From an optimization exercise on the open Yosys and OpenROAD flow, aimed at small area; shortcuts taken in it are not production practice. Only simulation tests tie the RTL to the original design; equivalence was not proved. Not every run is shown, and edits may drop behaviour that the tests do not exercise.

## flow/design.v in outline (module list and top-level ports)
// module add_rc: 18 lines
// module add_r: 17 lines
// module inc_r: 15 lines
// module carry_r: 17 lines
// module cell_maj: 3 lines
// module cell_aoi222: 4 lines
// module cell_aoi22: 3 lines
// module sel31: 21 lines
// module mul_rows: 2887 lines
// module cell_o22ai: 3 lines
// module cell_xor2: 3 lines
// module cell_xnor2: 3 lines
// module mul_fa: 4 lines
// module mul_ha: 4 lines
// module core_top: 723 lines
module core_top (
    input wire clk_i,
    input wire rst_n_i,
    input wire irq_i,
    output wire [8'd32-1:0] ibus_addr_o,
    input wire [8'd32-1:0] ibus_data_i,
    output wire [8'd32-1:0] dbus_addr_o,
    output dbus_rd_o,
    output dbus_we_o,
    output wire [2:0] dbus_size_o,
    output wire [8'd32-1:0]dbus_data_o,
    input wire [8'd32-1:0] dbus_data_i
  );
  // ...
==> flow/run.sh <==
#!/bin/bash
# synth_recipe.tcl (not shown) runs the flow's synth.tcl, then flattens the netlist and writes it again
# the make line also repeats each setting of config.mk as NAME=value (left out here)
make -C /OpenROAD-flow-scripts/flow DESIGN_CONFIG=/design/flow/config.mk WORK_HOME=/design/flow/orfs CLKGATE_MAP_FILE= SYNTH_SCRIPT=/design/flow/synth_recipe.tcl finish
==> flow/config.mk <==
export PLATFORM = sky130hd
export DESIGN_NAME = core_top
export DESIGN_NICKNAME = core_top
export VERILOG_FILES = /design/flow/design.v
export SDC_FILE = /design/flow/constraint.sdc
export NUM_CORES = 4
export LEC_CHECK = 0
export CAP_MARGIN = 40
export CORE_MARGIN = 2
export CORE_UTILIZATION = 55
export CTS_BUF_LIST = sky130_fd_sc_hd__clkbuf_8
export PLACE_DENSITY = 0.62
export SLEW_MARGIN = 30
export SYNTH_HIERARCHICAL = 1
export SYNTH_MINIMUM_KEEP_SIZE = 0
==> flow/constraint.sdc <==
create_clock -name core_clock -period 25.0 [get_ports {clk_i}]
set_input_delay 5.0000 -clock core_clock [delete_from_list [all_inputs] [get_ports {clk_i}]]
set_output_delay 5.0000 -clock core_clock [all_outputs]
set_load 0.01 [all_outputs]
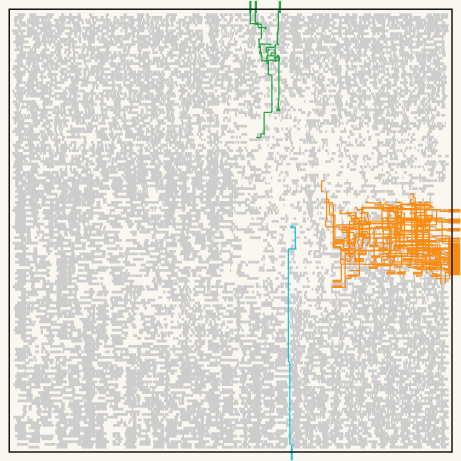
Figure 1: run 1, wires at chosen ports, followed through buffers.
(1 px per um)
| port | colour | direction | edge | end cells | wire |
|---|---|---|---|---|---|
| `dbus_rd_o` | cyan | output | bottom | 1 | 236 um |
| `ibus_addr_o` | orange | output | right | 32 | 5120 um |
| `dbus_size_o` | green | output | top | 3 | 403 um |

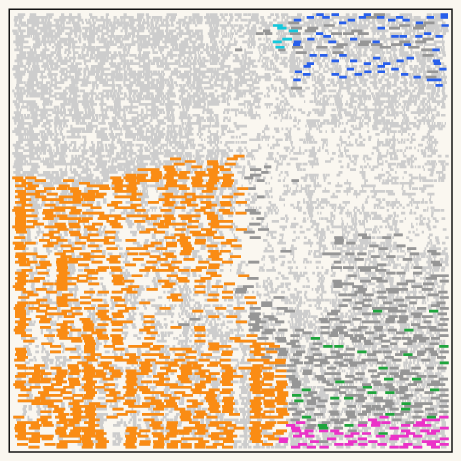
Figure 2: run 1, sequential cells coloured by netlist name.
(1 px per um)
| signal | colour | sequential cells |
|---|---|---|
| `div_s` | blue | 65 |
| `div_cnt` | cyan | 6 |
| `r_mcause` | green | 32 |
| `rf.r` | orange | 992 |
| `r_cycle` | magenta | 64 |
not coloured: 427

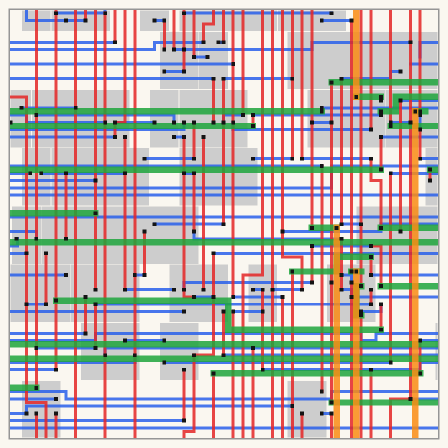
Figure 3: run 1, layout detail.
Region (321, 321) to (341, 341) um. Cells in grey, sequential cells in the stronger grey; small squares are vias.
| layer | colour |
|---|---|
| metal 2 | red |
| metal 1 | blue |
| metal 3 | green |
| metal 4 | orange |
cells with their middle in the window: 23
most frequent: inv_1 (3), fa_1 (3)
sequential cells in the window: 0

==> run notes, run 1 <==
Routing
- 0 — post-route antenna net violation count
- 21 — Pre-antenna DRT Iters
- 7.44 — Via-to-Cell Ratio
- 463000 um — Routed WL
- 89800 — count of vias placed by the detailed router
- 0 — Post-route DRC
- 18400 — Iter 0 DRT Violations
- 38.3 um — average routed wire per standard cell

Global routing
- 0.140 — global-route track usage on met3
- 0.693 — met2 demand-to-capacity share in global routing
- 0.466 — global-route total usage across every layer
- 119 — maximum number of pins on one net before global-route repair
- 642000 um — first-pass GRT wire length
- met2 — gr busiest metal
- 0.559 — met1 track demand over resource in global routing
- 86300 — vias in the first global route
- 0 — grt ovf
- 27 — initial antenna violation count

STA
- 0.178 — worst slew slack as a fraction of its limit
- 1.23 ns — slew at the pin closest to its max-slew limit
- 0 ns — setup TNS
- 0.986 — final worst path period share
- 0.404 ns — final hold slack
- 0 — setup-violating endpoint count in the final report
- 24.64 ns — crit path time final
- 0.123 ns — Setup Skew
- false — RSZ-0062 raised after global routing
- 0 — final hold violation count
- 0 — Max Transition Viols Final
- 0.0406 GHz — highest attainable clock frequency

Critical path
- output port — endpoint kind of the worst setup timing path
- 3.77 ns — Reg2Reg Setup Slack
- flip-flop — crit start category
- reg -> out — critical path type
- 20.00 ns — data required time of the worst path
- sky130_fd_sc_hd__fa_1 — Top cell by count, worst path
- 0.69 ns — Crit path largest cell delay
- 56 — depth of the most critical reg-to-reg path
- 30 — critical-path maximum fanout
- 19.64 ns — data arrival time at the worst-slack endpoint
- sky130_fd_sc_hd__edfxtp_1 — Slowest cell on crit path

Clocking
- 1.06 ns — Skew-Pair Late Insertion Delay
- 1586 — Clock Sinks
- 5 — number of H-tree levels
- sky130_fd_sc_hd__clkbuf_8 — Root Buffer
- 0 — count of instances resized after the clock tree is built
- yes — clock tree from TritonCTS
- 0 — post-CTS repair timing setup buffer count
- 0.06 ns — CTS clock-pin slew for the worst setup and hold paths
- 283 — number of clock buffers inserted by TritonCTS
- 0 — post-cts hold buffer count
- 4 — worst-case clock buffer depth

Synthesis
- 105000 sq um — total standard cell area after synthesis
- 11.7 sq um — mean post-synth cell area
- 109 — post-synthesis cell type count
- 0.0795 — simple-gate share of the synthesized area
- sky130_fd_sc_hd__edfxtp_1 — leading register cell type out of synthesis
- 7 — warning count from the yosys run
- 0.187 — post-synthesis compound-gate area fraction
- 1586 — number of register bits inferred by synthesis
- 1098 — Post-synth EDFFs
- 0.425 — sequential-to-total area share from yosys stat
- 0.179 — synthesized-area fraction occupied by adder cells
- 0.0243 — post-synthesis mux area share
- 8989 — cell count after synthesis
- 0.239 — fraction of synthesis flops using an asynchronous set or reset pin
- compound AO/OA/AOI/OAI gates — largest family of logic cells by synthesized area
- 0.0706 — fraction of synthesized cell area in xor and xnor cells

Finish
- 11.3% — layout overhead on the synthesized area
- 10500 — final net count
- 1098 x sky130_fd_sc_hd__edfxtp_1, 714 x sky130_fd_sc_hd__nand2_1, 703 x sky130_fd_sc_hd__fa_1 — most frequent cells in the layout
- 15100 — fill cell instance count of the final layout
- 992 — flip-flop count of the largest register, all copies and words added
- 12100 — Cell Count, Final, Fillers Out
- 117000 sq um — final instance area
- sky130_fd_sc_hd__edfxtp_1 — most frequent standard cell in the layout excluding fill and tap cells
- 0.121 — fraction of layout cells with a size suffix above 1

Outcome
- timing/DRC/antenna clean — result of the run

Placement
- 11600 — placed instance count
- 167 — count of input and output buffers
- 112000 sq um — Placed Instance Area
- 1.06 — final weighted congestion in routability-driven placement
- 318000 um — Post-DP HPWL

Die
- 160 — row count
- 190000 sq um — Core ar.
- 441 um — overall die height
- 168 — I/O pin count
- 441 um — horizontal die dimension
- 195000 sq um — area of the die
- 0.553 — starting density of the core

Flow run
- 0 — Maximum Capacitance Violations

Worst hold path
- 2 — number of stages on the worst hold path
- reg -> reg — HP Class

-- run 1: final cells by class --
type	count	area, sq um	area share
multi-input cells	6680	58200	0.497
diodes	12	30.0	0.000257
flip-flops and latches	1586	44600	0.382
inverters	232	871	0.00744
well taps	2511	3140	0.0269
clock buffers	307	4230	0.0361
repair buffers	592	5150	0.0440
clock inverters	151	757	0.00647
-- run 1: metrics by stage --
step | setup WS [ns] | util
2_1_floorplan | 1.78 | -
3_3_place_gp | 1.93 | 0.585
3_5_place_dp | 1.89 | 0.588
4_1_cts | 0.689 | 0.614
5_1_grt | 0.0561 | 0.616
6_report | 0.358 | 0.616
-- run 1: layer usage --
layer  share of wire  up-vias
met5         0.00025        -
met4            0.10       14
met3            0.13     1970
met2            0.43     7765
met1            0.33    44200
li1                -    35900
-- run 1: critical path, delay by kind of cell (launching register included) --
family	cells	cell delay [ns]
AO/OA/AOI/OAI	6	1.81
buffers and inverters	3	1.39
XOR/XNOR	1	0.18
AND/OR/NAND/NOR	6	2.13
adder cells (fa/ha/maj)	30	12.39
flip-flops	1	0.69
-- run 1: synthesized netlist by cell type, drive strengths merged (121+ instances only) --
cell,instances,area (sq um)
edfxtp,1098,33000
nand2,719,2700
fa,703,14100
xor2,688,6030
a222oi,681,6820
o22ai,579,3630
o21ai,497,2490
nor2,412,1560
dfrtp,375,9380
ha,354,4430
a21oi,289,1450
clkbuf,275,1030
buf,252,1670
inv,230,863
mux2i,169,1690
nand4,160,1010
xnor2,159,1390
nor3,121,622
-- run 1: kinds of logic after synthesis --
logic type               after synthesis
other                                  4
adder cells (fa/ha/maj)             1089
XOR/XNOR                             847
AO/OA/AOI/OAI                       2666
multiplexers                         246
buffers and inverters                759
AND/OR/NAND/NOR                     1792
flip-flops                          1586
Figure 4. Supply network (run 1).
(1 px per um) Pins as bars on the die edge. Tap cells in grey.
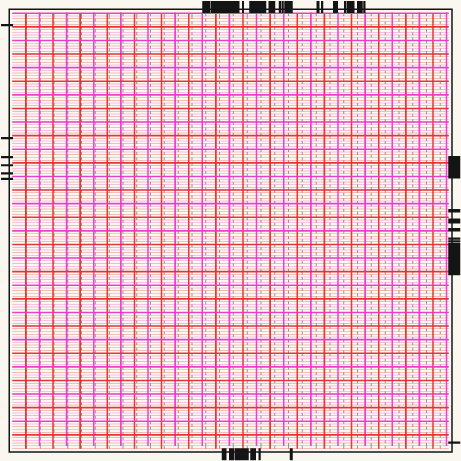

==> run 2: changes to the inputs <==
--- a/flow/design.v
+++ b/flow/design.v
@@ -96,6 +96,42 @@
     end
   endgenerate
 endmodule
+module sel10 (
+    input  wire [9:0]   sel,
+    input  wire [319:0] d,
+    output wire [31:0]  y
+  );
+  genvar j;
+  generate
+    for (j = 0; j < 32; j = j + 1)
+    begin : bit_
+      wire [3:0] n;
+      cell_aoi222 u0 (.a1(sel[0]), .b1(d[j]),       .a2(sel[1]), .b2(d[32+j]),  .a3(sel[2]), .b3(d[64+j]),  .y(n[0]));
+      cell_aoi222 u1 (.a1(sel[3]), .b1(d[96+j]),    .a2(sel[4]), .b2(d[128+j]), .a3(sel[5]), .b3(d[160+j]), .y(n[1]));
+      cell_aoi222 u2 (.a1(sel[6]), .b1(d[192+j]),   .a2(sel[7]), .b2(d[224+j]), .a3(sel[8]), .b3(d[256+j]), .y(n[2]));
+      assign n[3] = ~(sel[9] & d[288+j]);
+      assign y[j] = ~(&n);
+    end
+  endgenerate
+endmodule
+module sel8 (
+    input  wire [7:0]   sel,
+    input  wire [255:0] d,
+    output wire [31:0]  y
+  );
+  genvar j;
+  generate
+    for (j = 0; j < 32; j = j + 1)
+    begin : bit_
+      wire [3:0] n;
+      cell_aoi222 u0 (.a1(sel[7]), .b1(d[224+j]), .a2(sel[6]), .b2(d[192+j]), .a3(sel[5]), .b3(d[160+j]), .y(n[0]));
+      cell_aoi222 u1 (.a1(sel[4]), .b1(d[128+j]), .a2(sel[3]), .b2(d[96+j]),  .a3(sel[2]), .b3(d[64+j]),  .y(n[1]));
+      assign n[2] = ~(sel[1] & d[32+j]);
+      assign n[3] = ~(sel[0] & d[j]);
+      assign y[j] = ~(&n);
+    end
+  endgenerate
+endmodule
 module mul_rows (
     input  wire [31:0] a_i,
     input  wire [31:0] b_i,
@@ -3013,6 +3049,19 @@
     output wire [8'd32-1:0]dbus_data_o,
     input wire [8'd32-1:0] dbus_data_i
   );
+  function [15:0] cinc16;
+    input [15:0] s;
+    input        c;
+    integer k;
+    reg [15:0] p;
+    begin
+      p[0] = 1'b1;
+      for (k = 1; k < 16; k = k + 1)
+        p[k] = p[k-1] & s[k-1];
+      for (k = 0; k < 16; k = k + 1)
+        cinc16[k] = s[k] ^ (c & p[k]);
+    end
+  endfunction
   function [81:0] idu_decode;
   input [31:0] inst_data_i;
   reg [6:0] inst_func7;
@@ -3244,9 +3293,8 @@
     if (!hold_stall_flag)
       idu_inst_data_t <= ibus_data_i;
   end
-  wire [31:0] idu_inst_data = hold_stall_flag ? idu_inst_data_t : ibus_data_i;
-  reg [31:0] ex_inst;
-  reg        ex_vld;
+  wire [31:0] ex_inst = idu_inst_data_t;
+  reg         ex_vld;
   wire [81:0] dec = idu_decode(ex_inst);
   wire        dec_waddr_vld = dec[81];
   wire [11:0] dec_csr       = dec[80:69];
@@ -3274,8 +3322,8 @@
       assign xreg[g] = r;
     end
   endgenerate
-  wire [4:0] ex_rs1 = dec_raddr1;
-  wire [4:0] ex_rs2 = dec_raddr2;
+  wire [4:0] ex_rs1 = ex_inst[19:15];
+  wire [4:0] ex_rs2 = ex_inst[24:20];
   wire [31:0] rsel1;
   wire [31:0] rsel2;
   wire [1023:0] rdat;
@@ -3303,10 +3351,6 @@
     else
       ex_vld <= ~flush_flag;
   end
-  always @ (posedge clk_i)
-  begin
-    ex_inst <= idu_inst_data;
-  end
   wire [1:0]  ex_set       = {2{ex_vld}} & dec_set;
   wire [31:0] ex_func      = {32{ex_vld}} & dec_func;
   wire        ex_waddr_vld = ex_vld & dec_waddr_vld;
@@ -3352,14 +3396,20 @@
   wire        ext1    = ~subop_unsign & op1_data[31];
   wire        ext2    = ~subop_unsign & alu_b[31];
   wire [32:0] alu_bx  = {ext2, alu_b} ^ {33{alu_sub}};
-  wire [32:0] alu_sum;
-  add_rc #(33) u_alu_add (.a({ext1, op1_data}), .b(alu_bx), .ci(alu_sub), .s(alu_sum), .co());
+  wire [32:0] alu_a = {ext1, op1_data};
+  wire [16:0] alu_lo;
+  wire        alu_c17;
+  wire [15:0] alu_h0;
+  add_rc #(17) u_alu_lo (.a(alu_a[16:0]),  .b(alu_bx[16:0]),  .ci(alu_sub), .s(alu_lo), .co(alu_c17));
+  add_r  #(16) u_alu_h0 (.a(alu_a[32:17]), .b(alu_bx[32:17]), .s(alu_h0), .co());
+  wire [32:0] alu_sum = {cinc16(alu_h0, alu_c17), alu_lo};
   wire alu_zero = ~(|alu_sum[31:0]);
   wire alu_neg  = alu_sum[32];
   wire bxx_valid = (~subop_unsign & ((f[27] & alu_zero) | (f[26] & ~alu_zero) | (f[25] & alu_neg) | (f[24] & ~alu_neg)))
                  | ( subop_unsign & ((f[25] & alu_neg) | (f[24] & ~alu_neg)));
-  wire [31:0] inst_addr = pc - 32'h8;
-  wire [31:0] link_addr = pc - 32'h4;
+  wire [28:0] pc_hi_dec = pc[31:3] - 29'd1;
+  wire [31:0] inst_addr = {pc_hi_dec, pc[2:0]};
+  wire [31:0] link_addr = pc[2] ? {pc[31:3], 1'b0, pc[1:0]} : {pc_hi_dec, 1'b1, pc[1:0]};
   wire [31:0] pc_off = op_b   ? {{19{ex_uimm[11]}}, ex_uimm[11:0], 1'b0}
                      : op_jal ? {{11{ex_uimm[11]}}, ex_uimm[19:0], 1'b0}
                      :          {ex_uimm[19:0], 12'b0};
@@ -3392,20 +3442,16 @@
              .x_o  (mul_x),
              .y_o  (mul_y)
            );
-  wire [15:0] mul_l0, mul_m0, mul_m1, mul_a0, mul_a1, mul_b0, mul_b1;
-  wire        mul_c16, mul_cm0, mul_cm1, mul_ca0, mul_ca1;
+  wire [15:0] mul_l0, mul_m0, mul_a0, mul_b0;
+  wire        mul_c16, mul_cm0, mul_ca0;
   add_r  #(16) u_mul_l0 (.a(mul_x[15:0]),  .b(mul_y[15:0]),  .s(mul_l0), .co(mul_c16));
   add_r  #(16) u_mul_m0 (.a(mul_x[31:16]), .b(mul_y[31:16]), .s(mul_m0), .co(mul_cm0));
-  add_rc #(16) u_mul_m1 (.a(mul_x[31:16]), .b(mul_y[31:16]), .ci(1'b1), .s(mul_m1), .co(mul_cm1));
   add_r  #(16) u_mul_a0 (.a(mul_x[47:32]), .b(mul_y[47:32]), .s(mul_a0), .co(mul_ca0));
-  add_rc #(16) u_mul_a1 (.a(mul_x[47:32]), .b(mul_y[47:32]), .ci(1'b1), .s(mul_a1), .co(mul_ca1));
   add_r  #(16) u_mul_b0 (.a(mul_x[63:48]), .b(mul_y[63:48]), .s(mul_b0), .co());
-  add_rc #(16) u_mul_b1 (.a(mul_x[63:48]), .b(mul_y[63:48]), .ci(1'b1), .s(mul_b1), .co());
-  wire [31:0] mul_lo  = {mul_c16 ? mul_m1 : mul_m0, mul_l0};
-  wire        mul_c32 = mul_c16 ? mul_cm1 : mul_cm0;
-  wire [15:0] mul_bs0 = mul_ca0 ? mul_b1 : mul_b0;    
-  wire [15:0] mul_bs1 = mul_ca1 ? mul_b1 : mul_b0;    
-  wire [31:0] mul_hs  = mul_c32 ? {mul_bs1, mul_a1} : {mul_bs0, mul_a0};
+  wire        mul_c32 = mul_cm0 | (mul_c16 & (&mul_m0));
+  wire        mul_c48 = mul_ca0 | (mul_c32 & (&mul_a0));
+  wire [31:0] mul_lo  = {cinc16(mul_m0, mul_c16), mul_l0};
+  wire [31:0] mul_hs  = {cinc16(mul_b0, mul_c48), cinc16(mul_a0, mul_c32)};
   wire [31:0] mul_res = mul_hi ? mul_hs : mul_lo;
   wire div_sa = ~u1 & ex_r1[31];
   wire div_sb = ~u2 & ex_r2[31];
@@ -3474,17 +3520,14 @@
   wire exu_csr_waddr_vld = ~int_req & op_csr;
   wire sel_adder = op_add | op_sub | op_load | op_store;
   wire sel_mul   = op_sll | op_srl | op_sra | op_mul;
-  wire [31:0] iresult = ({32{sel_adder}} & alu_sum[31:0])
-                      | ({32{sel_mul}}   & mul_res)
-                      | ({32{op_or}}     & (op1_data | op2_data))
-                      | ({32{op_and}}    & (op1_data & op2_data))
-                      | ({32{op_xor}}    & (op1_data ^ op2_data))
-                      | {31'b0, op_slt & alu_neg}
-                      | ({32{op_jal | op_jalr}} & link_addr)
-                      | ({32{op_auipc}}  & pc_sum)
-                      | ({32{op_lui}}    & {ex_uimm, 12'b0})
-                      | ({32{op_csr}}    & csr_rdata)
-                      | ({32{div_stop}}  & div_res);
+  wire [31:0] logic_res = op_or ? (op1_data | op2_data) : op_and ? (op1_data & op2_data) : (op1_data ^ op2_data);
+  wire [31:0] iresult_w;
+  sel8 u_res (.sel({sel_adder, sel_mul, op_or | op_and | op_xor, op_jal | op_jalr, op_auipc,
+                    op_csr, op_lui, div_stop}),
+              .d({alu_sum[31:0], mul_res, logic_res, link_addr, pc_sum,
+                  csr_rdata, ex_uimm, 12'b0, div_res}),
+              .y(iresult_w));
+  wire [31:0] iresult = {iresult_w[31:1], iresult_w[0] | (op_slt & alu_neg)};
   wire exu_jump_flag = (op_b & bxx_valid) | op_jal | op_jalr;
   wire [31:0] exu_jump_addr = op_jalr ? {alu_sum[31:1], 1'b0} : pc_sum;
   wire mem_en_flag = ~int_req & (op_load | op_store);
@@ -3663,16 +3706,14 @@
       endcase
     end
   end
-  assign csr_rdata = ({32{ex_csr == 12'h305}}    & r_mtvec)
-                   | ({32{ex_csr == 12'h341}}     & r_mepc)
-                   | ({32{ex_csr == 12'h342}}   & r_mcause)
-                   | ({32{ex_csr == 12'h304}}      & r_mie)
-                   | ({32{ex_csr == 12'h344}}      & r_mip)
-                   | ({32{ex_csr == 12'h343}}    & r_mtval)
-                   | ({32{ex_csr == 12'h340}} & r_mscratch)
-                   | ({32{ex_csr == 12'h300}}  & r_mstatus)
-                   | ({32{ex_csr == 12'hc80}}   & r_cycle[63:32])
-                   | ({32{ex_csr == 12'hc00}}    & r_cycle[31:0]);
+  wire [9:0] csr_rsel = {ex_csr == 12'h305,  ex_csr == 12'h341,  ex_csr == 12'h342,
+                         ex_csr == 12'h304,    ex_csr == 12'h344,   ex_csr == 12'h343,
+                         ex_csr == 12'h340, ex_csr == 12'h300,
+                         ex_csr == 12'hc80, ex_csr == 12'hc00};
+  sel10 u_csr_rd (.sel(csr_rsel),
+                  .d({r_mtvec, r_mepc, r_mcause, r_mie, r_mip, r_mtval, r_mscratch, r_mstatus,
+                      r_cycle[63:32], r_cycle[31:0]}),
+                  .y(csr_rdata));
   assign csr_mtvec   = r_mtvec;
   assign csr_mepc    = r_mepc;
   assign csr_mstatus = r_mstatus;
--- a/flow/config.mk
+++ b/flow/config.mk
@@ -6,10 +6,12 @@
 export NUM_CORES = 4
 export LEC_CHECK = 0
 export CAP_MARGIN = 40
+export CELL_PAD_IN_SITES_DETAIL_PLACEMENT = 1
+export CELL_PAD_IN_SITES_GLOBAL_PLACEMENT = 1
 export CORE_MARGIN = 2
-export CORE_UTILIZATION = 55
+export CORE_UTILIZATION = 45
 export CTS_BUF_LIST = sky130_fd_sc_hd__clkbuf_8
-export PLACE_DENSITY = 0.62
+export PLACE_DENSITY = 0.55
 export SLEW_MARGIN = 30
 export SYNTH_HIERARCHICAL = 1
 export SYNTH_MINIMUM_KEEP_SIZE = 0
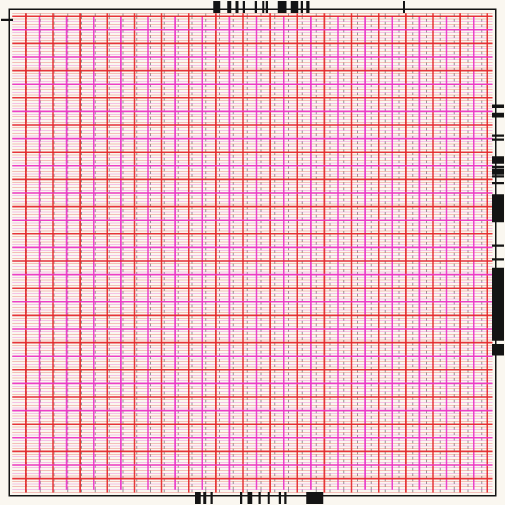
Figure 5: run 2, supply network.
(1 px per um) Pins as bars on the die edge. Tap cells in grey.
| net | colour |
|---|---|
| VSS | red |
| VDD | magenta |
rows: 176
tap cells: 3026
signal pins: 168
met4 straps: 35
met1 rails: 177

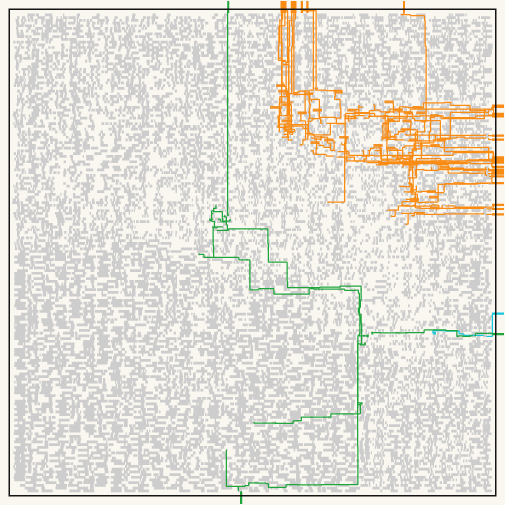
Figure 6: run 2, wires at chosen ports, followed through buffers.
(1 px per um)
| port | colour | direction | edge | end cells | wire |
|---|---|---|---|---|---|
| `dbus_rd_o` | cyan | output | right | 1 | 87.9 um |
| `ibus_addr_o` | orange | output | 22 right, 10 top | 32 | 5740 um |
| `dbus_size_o` | green | output | 1 bottom, 1 top, 1 right | 3 | 1560 um |

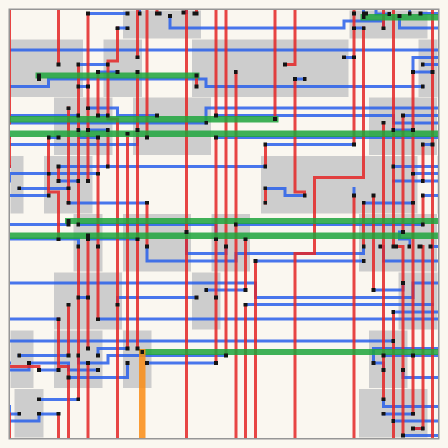
Figure 7: run 2, layout detail.
Region (354, 354) to (374, 374) um. Cells in grey, sequential cells in the stronger grey; small squares are vias.
| layer | colour |
|---|---|
| metal 4 | orange |
| metal 3 | green |
| metal 1 | blue |
| metal 2 | red |
sequential cells in the window: 0
most frequent: nand2_1 (3)
cells with their middle in the window: 20

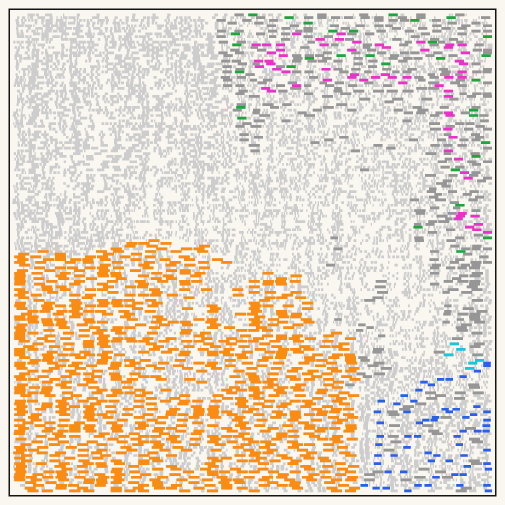
Figure 8: run 2, sequential cells coloured by netlist name.
(1 px per um)
| signal | colour | sequential cells |
|---|---|---|
| `r_cycle` | magenta | 64 |
| `div_s` | blue | 65 |
| `div_cnt` | cyan | 6 |
| `rf.r` | orange | 992 |
| `r_mcause` | green | 32 |

==> run 2 against run 1 <==
Net effect:
- sequential share of layout area fell by 0.22 points
- largest cell class unchanged
- register-to-register slack gained 1.9 ns
- fmax increased by 25%
- first-iteration DRC count down 10%
==> run notes, run 2 <==
Critical path
- 20.00 ns — data required time of the worst path, about the same
- sky130_fd_sc_hd__fa_1 — Top cell by count, worst path, unchanged
- 0.91 ns — Crit path largest cell delay, was 0.69 ns
- 51 — depth of the most critical reg-to-reg path, was 56
- 14.71 ns — data arrival time at the worst-slack endpoint, was 19.64 ns
- flip-flop — crit start category, unchanged
- 5.67 ns — Reg2Reg Setup Slack, was 3.77 ns
- reg -> out — critical path type, unchanged
- 32 — critical-path maximum fanout, was 30

STA
- 0.288 — worst slew slack as a fraction of its limit, was 0.178
- false — RSZ-0062 raised after global routing, unchanged
- 0 — final hold violation count, unchanged
- 19.71 ns — crit path time final, was 24.64 ns
- 0 — setup-violating endpoint count in the final report, unchanged
- 5.29 ns — fin worst setup slack, was 0.358 ns
- 0 ns — setup TNS, unchanged
- 0.169 ns — Setup Skew, was 0.123 ns
- 0.0507 GHz — highest attainable clock frequency, was 0.0406 GHz
- 0.788 — final worst path period share, was 0.986
- 1.07 ns — slew at the pin closest to its max-slew limit, was 1.23 ns

Synthesis
- 1098 — Post-synth EDFFs, unchanged
- 11.7 sq um — mean post-synth cell area, about the same
- sky130_fd_sc_hd__edfxtp_1 32%, sky130_fd_sc_hd__fa_1 13%, sky130_fd_sc_hd__dfrtp_1 9.0%, sky130_fd_sc_hd__a222oi_1 7.7%, sky130_fd_sc_hd__xor2_1 5.5% — biggest area contributors in the synthesized netlist, was sky130_fd_sc_hd__edfxtp_1 31%, sky130_fd_sc_hd__fa_1 13%, sky130_fd_sc_hd__dfrtp_1 8.9%, sky130_fd_sc_hd__a222oi_1 6.5%, sky130_fd_sc_hd__xor2_1 5.7%
- 0.429 — sequential-to-total area share from yosys stat, was 0.425
- 1098 x sky130_fd_sc_hd__edfxtp_1, 802 x sky130_fd_sc_hd__a222oi_1, 761 x sky130_fd_sc_hd__nand2_1 — top cells by count, synth, was 1098 x sky130_fd_sc_hd__edfxtp_1, 717 x sky130_fd_sc_hd__nand2_1, 703 x sky130_fd_sc_hd__fa_1
- 7 — warning count from the yosys run, unchanged
- sky130_fd_sc_hd__edfxtp_1 — leading register cell type out of synthesis, unchanged
- 0.239 — fraction of synthesis flops using an asynchronous set or reset pin, unchanged
- 0.317 — top cell type's share of synthesized area, was 0.314
- 92 — post-synthesis cell type count, was 109
- sky130_fd_sc_hd__edfxtp_1 — cell type with the highest aggregate area in the netlist, unchanged
- sky130_fd_sc_hd__edfxtp_1 — most numerous cell in the Yosys netlist, unchanged
- 8911 — cell count after synthesis, was 8989
- 104000 sq um — total standard cell area after synthesis, was 105000 sq um

Global routing
- 0 — grt ovf, unchanged
- 91000 — vias in the first global route, was 86300
- 128 — maximum number of pins on one net before global-route repair, was 119
- 0.427 — global-route total usage across every layer, was 0.466
- 0.563 — met1 track demand over resource in global routing, was 0.559
- met2 — gr busiest metal, unchanged
- 38 — initial antenna violation count, was 27
- 0.612 — met2 demand-to-capacity share in global routing, was 0.693
- 0.138 — global-route track usage on met3, was 0.140
- 712000 um — first-pass GRT wire length, was 642000 um

Routing
- 11 — Pre-antenna DRT Iters, was 21
- 16500 — Iter 0 DRT Violations, was 18400
- 0 — Post-route DRC, unchanged
- 7.14 — Via-to-Cell Ratio, was 7.44
- 515000 um — Routed WL, was 463000 um
- 40.6 um — average routed wire per standard cell, was 38.3 um
- 90600 — count of vias placed by the detailed router, was 89800
- 0 — post-route antenna net violation count, unchanged

Finish
- 0.123 — fraction of layout cells with a size suffix above 1, was 0.121
- 44600 sq um — storage element area, unchanged
- 10500 — final net count, about the same
- 24000 — fill cell instance count of the final layout, was 15100
- 0.512 — final core utilization, was 0.616
- 118000 sq um — final instance area, was 117000 sq um
- 13.1% — layout overhead on the synthesized area, was 11.3%
- 1098 x sky130_fd_sc_hd__edfxtp_1, 802 x sky130_fd_sc_hd__a222oi_1, 757 x sky130_fd_sc_hd__nand2_1 — most frequent cells in the layout, was 1098 x sky130_fd_sc_hd__edfxtp_1, 714 x sky130_fd_sc_hd__nand2_1, 703 x sky130_fd_sc_hd__fa_1
- 992 — flip-flop count of the largest register, all copies and words added, unchanged
- sky130_fd_sc_hd__edfxtp_1 — most frequent standard cell in the layout excluding fill and tap cells, unchanged
- 57500 sq um — area of the multi-input gates, was 58200 sq um

Die
- 235000 sq um — area of the die, was 195000 sq um
- 230000 sq um — Core ar., was 190000 sq um
- 168 — I/O pin count, unchanged
- 485 um — horizontal die dimension, was 441 um
- 485 um — overall die height, was 441 um
- 176 — row count, was 160
- 0.453 — starting density of the core, was 0.553

Clocking
- 0 — post-CTS repair timing setup buffer count, unchanged
- 0 — count of instances resized after the clock tree is built, unchanged
- 1586 — Clock Sinks, unchanged
- yes — clock tree from TritonCTS, unchanged
- 4 — worst-case clock buffer depth, unchanged
- 5 — number of H-tree levels, unchanged
- sky130_fd_sc_hd__clkbuf_8 — Root Buffer, unchanged
- 0 — post-cts hold buffer count, unchanged
- 299 — number of clock buffers inserted by TritonCTS, was 283
- 0.06 ns — CTS clock-pin slew for the worst setup and hold paths, about the same
- 1.13 ns — Skew-Pair Late Insertion Delay, was 1.06 ns

Placement
- 112000 sq um — Placed Instance Area, about the same
- 345000 um — Post-DP HPWL, was 318000 um
- 167 — count of input and output buffers, unchanged
- 1.03 — final weighted congestion in routability-driven placement, was 1.06
- 6.17 ns — pre-CTS setup slack, was 1.89 ns

Worst hold path
- 1 — number of stages on the worst hold path, was 2
- reg -> reg — HP Class, unchanged

Flow run
- 0 — Maximum Capacitance Violations, unchanged

Outcome
- timing/DRC/antenna clean — result of the run, unchanged

-- run 2: cell types whose count changed in the layout (fill, tap and decap cells not counted), moves of 43 or more --
cell | before | now
sky130_fd_sc_hd__a222oi_1 | 681 | 802
sky130_fd_sc_hd__a22oi_1 | 83 | 40
sky130_fd_sc_hd__inv_1 | 311 | 383
sky130_fd_sc_hd__a221oi_1 | 78 | 17
sky130_fd_sc_hd__fa_1 | 703 | 654
sky130_fd_sc_hd__xnor2_1 | 144 | 232
sky130_fd_sc_hd__o21ai_0 | 470 | 521
sky130_fd_sc_hd__nand2_1 | 714 | 757
sky130_fd_sc_hd__a21oi_1 | 258 | 154
-- run 2: layer usage --
| metal | wire [um] | vias to the layer above |
|---|---|---|
| met5 | 232 | - |
| met4 | 35200 | 22 |
| met3 | 68300 | 1364 |
| met2 | 215000 | 6736 |
| met1 | 196000 | 46500 |
| li1 | - | 35900 |
-- run 2: stage by stage --
step,instances,hold WS [ns]
floorplan,8956,0.354
global placement,12100,0.382
detailed placement,12100,0.377
CTS,12600,0.388
global route,12700,0.416
finish,12700,0.390
-- run 2: critical path: cells and delay by family (launching register included) --
family | cells | cell delay [ns]
flip-flops | 1 | 0.91
AO/OA/AOI/OAI | 3 | 1.24
multiplexers | 1 | 0.36
AND/OR/NAND/NOR | 8 | 1.99
buffers and inverters | 4 | 1.65
adder cells (fa/ha/maj) | 17 | 7.05
XOR/XNOR | 2 | 0.40
-- run 2: layout make-up --
class / count / share of cell area
Multi-Input combinational cell: 6632 / 0.488
Sequential cell: 1586 / 0.379
Timing Repair Buffer: 615 / 0.0449
Clock buffer: 318 / 0.0372
Tap cell: 3026 / 0.0322
Inverter: 277 / 0.00883
Clock inverter: 199 / 0.00845
Antenna cell: 34 / 0.000723
-- run 2: cells by family (layout without fill, tap and decap cells) --
group           count (synthesis)  after routing  share of synthesized area
xor+xnor                      898            898                     0.0756
mux                           249            249                     0.0248
fa+ha+maj                    1043           1043                      0.172
buf+inv                       738           1409                     0.0332
other cells                     4             83                   0.000144
compound gates               2497           2497                      0.180
flops                        1586           1586                      0.429
simple gates                 1896           1896                     0.0852
==> run 3: changes to the inputs <==
==> flow/config.mk (replaced) <==
export PLATFORM = sky130hd
export DESIGN_NAME = core_top
export DESIGN_NICKNAME = core_top
export VERILOG_FILES = /design/flow/design.v
export SDC_FILE = /design/flow/constraint.sdc
export NUM_CORES = 4
export LEC_CHECK = 0
export CAP_MARGIN = 40
export CORE_MARGIN = 2
export CORE_UTILIZATION = 55
export CTS_BUF_LIST = sky130_fd_sc_hd__clkbuf_8
export PLACE_DENSITY = 0.62
export SLEW_MARGIN = 30
export SYNTH_HIERARCHICAL = 1
export SYNTH_MINIMUM_KEEP_SIZE = 0
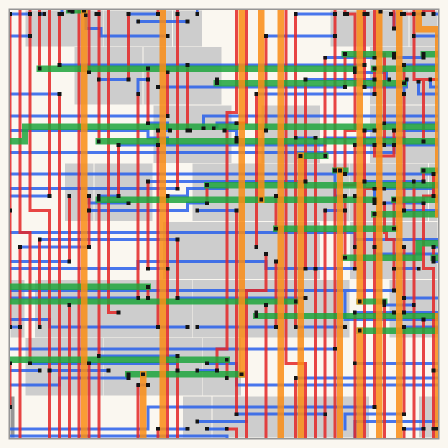
Figure 9: run 3, layout detail.
Region (319, 319) to (339, 339) um. Cells in grey, sequential cells in the stronger grey; small squares are vias.
| layer | colour |
|---|---|
| metal 2 | red |
| metal 3 | green |
| metal 1 | blue |
| metal 4 | orange |
cells with their middle in the window: 26
sequential cells in the window: 0
most frequent: mux2i_1 (5), fa_1 (5), a222oi_1 (4)

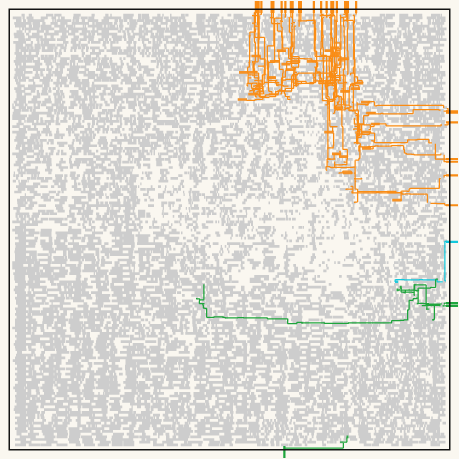
Figure 10: run 3, wires at chosen ports, followed through buffers.
(1 px per um)
| port | colour | direction | edge | end cells | wire |
|---|---|---|---|---|---|
| `dbus_rd_o` | cyan | output | right | 1 | 97.5 um |
| `ibus_addr_o` | orange | output | 25 top, 7 right | 32 | 4790 um |
| `dbus_size_o` | green | output | 2 right, 1 bottom | 3 | 593 um |

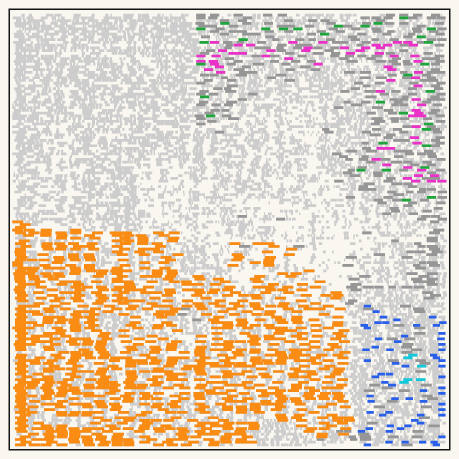
Figure 11: run 3, sequential cells coloured by netlist name.
(1 px per um)
| signal | colour | sequential cells |
|---|---|---|
| `div_s` | blue | 65 |
| `div_cnt` | cyan | 6 |
| `rf.r` | orange | 992 |
| `r_mcause` | green | 32 |
| `r_cycle` | magenta | 64 |
not coloured: 427

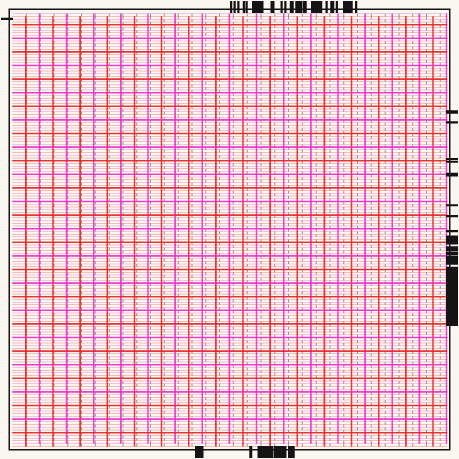
Figure 12: run 3, supply network.
(1 px per um) Pins as bars on the die edge. Tap cells in grey.
| net | colour |
|---|---|
| VSS | red |
| VDD | magenta |
met5 straps: 31
signal pins: 168
tap cells: 2495
met1 rails: 160
rows: 159

==> run 3 against run 2 <==
Net effect:
- still clean
- cell count decreased by 4.8%
- first-iteration DRC count increased by 18%
- register-to-register slack got worse by 0.16 ns
- count of clock-buffer cells in the layout decreased by 15
- sequential cell count unchanged
- global-route usage increased by 3.9 points
- hold slack got worse by 0.025 ns
- final area decreased by 1.1%
- area after synthesis unchanged
- die area decreased by 18%
- highest routed layer unchanged
==> run notes, run 3 <==
Outcome
- timing/DRC/antenna clean — result of the run, unchanged

Finish
- 57500 sq um — area of the multi-input gates, about the same
- 992 — flip-flop count of the largest register, all copies and words added, unchanged
- 44600 sq um — storage element area, unchanged
- 1098 x sky130_fd_sc_hd__edfxtp_1, 802 x sky130_fd_sc_hd__a222oi_1, 759 x sky130_fd_sc_hd__nand2_1 — most frequent cells in the layout, was 1098 x sky130_fd_sc_hd__edfxtp_1, 802 x sky130_fd_sc_hd__a222oi_1, 757 x sky130_fd_sc_hd__nand2_1
- sky130_fd_sc_hd__edfxtp_1 — most frequent standard cell in the layout excluding fill and tap cells, unchanged
- 15100 — fill cell instance count of the final layout, was 24000
- 10400 — final net count, was 10500
- 12100 — Cell Count, Final, Fillers Out, was 12700
- 11.8% — layout overhead on the synthesized area, was 13.1%
- 0.119 — fraction of layout cells with a size suffix above 1, was 0.123

Global routing
- 111 — maximum number of pins on one net before global-route repair, was 128
- 37 — initial antenna violation count, was 38
- 85500 — vias in the first global route, was 91000
- 0.466 — global-route total usage across every layer, was 0.427
- 0.639 — met2 demand-to-capacity share in global routing, was 0.612
- 0 — grt ovf, unchanged
- 0.184 — global-route track usage on met3, was 0.138
- 638000 um — first-pass GRT wire length, was 712000 um
- 0.615 — met1 track demand over resource in global routing, was 0.563
- met2 — gr busiest metal, unchanged

Routing
- 7.46 — Via-to-Cell Ratio, was 7.14
- 0 — Post-route DRC, unchanged
- 17 — Pre-antenna DRT Iters, was 11
- 19400 — Iter 0 DRT Violations, was 16500
- 459000 um — Routed WL, was 515000 um
- 38.0 um — average routed wire per standard cell, was 40.6 um
- 90100 — count of vias placed by the detailed router, was 90600
- 0 — post-route antenna net violation count, unchanged

Die
- 439 um — horizontal die dimension, was 485 um
- 439 um — overall die height, was 485 um
- 188000 sq um — Core ar., was 230000 sq um
- 159 — row count, was 176
- 168 — I/O pin count, unchanged
- 0.554 — starting density of the core, was 0.453
- 193000 sq um — area of the die, was 235000 sq um

Synthesis
- 11.7 sq um — mean post-synth cell area, unchanged
- 7 — warning count from the yosys run, unchanged
- 1586 — number of register bits inferred by synthesis, unchanged
- 1098 x sky130_fd_sc_hd__edfxtp_1, 802 x sky130_fd_sc_hd__a222oi_1, 761 x sky130_fd_sc_hd__nand2_1 — top cells by count, synth, unchanged
- 0.0248 — post-synthesis mux area share, unchanged
- 92 — post-synthesis cell type count, unchanged
- 104000 sq um — total standard cell area after synthesis, unchanged
- sky130_fd_sc_hd__edfxtp_1 — most numerous cell in the Yosys netlist, unchanged
- 0.0756 — fraction of synthesized cell area in xor and xnor cells, unchanged
- compound AO/OA/AOI/OAI gates — largest family of logic cells by synthesized area, unchanged
- sky130_fd_sc_hd__edfxtp_1 32%, sky130_fd_sc_hd__fa_1 13%, sky130_fd_sc_hd__dfrtp_1 9.0%, sky130_fd_sc_hd__a222oi_1 7.7%, sky130_fd_sc_hd__xor2_1 5.5% — biggest area contributors in the synthesized netlist, unchanged
- 0.172 — synthesized-area fraction occupied by adder cells, unchanged
- sky130_fd_sc_hd__edfxtp_1 — leading register cell type out of synthesis, unchanged
- 1098 — Post-synth EDFFs, unchanged
- 8911 — cell count after synthesis, unchanged
- 0.0852 — simple-gate share of the synthesized area, unchanged
- 0.180 — post-synthesis compound-gate area fraction, unchanged
- sky130_fd_sc_hd__edfxtp_1 — cell type with the highest aggregate area in the netlist, unchanged
- 0.317 — top cell type's share of synthesized area, unchanged
- 0.429 — sequential-to-total area share from yosys stat, unchanged
- 0.239 — fraction of synthesis flops using an asynchronous set or reset pin, unchanged

Worst hold path
- reg -> reg — HP Class, unchanged
- 1 — number of stages on the worst hold path, unchanged

STA
- 5.51 ns — fin worst setup slack, was 5.29 ns
- 0 ns — setup TNS, unchanged
- false — RSZ-0062 raised after global routing, unchanged
- 0.243 — worst slew slack as a fraction of its limit, was 0.288
- 0 — final hold violation count, unchanged
- 0 — Max Transition Viols Final, unchanged
- 0 — setup-violating endpoint count in the final report, unchanged
- 19.49 ns — crit path time final, was 19.71 ns
- 0.129 ns — Setup Skew, was 0.169 ns
- 0.0513 GHz — highest attainable clock frequency, was 0.0507 GHz
- 0.780 — final worst path period share, was 0.788
- 1.14 ns — slew at the pin closest to its max-slew limit, was 1.07 ns

Placement
- 6.26 ns — pre-CTS setup slack, was 6.17 ns
- 11600 — placed instance count, was 12100
- 167 — count of input and output buffers, unchanged
- 1.13 — final weighted congestion in routability-driven placement, was 1.03
- 307000 um — Post-DP HPWL, was 345000 um

Clocking
- 0 — post-cts hold buffer count, unchanged
- 5 — number of H-tree levels, unchanged
- 0 — post-CTS repair timing setup buffer count, unchanged
- 0.06 ns — CTS clock-pin slew for the worst setup and hold paths, about the same
- 0 — count of instances resized after the clock tree is built, unchanged
- 1.10 ns — Skew-Pair Late Insertion Delay, was 1.13 ns
- yes — clock tree from TritonCTS, unchanged
- 286 — number of clock buffers inserted by TritonCTS, was 299
- 4 — worst-case clock buffer depth, unchanged
- sky130_fd_sc_hd__clkbuf_8 — Root Buffer, unchanged
- 1586 — Clock Sinks, unchanged

Critical path
- sky130_fd_sc_hd__edfxtp_1 — Slowest cell on crit path, unchanged
- reg -> reg — critical path type, was reg -> out
- 25.69 ns — data required time of the worst path, was 20.00 ns
- 5.51 ns — Reg2Reg Setup Slack, was 5.67 ns
- 51 — depth of the most critical reg-to-reg path, unchanged
- 40 — critical-path maximum fanout, was 32
- 20.18 ns — data arrival time at the worst-slack endpoint, was 14.71 ns
- sky130_fd_sc_hd__fa_1 — Top cell by count, worst path, unchanged
- flip-flop — endpoint kind of the worst setup timing path, was output port
- 0.84 ns — Crit path largest cell delay, was 0.91 ns
- flip-flop — crit start category, unchanged

Flow run
- 0 — Maximum Capacitance Violations, unchanged

run 3: cell types whose count changed in the layout (fill, tap and decap cells not counted), sizes merged:
cell,delta
clkbuf,-16
clkinvlp,-3
dlymetal6s2s,+1
inv,-31
bufinv,-2
clkdlybuf4s15,-1
clkdlybuf4s18,+1
diode,-14
buf,-31
clkinv,+13
run 3: logic make-up (layout without fill, tap and decap cells):
kind of cell               count (synthesis)  in the layout
adders and majority gates               1043           1043
and+or+nand+nor                         1896           1896
DFF                                     1586           1586
AOI/OAI and AO/OA                       2497           2497
xor gates and xnor gates                 898            898
buffers and inverters                    738           1340
other                                      4             69
muxes                                    249            249
run 3: layout make-up:
type                       instances  share of cell area
clock inverter                   176             0.00723
tap                             2495              0.0268
clock buffer                     303              0.0358
sequential                      1586               0.384
antenna                           20            0.000430
timing repair buffer             584              0.0435
inverter                         277             0.00893
multi-input combinational       6632               0.494
run 3: worst max-delay path: cells and delay by family, from the launching register on:
kind / cells / cell delay, ns
xor gates and xnor gates: 2 / 0.35
AOI/OAI and AO/OA: 10 / 3.27
adders and majority gates: 22 / 9.44
muxes: 1 / 0.16
buffers and inverters: 4 / 1.93
DFF: 1 / 0.84
and+or+nand+nor: 12 / 3.08
run 3: routing by layer:
metal	vias to the layer above	part of all wire	wire length (um)
li1	35800	-	-
met5	-	0.0018	808
met3	1526	0.16	73100
met4	34	0.073	33500
met2	8075	0.40	185000
met1	44600	0.36	166000
run 3: metrics by stage:
step	instance area, sq um	utilization	hold WS (ns)
finish	116000	0.619	0.366
global route	116000	0.619	0.359
CTS	116000	0.617	0.371
detailed placement	111000	0.591	0.375
global placement	111000	0.588	0.368
floorplan	104000	-	0.354
==> run 4: changes to the inputs <==
--- a/flow/design.v
+++ b/flow/design.v
@@ -3456,16 +3456,15 @@
   wire div_sa = ~u1 & ex_r1[31];
   wire div_sb = ~u2 & ex_r2[31];
   wire [31:0] div_a;
-  wire [31:0] div_b;
   inc_r #(32) u_div_nega (.a(ex_r1 ^ {32{div_sa}}), .ci(div_sa), .s(div_a));
-  inc_r #(32) u_div_negb (.a(ex_r2 ^ {32{div_sb}}), .ci(div_sb), .s(div_b));
   wire        div_start = op_div | op_rem;
-  wire        div_bz    = ~(|div_b);
+  wire        div_bz    = ~(|ex_r2);
   wire        div_age;
-  carry_r #(32) u_div_cmp (.a(div_a), .b(~div_b), .ci(1'b1), .co(div_age));
+  carry_r #(32) u_div_cmp (.a(div_a), .b(ex_r2 ^ {32{~div_sb}}), .ci(~div_sb), .co(div_age));
   wire        div_bgt   = ~div_age;
   reg [5:0]  div_cnt;
-  reg [31:0] div_d;
+  reg [31:0] div_d;       
+  reg        div_dsb;     
   reg [64:0] div_s;
   reg        div_early;
   reg        div_zero;
@@ -3485,8 +3484,10 @@
   wire div_step = (div_cnt < 6'd32);
   wire div_stop = (div_cnt == 6'd32);
   wire [32:0] div_u    = div_s[63:31];
+  wire        div_add = div_u[32];
+  wire        div_m   = ~(div_add ^ div_dsb);
   wire [32:0] div_t;
-  add_rc #(33) u_div_step (.a(div_u), .b({1'b0, div_d} ^ {33{~div_u[32]}}), .ci(~div_u[32]), .s(div_t), .co());
+  add_rc #(33) u_div_step (.a(div_u), .b({~div_add, div_d ^ {32{div_m}}}), .ci(div_m), .s(div_t), .co());
   always @ (posedge clk_i)
   begin
     div_s <= div_start ? {33'b0, div_a} : {div_t, div_s[30:0], ~div_t[32]};
@@ -3495,7 +3496,8 @@
   begin
     if (div_start)
     begin
-      div_d     <= div_b;
+      div_d     <= ex_r2;
+      div_dsb   <= div_sb;
       div_early <= div_bz | div_bgt;
       div_zero  <= div_bz;
       div_qs    <= div_sa ^ div_sb;
@@ -3505,7 +3507,7 @@
     end
   end
   wire [31:0] div_rem_b;
-  add_r #(32) u_div_back (.a(div_s[63:32]), .b(div_d), .s(div_rem_b), .co());
+  add_rc #(32) u_div_back (.a(div_s[63:32]), .b(div_d ^ {32{div_dsb}}), .ci(div_dsb), .s(div_rem_b), .co());
   wire [31:0] div_rem_c = div_s[64] ? div_rem_b : div_s[63:32];
   wire [31:0] div_q_t   = div_zero ? 32'hffff_ffff : (div_early ? 32'b0 : div_s[31:0]);
   wire [31:0] div_r_t   = div_early ? div_s[31:0] : div_rem_c;
==> flow/flow/run.sh (new file) <==
#!/bin/bash
# Layout flow: the standard flow (standard.sh, unchanged), with one
# change to clock tree synthesis: no dummy loads are added to balance the
# leaf clusters.  The CTS arguments are the standard ones otherwise
# (sink clustering, clock net repair, buffer list from config.mk).
# Each tool's full output goes to standard.log in this folder.
set -o pipefail
export CTS_ARGS="-sink_clustering_enable -repair_clock_nets -buf_list sky130_fd_sc_hd__clkbuf_8 -dont_use_dummy_load"
bash standard.sh > standard.log 2>&1
==> flow/standard.sh (new file) <==
#!/bin/bash
# synth_recipe.tcl (not shown) runs the flow's synth.tcl, then flattens the netlist and writes it again
# the make line also repeats each setting of config.mk as NAME=value (left out here)
make -C /OpenROAD-flow-scripts/flow DESIGN_CONFIG=/design/flow/config.mk WORK_HOME=/design/flow/orfs CLKGATE_MAP_FILE= SYNTH_SCRIPT=/design/flow/synth_recipe.tcl "${@:-finish}"
removed: flow/run.sh
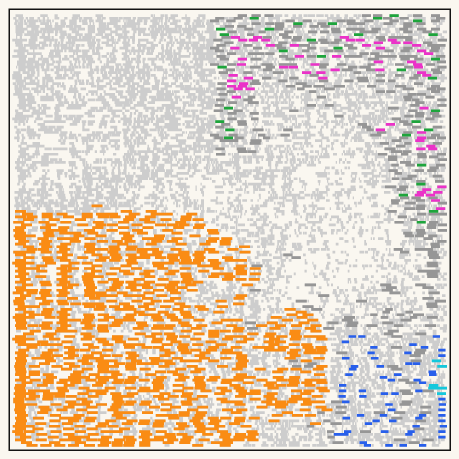
Figure 13: run 4, sequential cells coloured by netlist name.
(1 px per um)
| signal | colour | sequential cells |
|---|---|---|
| `div_s` | blue | 65 |
| `r_mcause` | green | 32 |
| `div_cnt` | cyan | 6 |
| `r_cycle` | magenta | 64 |
| `rf.r` | orange | 992 |
not coloured: 428

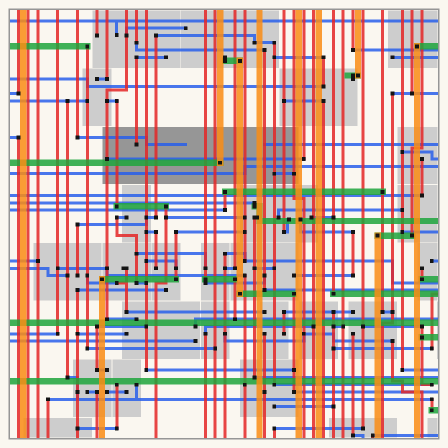
Figure 14: run 4, layout detail.
Region (320, 320) to (340, 340) um. Cells in grey, sequential cells in the stronger grey; small squares are vias.
| layer | colour |
|---|---|
| metal 4 | orange |
| metal 2 | red |
| metal 3 | green |
| metal 1 | blue |
sequential cells in the window: 1
most frequent: nand2_1 (5), nor2_1 (3), o21ai_0 (2)
cells with their middle in the window: 22

==> run 4 against run 3 <==
Net effect:
- setup slack got worse by 0.85 ns
- sequential share of layout area rose by 0.24 points
- register-to-register slack got worse by 0.85 ns
- first-iteration DRC count fell by 2.4%
- critical path depth rose by 7
- die area rose by 0.16%
- hold slack improved by 0.010 ns
- critical path type unchanged
- largest cell class unchanged
==> run notes, run 4 <==
Critical path
- flip-flop — endpoint kind of the worst setup timing path, unchanged
- 20.96 ns — data arrival time at the worst-slack endpoint, was 20.18 ns
- 4.67 ns — Reg2Reg Setup Slack, was 5.51 ns
- 58 — depth of the most critical reg-to-reg path, was 51
- 25.63 ns — data required time of the worst path, was 25.69 ns
- 31 — critical-path maximum fanout, was 40
- sky130_fd_sc_hd__edfxtp_1 — Slowest cell on crit path, unchanged
- sky130_fd_sc_hd__fa_1 — Top cell by count, worst path, unchanged
- reg -> reg — critical path type, unchanged
- 0.74 ns — Crit path largest cell delay, was 0.84 ns

Synthesis
- 0.239 — fraction of synthesis flops using an asynchronous set or reset pin, about the same
- 104000 sq um — total standard cell area after synthesis, about the same
- sky130_fd_sc_hd__edfxtp_1 32%, sky130_fd_sc_hd__fa_1 13%, sky130_fd_sc_hd__dfrtp_1 9.0%, sky130_fd_sc_hd__a222oi_1 7.7%, sky130_fd_sc_hd__xor2_1 5.8% — biggest area contributors in the synthesized netlist, was sky130_fd_sc_hd__edfxtp_1 32%, sky130_fd_sc_hd__fa_1 13%, sky130_fd_sc_hd__dfrtp_1 9.0%, sky130_fd_sc_hd__a222oi_1 7.7%, sky130_fd_sc_hd__xor2_1 5.5%
- 106 — post-synthesis cell type count, was 92
- 0.317 — top cell type's share of synthesized area, about the same
- 0.168 — synthesized-area fraction occupied by adder cells, was 0.172
- 1099 — Post-synth EDFFs, was 1098
- sky130_fd_sc_hd__edfxtp_1 — leading register cell type out of synthesis, unchanged
- sky130_fd_sc_hd__edfxtp_1 — most numerous cell in the Yosys netlist, unchanged
- 0.0790 — fraction of synthesized cell area in xor and xnor cells, was 0.0756
- 0.0751 — simple-gate share of the synthesized area, was 0.0852
- 1099 x sky130_fd_sc_hd__edfxtp_1, 806 x sky130_fd_sc_hd__a222oi_1, 692 x sky130_fd_sc_hd__xor2_1 — top cells by count, synth, was 1098 x sky130_fd_sc_hd__edfxtp_1, 802 x sky130_fd_sc_hd__a222oi_1, 761 x sky130_fd_sc_hd__nand2_1
- 0.0485 — post-synthesis mux area share, was 0.0248
- 8631 — cell count after synthesis, was 8911
- 1587 — number of register bits inferred by synthesis, was 1586
- compound AO/OA/AOI/OAI gates — largest family of logic cells by synthesized area, unchanged
- 7 — warning count from the yosys run, unchanged
- 12.1 sq um — mean post-synth cell area, was 11.7 sq um
- 0.428 — sequential-to-total area share from yosys stat, was 0.429
- 0.170 — post-synthesis compound-gate area fraction, was 0.180
- sky130_fd_sc_hd__edfxtp_1 — cell type with the highest aggregate area in the netlist, unchanged

Finish
- 10200 — final net count, was 10400
- 11.0% — layout overhead on the synthesized area, was 11.8%
- 1099 x sky130_fd_sc_hd__edfxtp_1, 806 x sky130_fd_sc_hd__a222oi_1, 691 x sky130_fd_sc_hd__xor2_1 — most frequent cells in the layout, was 1098 x sky130_fd_sc_hd__edfxtp_1, 802 x sky130_fd_sc_hd__a222oi_1, 759 x sky130_fd_sc_hd__nand2_1
- 0.147 — fraction of layout cells with a size suffix above 1, was 0.119
- sky130_fd_sc_hd__edfxtp_1 — most frequent standard cell in the layout excluding fill and tap cells, unchanged
- 992 — flip-flop count of the largest register, all copies and words added, unchanged

STA
- 0.152 ns — Setup Skew, was 0.129 ns
- false — RSZ-0062 raised after global routing, unchanged
- 0 — setup-violating endpoint count in the final report, unchanged
- 0 — final hold violation count, unchanged
- 0 ns — setup TNS, unchanged
- 0 — Max Transition Viols Final, unchanged
- 1.08 ns — slew at the pin closest to its max-slew limit, was 1.14 ns
- 4.67 ns — fin worst setup slack, was 5.51 ns
- 0.0492 GHz — highest attainable clock frequency, was 0.0513 GHz
- 0.279 — worst slew slack as a fraction of its limit, was 0.243
- 0.813 — final worst path period share, was 0.780
- 20.33 ns — crit path time final, was 19.49 ns

Die
- 439 um — horizontal die dimension, about the same
- 188000 sq um — Core ar., unchanged
- 193000 sq um — area of the die, about the same
- 439 um — overall die height, about the same
- 159 — row count, unchanged
- 168 — I/O pin count, unchanged
- 0.555 — starting density of the core, was 0.554

Routing
- 89300 — count of vias placed by the detailed router, was 90100
- 19000 — Iter 0 DRT Violations, was 19400
- 0 — Post-route DRC, unchanged
- 7.65 — Via-to-Cell Ratio, was 7.46
- 468000 um — Routed WL, was 459000 um
- 0 — post-route antenna net violation count, unchanged
- 20 — Pre-antenna DRT Iters, was 17
- 40.1 um — average routed wire per standard cell, was 38.0 um

Clocking
- yes — clock tree from TritonCTS, unchanged
- sky130_fd_sc_hd__clkbuf_8 — Root Buffer, unchanged
- 0 — post-CTS repair timing setup buffer count, unchanged
- 0 — post-cts hold buffer count, unchanged
- 1.09 ns — Skew-Pair Late Insertion Delay, was 1.10 ns
- 4 — worst-case clock buffer depth, unchanged
- 5 — number of H-tree levels, unchanged
- 1587 — Clock Sinks, was 1586
- 286 — number of clock buffers inserted by TritonCTS, unchanged
- 0.05 ns — CTS clock-pin slew for the worst setup and hold paths, was 0.06 ns
- 0 — count of instances resized after the clock tree is built, unchanged

Outcome
- timing/DRC/antenna clean — result of the run, unchanged

Global routing
- 84900 — vias in the first global route, was 85500
- 37 — initial antenna violation count, unchanged
- 0.473 — global-route total usage across every layer, was 0.466
- 0 — grt ovf, unchanged
- 95 — maximum number of pins on one net before global-route repair, was 111
- 644000 um — first-pass GRT wire length, was 638000 um

Worst hold path
- 0 — number of stages on the worst hold path, was 1
- reg -> reg — HP Class, unchanged

Flow run
- 0 — Maximum Capacitance Violations, unchanged

Placement
- 167 — count of input and output buffers, unchanged
- 314000 um — Post-DP HPWL, was 307000 um
- 1.07 — final weighted congestion in routability-driven placement, was 1.13
- 5.37 ns — pre-CTS setup slack, was 6.26 ns

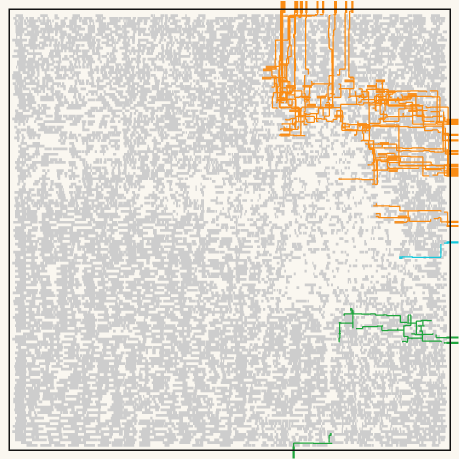
Figure 15: run 4, wires at chosen ports, followed through buffers.
(1 px per um)
| port | colour | direction | edge | end cells | wire |
|---|---|---|---|---|---|
| `dbus_size_o` | green | output | 2 right, 1 bottom | 3 | 446 um |
| `dbus_rd_o` | cyan | output | right | 1 | 58.1 um |
| `ibus_addr_o` | orange | output | 18 right, 14 top | 32 | 5090 um |

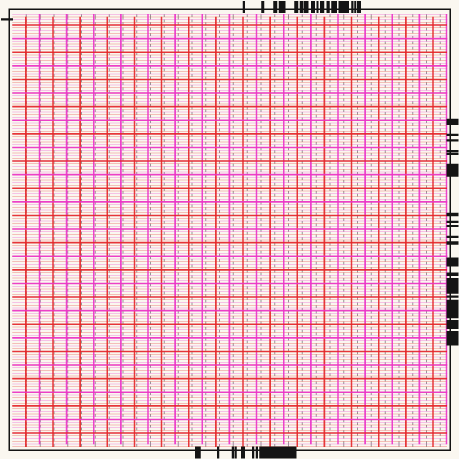
Figure 16: run 4, supply network.
(1 px per um) Pins as bars on the die edge. Tap cells in grey.
| net | colour |
|---|---|
| VDD | magenta |
| VSS | red |
tap cells: 2495
met5 straps: 31
met1 rails: 160

[run 4: cell types whose count changed after synthesis, moves of 24 or more]
| cell | delta |
|---|---|
| sky130_fd_sc_hd__inv_1 | -51 |
| sky130_fd_sc_hd__nand2_1 | -214 |
| sky130_fd_sc_hd__o21ai_0 | -212 |
| sky130_fd_sc_hd__clkbuf_1 | -24 |
| sky130_fd_sc_hd__a31oi_1 | +38 |
| sky130_fd_sc_hd__o2bb2ai_1 | -33 |
| sky130_fd_sc_hd__o31ai_1 | -30 |
| sky130_fd_sc_hd__mux2_2 | +223 |
| sky130_fd_sc_hd__a21oi_1 | +25 |
| sky130_fd_sc_hd__xor2_1 | +41 |
| sky130_fd_sc_hd__ha_1 | -33 |
[run 4: cell families (layout without fill, tap and decap cells)]
kind of cell	Yosys count	count (layout)
simple gates	1647	1647
flops	1587	1587
compound gates	2302	2302
xor+xnor	940	940
fa+ha+maj	1011	1011
other cells	4	93
mux	468	468
buf+inv	672	1134
[run 4: per-stage QoR]
step / utilization / hold slack [ns] / area (sq um) / std cells
6_report: 0.616 / 0.376 / 116000 / 11700
2_1_floorplan: - / 0.354 / 104000 / 8675
3_5_place_dp: 0.594 / 0.372 / 112000 / 11300
5_1_grt: 0.615 / 0.389 / 116000 / 11600
3_3_place_gp: 0.592 / 0.375 / 111000 / 11300
4_1_cts: 0.615 / 0.379 / 116000 / 11600
[run 4: worst max-delay path: cells and delay by family, from the launching register on]
| kind | cells | cell delay [ns] |
|---|---|---|
| buffers and inverters | 8 | 2.71 |
| AOI/OAI and AO/OA | 8 | 1.47 |
| adders and majority gates | 22 | 9.29 |
| and+or+nand+nor | 17 | 5.21 |
| DFF | 1 | 0.74 |
| xor gates and xnor gates | 2 | 0.37 |
| muxes | 1 | 0.10 |
[run 4: layout make-up]
| cell class | count | area, sq um |
|---|---|---|
| antenna | 45 | 113 |
| clock buffer | 286 | 3940 |
| fill | 15100 | 72300 |
| inverter | 228 | 856 |
| multi-input combinational | 6416 | 57900 |
| sequential | 1587 | 44700 |
| tap | 2495 | 3120 |
| timing repair buffer | 620 | 5170 |
[run 4: layer usage]
layer / up-vias / global-route usage / part of all wire
met5: - / 0.00149 / 0.00060
met4: 30 / 0.319 / 0.081
met3: 1724 / 0.204 / 0.16
met2: 8295 / 0.652 / 0.41
met1: 44300 / 0.602 / 0.35
li1: 34900 / - / -
==> run 5: changes to the inputs <==
==> flow/flow/run.sh (replaced) <==
#!/bin/bash
# Layout flow: the standard flow (standard.sh, unchanged), with one
# change to clock tree synthesis: no dummy loads are added to balance the
# leaf clusters, and sink clusters of up to 12 registers within 150 um.
# The CTS arguments are the standard ones otherwise
# (sink clustering, clock net repair, buffer list from config.mk).
# Each tool's full output goes to standard.log in this folder.
set -o pipefail
export CTS_ARGS="-sink_clustering_enable -repair_clock_nets -buf_list sky130_fd_sc_hd__clkbuf_8 -dont_use_dummy_load -sink_clustering_size 12 -sink_clustering_max_diameter 150"
bash standard.sh > standard.log 2>&1
==> flow/config.mk (replaced) <==
export PLATFORM = sky130hd
export DESIGN_NAME = core_top
export DESIGN_NICKNAME = core_top
export VERILOG_FILES = /design/flow/design.v
export SDC_FILE = /design/flow/constraint.sdc
export NUM_CORES = 4
export LEC_CHECK = 0
export CAP_MARGIN = 20
export CORE_MARGIN = 2
export CORE_UTILIZATION = 45
export CTS_BUF_LIST = sky130_fd_sc_hd__clkbuf_8
export PLACE_DENSITY = 0.55
export SLEW_MARGIN = 20
export SYNTH_HIERARCHICAL = 1
export SYNTH_MINIMUM_KEEP_SIZE = 0
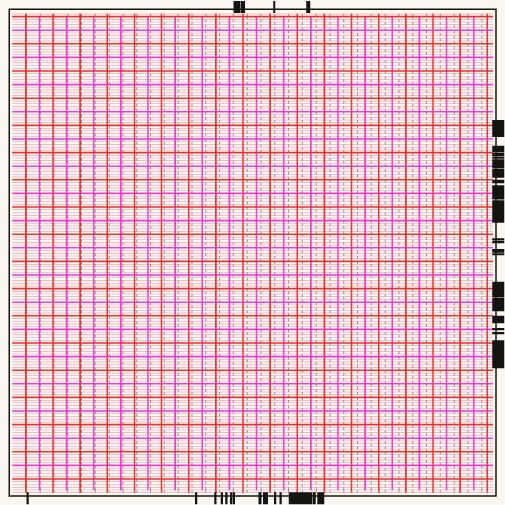
Figure 17: run 5, supply network.
(1 px per um) Pins as bars on the die edge. Tap cells in grey.
| net | colour |
|---|---|
| VSS | red |
| VDD | magenta |
rows: 176
tap cells: 3026

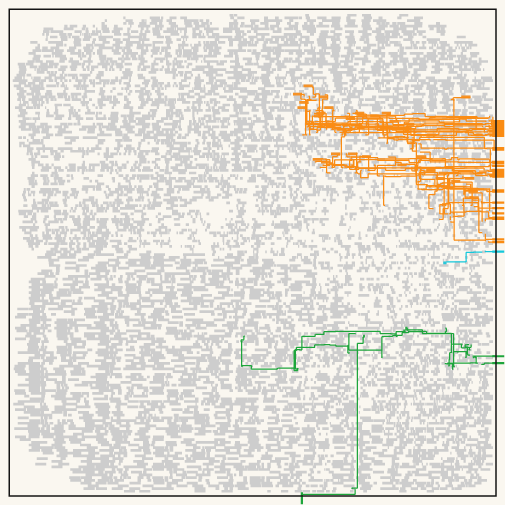
Figure 18: run 5, wires at chosen ports, followed through buffers.
(1 px per um)
| port | colour | direction | edge | end cells | wire |
|---|---|---|---|---|---|
| `dbus_rd_o` | cyan | output | right | 1 | 55.4 um |
| `ibus_addr_o` | orange | output | right | 32 | 6250 um |
| `dbus_size_o` | green | output | 2 right, 1 bottom | 3 | 1030 um |

==> run 5 against run 4 <==
Net effect:
- non-clock buffer count decreased by 22
- global-route usage decreased by 5.9 points
- clock skew increased by 0.011 ns
- register-to-register slack got worse by 0.88 ns
- via count decreased by 1.0%
- critical endpoint is now rf[16].r[30]$_DFFE_PP_
- highest routed layer unchanged
==> run notes, run 5 <==
Outcome
- timing/DRC/antenna clean — result of the run, unchanged

Clocking
- 4 — number of H-tree levels, was 5
- 0 — count of instances resized after the clock tree is built, unchanged
- 3 — worst-case clock buffer depth, was 4
- 1587 — Clock Sinks, unchanged
- 0.09 ns — CTS clock-pin slew for the worst setup and hold paths, was 0.05 ns
- 1.03 ns — Skew-Pair Late Insertion Delay, was 1.09 ns
- yes — clock tree from TritonCTS, unchanged
- 0 — post-CTS repair timing setup buffer count, unchanged
- 0 — post-cts hold buffer count, unchanged
- sky130_fd_sc_hd__clkbuf_8 — Root Buffer, unchanged
- 151 — number of clock buffers inserted by TritonCTS, was 286

Routing
- 0 — Post-route DRC, unchanged
- 88400 — count of vias placed by the detailed router, was 89300
- 20000 — Iter 0 DRT Violations, was 19000
- 41.8 um — average routed wire per standard cell, was 40.1 um
- 503000 um — Routed WL, was 468000 um
- 14 — Pre-antenna DRT Iters, was 20
- 7.35 — Via-to-Cell Ratio, was 7.65
- 0 — post-route antenna net violation count, unchanged

Synthesis
- sky130_fd_sc_hd__edfxtp_1 32%, sky130_fd_sc_hd__fa_1 13%, sky130_fd_sc_hd__dfrtp_1 9.0%, sky130_fd_sc_hd__a222oi_1 7.7%, sky130_fd_sc_hd__xor2_1 5.8% — biggest area contributors in the synthesized netlist, unchanged
- 7 — warning count from the yosys run, unchanged
- 0.317 — top cell type's share of synthesized area, unchanged
- 12.1 sq um — mean post-synth cell area, unchanged
- 0.428 — sequential-to-total area share from yosys stat, unchanged
- 1099 — Post-synth EDFFs, unchanged
- sky130_fd_sc_hd__edfxtp_1 — leading register cell type out of synthesis, unchanged
- 1587 — number of register bits inferred by synthesis, unchanged
- 8631 — cell count after synthesis, unchanged
- 106 — post-synthesis cell type count, unchanged
- 0.239 — fraction of synthesis flops using an asynchronous set or reset pin, unchanged
- sky130_fd_sc_hd__edfxtp_1 — cell type with the highest aggregate area in the netlist, unchanged
- 104000 sq um — total standard cell area after synthesis, unchanged
- 1099 x sky130_fd_sc_hd__edfxtp_1, 806 x sky130_fd_sc_hd__a222oi_1, 692 x sky130_fd_sc_hd__xor2_1 — top cells by count, synth, unchanged
- sky130_fd_sc_hd__edfxtp_1 — most numerous cell in the Yosys netlist, unchanged

Finish
- 20500 — fill cell instance count of the final layout, was 15100
- 0.132 — fraction of layout cells with a size suffix above 1, was 0.147
- 57900 sq um — area of the multi-input gates, about the same
- sky130_fd_sc_hd__edfxtp_1 — most frequent standard cell in the layout excluding fill and tap cells, unchanged
- 12000 — Cell Count, Final, Fillers Out, was 11700
- 10000 — final net count, was 10200
- 992 — flip-flop count of the largest register, all copies and words added, unchanged
- 44700 sq um — storage element area, unchanged
- 1099 x sky130_fd_sc_hd__edfxtp_1, 806 x sky130_fd_sc_hd__a222oi_1, 691 x sky130_fd_sc_hd__xor2_1 — most frequent cells in the layout, unchanged
- 9.67% — layout overhead on the synthesized area, was 11.0%

STA
- 1.26 ns — slew at the pin closest to its max-slew limit, was 1.08 ns
- 0 — setup-violating endpoint count in the final report, unchanged
- false — RSZ-0062 raised after global routing, unchanged
- 0.848 — final worst path period share, was 0.813
- 0 — final hold violation count, unchanged
- 0 — Max Transition Viols Final, unchanged
- 0.163 ns — Setup Skew, was 0.152 ns
- 0.0471 GHz — highest attainable clock frequency, was 0.0492 GHz
- 21.21 ns — crit path time final, was 20.33 ns
- 0 ns — setup TNS, unchanged
- 0.161 — worst slew slack as a fraction of its limit, was 0.279

Critical path
- sky130_fd_sc_hd__fa_1 — Top cell by count, worst path, unchanged
- 33 — critical-path maximum fanout, was 31
- sky130_fd_sc_hd__nor4b_1 — Slowest cell on crit path, was sky130_fd_sc_hd__edfxtp_1
- 1.01 ns — Crit path largest cell delay, was 0.74 ns
- 21.84 ns — data arrival time at the worst-slack endpoint, was 20.96 ns
- reg -> reg — critical path type, unchanged
- 25.63 ns — data required time of the worst path, about the same
- 3.79 ns — Reg2Reg Setup Slack, was 4.67 ns
- 54 — depth of the most critical reg-to-reg path, was 58
- flip-flop — endpoint kind of the worst setup timing path, unchanged
- flip-flop — crit start category, unchanged

Flow run
- 0 — Maximum Capacitance Violations, unchanged

Die
- 168 — I/O pin count, unchanged
- 485 um — overall die height, was 439 um
- 236000 sq um — area of the die, was 193000 sq um
- 230000 sq um — Core ar., was 188000 sq um
- 176 — row count, was 159
- 485 um — horizontal die dimension, was 439 um
- 0.453 — starting density of the core, was 0.555

Global routing
- 157 — maximum number of pins on one net before global-route repair, was 95
- 683000 um — first-pass GRT wire length, was 644000 um
- 0 — grt ovf, unchanged
- 41 — initial antenna violation count, was 37
- 0.415 — global-route total usage across every layer, was 0.473
- 84000 — vias in the first global route, was 84900

Worst hold path
- 0 — number of stages on the worst hold path, unchanged
- reg -> reg — HP Class, unchanged

Placement
- 167 — count of input and output buffers, unchanged
- 1.04 — final weighted congestion in routability-driven placement, was 1.07
- 345000 um — Post-DP HPWL, was 314000 um
- 11900 — placed instance count, was 11300

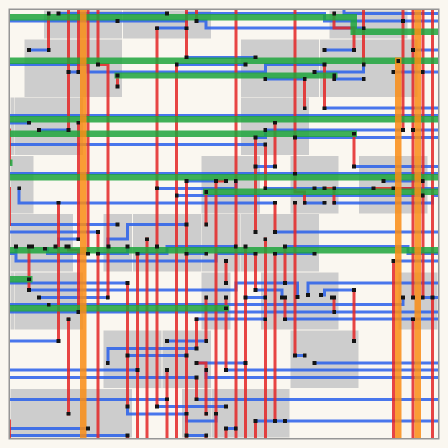
Figure 19: run 5, layout detail.
Region (354, 354) to (374, 374) um. Cells in grey, sequential cells in the stronger grey; small squares are vias.
| layer | colour |
|---|---|
| metal 1 | blue |
| metal 3 | green |
| metal 2 | red |
| metal 4 | orange |
most frequent: xor2_1 (4), mux2i_1 (3)
cells with their middle in the window: 22
sequential cells in the window: 0

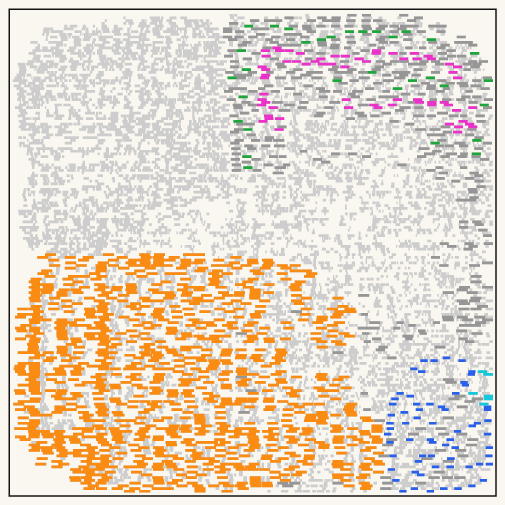
Figure 20: run 5, sequential cells coloured by netlist name.
(1 px per um)
| signal | colour | sequential cells |
|---|---|---|
| `rf.r` | orange | 992 |
| `r_mcause` | green | 32 |
| `div_cnt` | cyan | 6 |
| `r_cycle` | magenta | 64 |
| `div_s` | blue | 65 |

[run 5: layer usage]
layer  share of wire  GRT usage  vias up  wire length, um
li1                -          -    34500                -
met1            0.37      0.546    44600           188000
met2            0.40      0.577     7638           203000
met3            0.15      0.167     1562            77200
met4           0.068      0.230       50            34400
met5          0.0016     0.0112        -              783
[run 5: layout make-up]
class | instances | share of cell area
multi-input cells | 6416 | 0.506
flip-flops and latches | 1587 | 0.391
diodes | 17 | 0.000372
well taps | 3026 | 0.0331
inverters | 228 | 0.00749
repair buffers | 598 | 0.0440
clock buffers | 151 | 0.0182
[run 5: cell families after synthesis]
| kind of cell | count (synthesis) | share of synthesized area |
|---|---|---|
| AOI/OAI and AO/OA | 2302 | 0.170 |
| xor gates and xnor gates | 940 | 0.0790 |
| adders and majority gates | 1011 | 0.168 |
| buffers and inverters | 672 | 0.0310 |
| DFF | 1587 | 0.428 |
| muxes | 468 | 0.0485 |
| other | 4 | 0.000144 |
| and+or+nand+nor | 1647 | 0.0751 |
[run 5: worst max-delay path, delay by kind of cell (launching register included)]
family	cells	cell delay [ns]
adder cells (fa/ha/maj)	22	9.33
XOR/XNOR	2	0.36
buffers and inverters	5	2.04
AO/OA/AOI/OAI	8	2.07
AND/OR/NAND/NOR	16	6.00
flip-flops	1	0.86
multiplexers	1	0.10
[run 5: stage by stage]
stage | area [sq um] | util | hold slack (ns) | setup slack, ns
global placement | 112000 | 0.487 | 0.377 | 4.84
detailed placement | 112000 | 0.487 | 0.382 | 4.47
finish | 114000 | 0.497 | 0.326 | 3.79
floorplan | 104000 | - | 0.354 | 2.52
global route | 114000 | 0.497 | 0.351 | 3.56
CTS | 114000 | 0.496 | 0.348 | 4.44
==> run 6: changes to the inputs <==
==> flow/flow/run.sh (replaced) <==
#!/bin/bash
# Layout flow: the standard flow (standard.sh, unchanged), with one
# change to clock tree synthesis: no dummy loads are added to balance the
# leaf clusters, and sink clusters of up to 9 registers within 100 um.
# The CTS arguments are the standard ones otherwise
# (sink clustering, clock net repair, buffer list from config.mk).
# Each tool's full output goes to standard.log in this folder.
set -o pipefail
export CTS_ARGS="-sink_clustering_enable -repair_clock_nets -buf_list sky130_fd_sc_hd__clkbuf_8 -dont_use_dummy_load -sink_clustering_size 9 -sink_clustering_max_diameter 100"
bash standard.sh > standard.log 2>&1
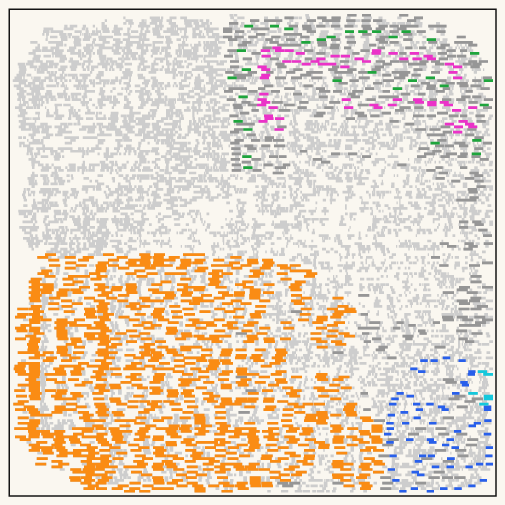
Figure 21: run 6, sequential cells coloured by netlist name.
(1 px per um)
| signal | colour | sequential cells |
|---|---|---|
| `div_s` | blue | 65 |
| `r_cycle` | magenta | 64 |
| `r_mcause` | green | 32 |
| `div_cnt` | cyan | 6 |
| `rf.r` | orange | 992 |
not coloured: 428

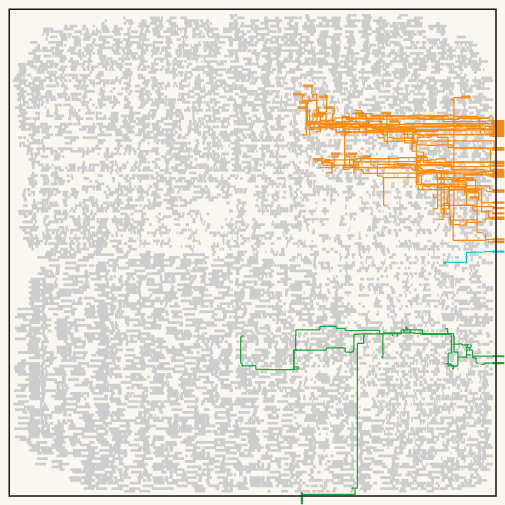
Figure 22: run 6, wires at chosen ports, followed through buffers.
(1 px per um)
| port | colour | direction | edge | end cells | wire |
|---|---|---|---|---|---|
| `dbus_rd_o` | cyan | output | right | 1 | 55.8 um |
| `dbus_size_o` | green | output | 2 right, 1 bottom | 3 | 1010 um |
| `ibus_addr_o` | orange | output | right | 32 | 6230 um |

==> run 6 against run 5 <==
Net effect:
- wire length rose by 0.12%
- core utilization grew 0.28 points
- global-route usage up 0.076 points
- fmax grew 1.1%
- die area did not move
- count of clock-buffer cells in the layout increased by 45
- clock skew increased by 0.033 ns
- via count up 0.55%
- critical path depth is the same
==> run notes, run 6 <==
Clocking
- 4 — number of H-tree levels, unchanged
- 0 — post-CTS repair timing setup buffer count, unchanged
- 196 — number of clock buffers inserted by TritonCTS, was 151
- 1.08 ns — Skew-Pair Late Insertion Delay, was 1.03 ns
- 0.07 ns — CTS clock-pin slew for the worst setup and hold paths, was 0.09 ns
- 0 — count of instances resized after the clock tree is built, unchanged
- sky130_fd_sc_hd__clkbuf_8 — Root Buffer, unchanged
- 0 — post-cts hold buffer count, unchanged
- yes — clock tree from TritonCTS, unchanged
- 3 — worst-case clock buffer depth, unchanged

Routing
- 41.7 um — average routed wire per standard cell, was 41.8 um
- 7.36 — Via-to-Cell Ratio, was 7.35
- 17 — Pre-antenna DRT Iters, was 14
- 88900 — count of vias placed by the detailed router, was 88400
- 0 — post-route antenna net violation count, unchanged
- 20300 — Iter 0 DRT Violations, was 20000
- 0 — Post-route DRC, unchanged
- 504000 um — Routed WL, was 503000 um

Critical path
- sky130_fd_sc_hd__nor4b_1 — Slowest cell on crit path, unchanged
- 25.58 ns — data required time of the worst path, was 25.63 ns
- flip-flop — crit start category, unchanged
- 21.57 ns — data arrival time at the worst-slack endpoint, was 21.84 ns
- 54 — logic depth of the worst setup path including buffers, unchanged
- adder cells — family of cells with the greatest summed delay on the critical path, unchanged
- 54 — depth of the most critical reg-to-reg path, unchanged
- flip-flop — endpoint kind of the worst setup timing path, unchanged
- reg -> reg — critical path type, unchanged
- 33 — critical-path maximum fanout, unchanged
- 4.02 ns — Reg2Reg Setup Slack, was 3.79 ns
- 0.94 ns — Crit path largest cell delay, was 1.01 ns
- 5 — Crit path buffers/inverters, unchanged

STA
- 1.29 ns — slew at the pin closest to its max-slew limit, was 1.26 ns
- 0 — Max Transition Viols Final, unchanged
- 0 ns — setup TNS, unchanged
- 0.196 ns — Setup Skew, was 0.163 ns
- 0.138 — worst slew slack as a fraction of its limit, was 0.161
- 0.0477 GHz — highest attainable clock frequency, was 0.0471 GHz
- 0.839 — final worst path period share, was 0.848
- false — RSZ-0062 raised after global routing, unchanged
- 0.377 ns — final hold slack, was 0.326 ns
- 0 — final hold violation count, unchanged
- 20.98 ns — crit path time final, was 21.21 ns
- 0 — setup-violating endpoint count in the final report, unchanged

Synthesis
- 1587 — number of register bits inferred by synthesis, unchanged
- sky130_fd_sc_hd__edfxtp_1 32%, sky130_fd_sc_hd__fa_1 13%, sky130_fd_sc_hd__dfrtp_1 9.0%, sky130_fd_sc_hd__a222oi_1 7.7%, sky130_fd_sc_hd__xor2_1 5.8% — biggest area contributors in the synthesized netlist, unchanged
- sky130_fd_sc_hd__edfxtp_1 — cell type with the highest aggregate area in the netlist, unchanged
- sky130_fd_sc_hd__edfxtp_1 — leading register cell type out of synthesis, unchanged
- sky130_fd_sc_hd__edfxtp_1 — most numerous cell in the Yosys netlist, unchanged
- 0.428 — sequential-to-total area share from yosys stat, unchanged
- 1099 x sky130_fd_sc_hd__edfxtp_1, 806 x sky130_fd_sc_hd__a222oi_1, 692 x sky130_fd_sc_hd__xor2_1 — top cells by count, synth, unchanged
- 104000 sq um — total standard cell area after synthesis, unchanged
- 8631 — cell count after synthesis, unchanged
- 0.317 — top cell type's share of synthesized area, unchanged
- 1099 — Post-synth EDFFs, unchanged
- 12.1 sq um — mean post-synth cell area, unchanged

Placement
- 345000 um — Post-DP HPWL, unchanged
- 1.04 — final weighted congestion in routability-driven placement, unchanged
- 167 — count of input and output buffers, unchanged

Worst hold path
- reg -> reg — HP Class, unchanged
- 0 — number of stages on the worst hold path, unchanged

Die
- 0.453 — starting density of the core, unchanged
- 168 — I/O pin count, unchanged
- 236000 sq um — area of the die, unchanged
- 230000 sq um — Core ar., unchanged
- 485 um — horizontal die dimension, unchanged
- 176 — row count, unchanged

Finish
- 44700 sq um — storage element area, unchanged
- 10.3% — layout overhead on the synthesized area, was 9.67%
- 1099 x sky130_fd_sc_hd__edfxtp_1, 806 x sky130_fd_sc_hd__a222oi_1, 691 x sky130_fd_sc_hd__xor2_1 — most frequent cells in the layout, unchanged
- 0.137 — fraction of layout cells with a size suffix above 1, was 0.132
- 20400 — fill cell instance count of the final layout, was 20500
- 992 — flip-flop count of the largest register, all copies and words added, unchanged
- sky130_fd_sc_hd__edfxtp_1 — most frequent standard cell in the layout excluding fill and tap cells, unchanged
- 57900 sq um — area of the multi-input gates, unchanged

Global routing
- 157 — maximum number of pins on one net before global-route repair, unchanged
- 0.415 — global-route total usage across every layer, about the same
- 685000 um — first-pass GRT wire length, was 683000 um
- 54 — initial antenna violation count, was 41
- 84400 — vias in the first global route, was 84000
- 0 — grt ovf, unchanged

Flow run
- 0 — Maximum Capacitance Violations, unchanged

Outcome
- timing/DRC/antenna clean — result of the run, unchanged

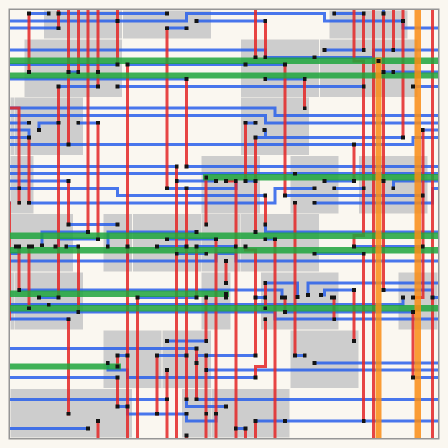
Figure 23: run 6, layout detail.
Region (354, 354) to (374, 374) um. Cells in grey, sequential cells in the stronger grey; small squares are vias.
| layer | colour |
|---|---|
| metal 2 | red |
| metal 1 | blue |
| metal 4 | orange |
| metal 3 | green |
most frequent: xor2_1 (4), mux2i_1 (3)
cells with their middle in the window: 22
sequential cells in the window: 0

-- run 6: changes by cell type in the layout (fill, tap and decap cells not counted), sizes merged --
| cell | change |
|---|---|
| clkbuf | +45 |
| diode | +10 |
-- run 6: cells by family (layout without fill, tap and decap cells) --
| kind of cell | after synthesis | in the layout | synth area share |
|---|---|---|---|
| flip-flops | 1587 | 1587 | 0.428 |
| AND/OR/NAND/NOR | 1647 | 1647 | 0.0751 |
| adder cells (fa/ha/maj) | 1011 | 1011 | 0.168 |
| XOR/XNOR | 940 | 940 | 0.0790 |
| buffers and inverters | 672 | 1022 | 0.0310 |
| AO/OA/AOI/OAI | 2302 | 2302 | 0.170 |
| multiplexers | 468 | 468 | 0.0485 |
| other | 4 | 75 | 0.000144 |
-- run 6: area by class of cell --
type                       count  share of cell area
timing repair buffer         598              0.0437
tap                         3026              0.0329
antenna                       27            0.000588
inverter                     228             0.00744
sequential                  1587               0.389
multi-input combinational   6416               0.503
clock buffer                 196              0.0235
-- run 6: layer usage --
layer | GRT usage | wire length [um]
met2 | 0.573 | 203000
met4 | 0.243 | 35300
met3 | 0.171 | 76900
met5 | 0.0284 | 1490
met1 | 0.543 | 187000
-- run 6: metrics by stage --
stage	cells	utilization	setup slack (ns)	instance area, sq um
5_1_grt	12100	0.499	3.63	115000
6_report	12100	0.500	4.02	115000
3_5_place_dp	11900	0.487	4.47	112000
3_3_place_gp	11900	0.487	4.84	112000
4_1_cts	12000	0.499	4.45	115000
2_1_floorplan	8675	-	2.52	104000
-- run 6: worst reg2reg max path: cells and delay by family, from the launching register on --
family / cells / cell delay [ns]
DFF: 1 / 0.88
adders and majority gates: 22 / 9.32
and+or+nand+nor: 16 / 5.70
AOI/OAI and AO/OA: 8 / 2.01
xor gates and xnor gates: 2 / 0.37
buffers and inverters: 5 / 2.06
muxes: 1 / 0.29

-- what the ideal ports hide --
No port has a modelled driver above. Below, the same layouts with a new extraction and two added sets of constraints. Step 1, drivers: a clkbuf_16 drives clk_i and a buf_2 each remaining input, both assumed. Step 2 also shifts input and output timing later by t, the mid clock arrival at the registers, as if the neighbouring blocks saw the same clock. Slacks: ideal / step 1 / step 2; pairs: ideal / step 1.
| run | t, ns | setup slack, ns | worst setup path after step 2 |
|---|---|---|---|
| run 1 | 1.094 | 0.358 / 0.258 / 1.352 | register to output |
| run 2 | 1.147 | 5.293 / 5.187 / 5.673 | register to register |
| run 3 | 1.139 | 5.512 / 5.512 / 5.512 | register to register |
| run 4 | 1.107 | 4.666 / 4.622 / 4.666 | register to register |
| run 5 | 1.046 | 3.790 / 3.790 / 3.790 | register to register |
| run 6 | 1.083 | 4.016 / 4.016 / 4.016 | register to register |
After both steps every run listed still meets setup and hold.
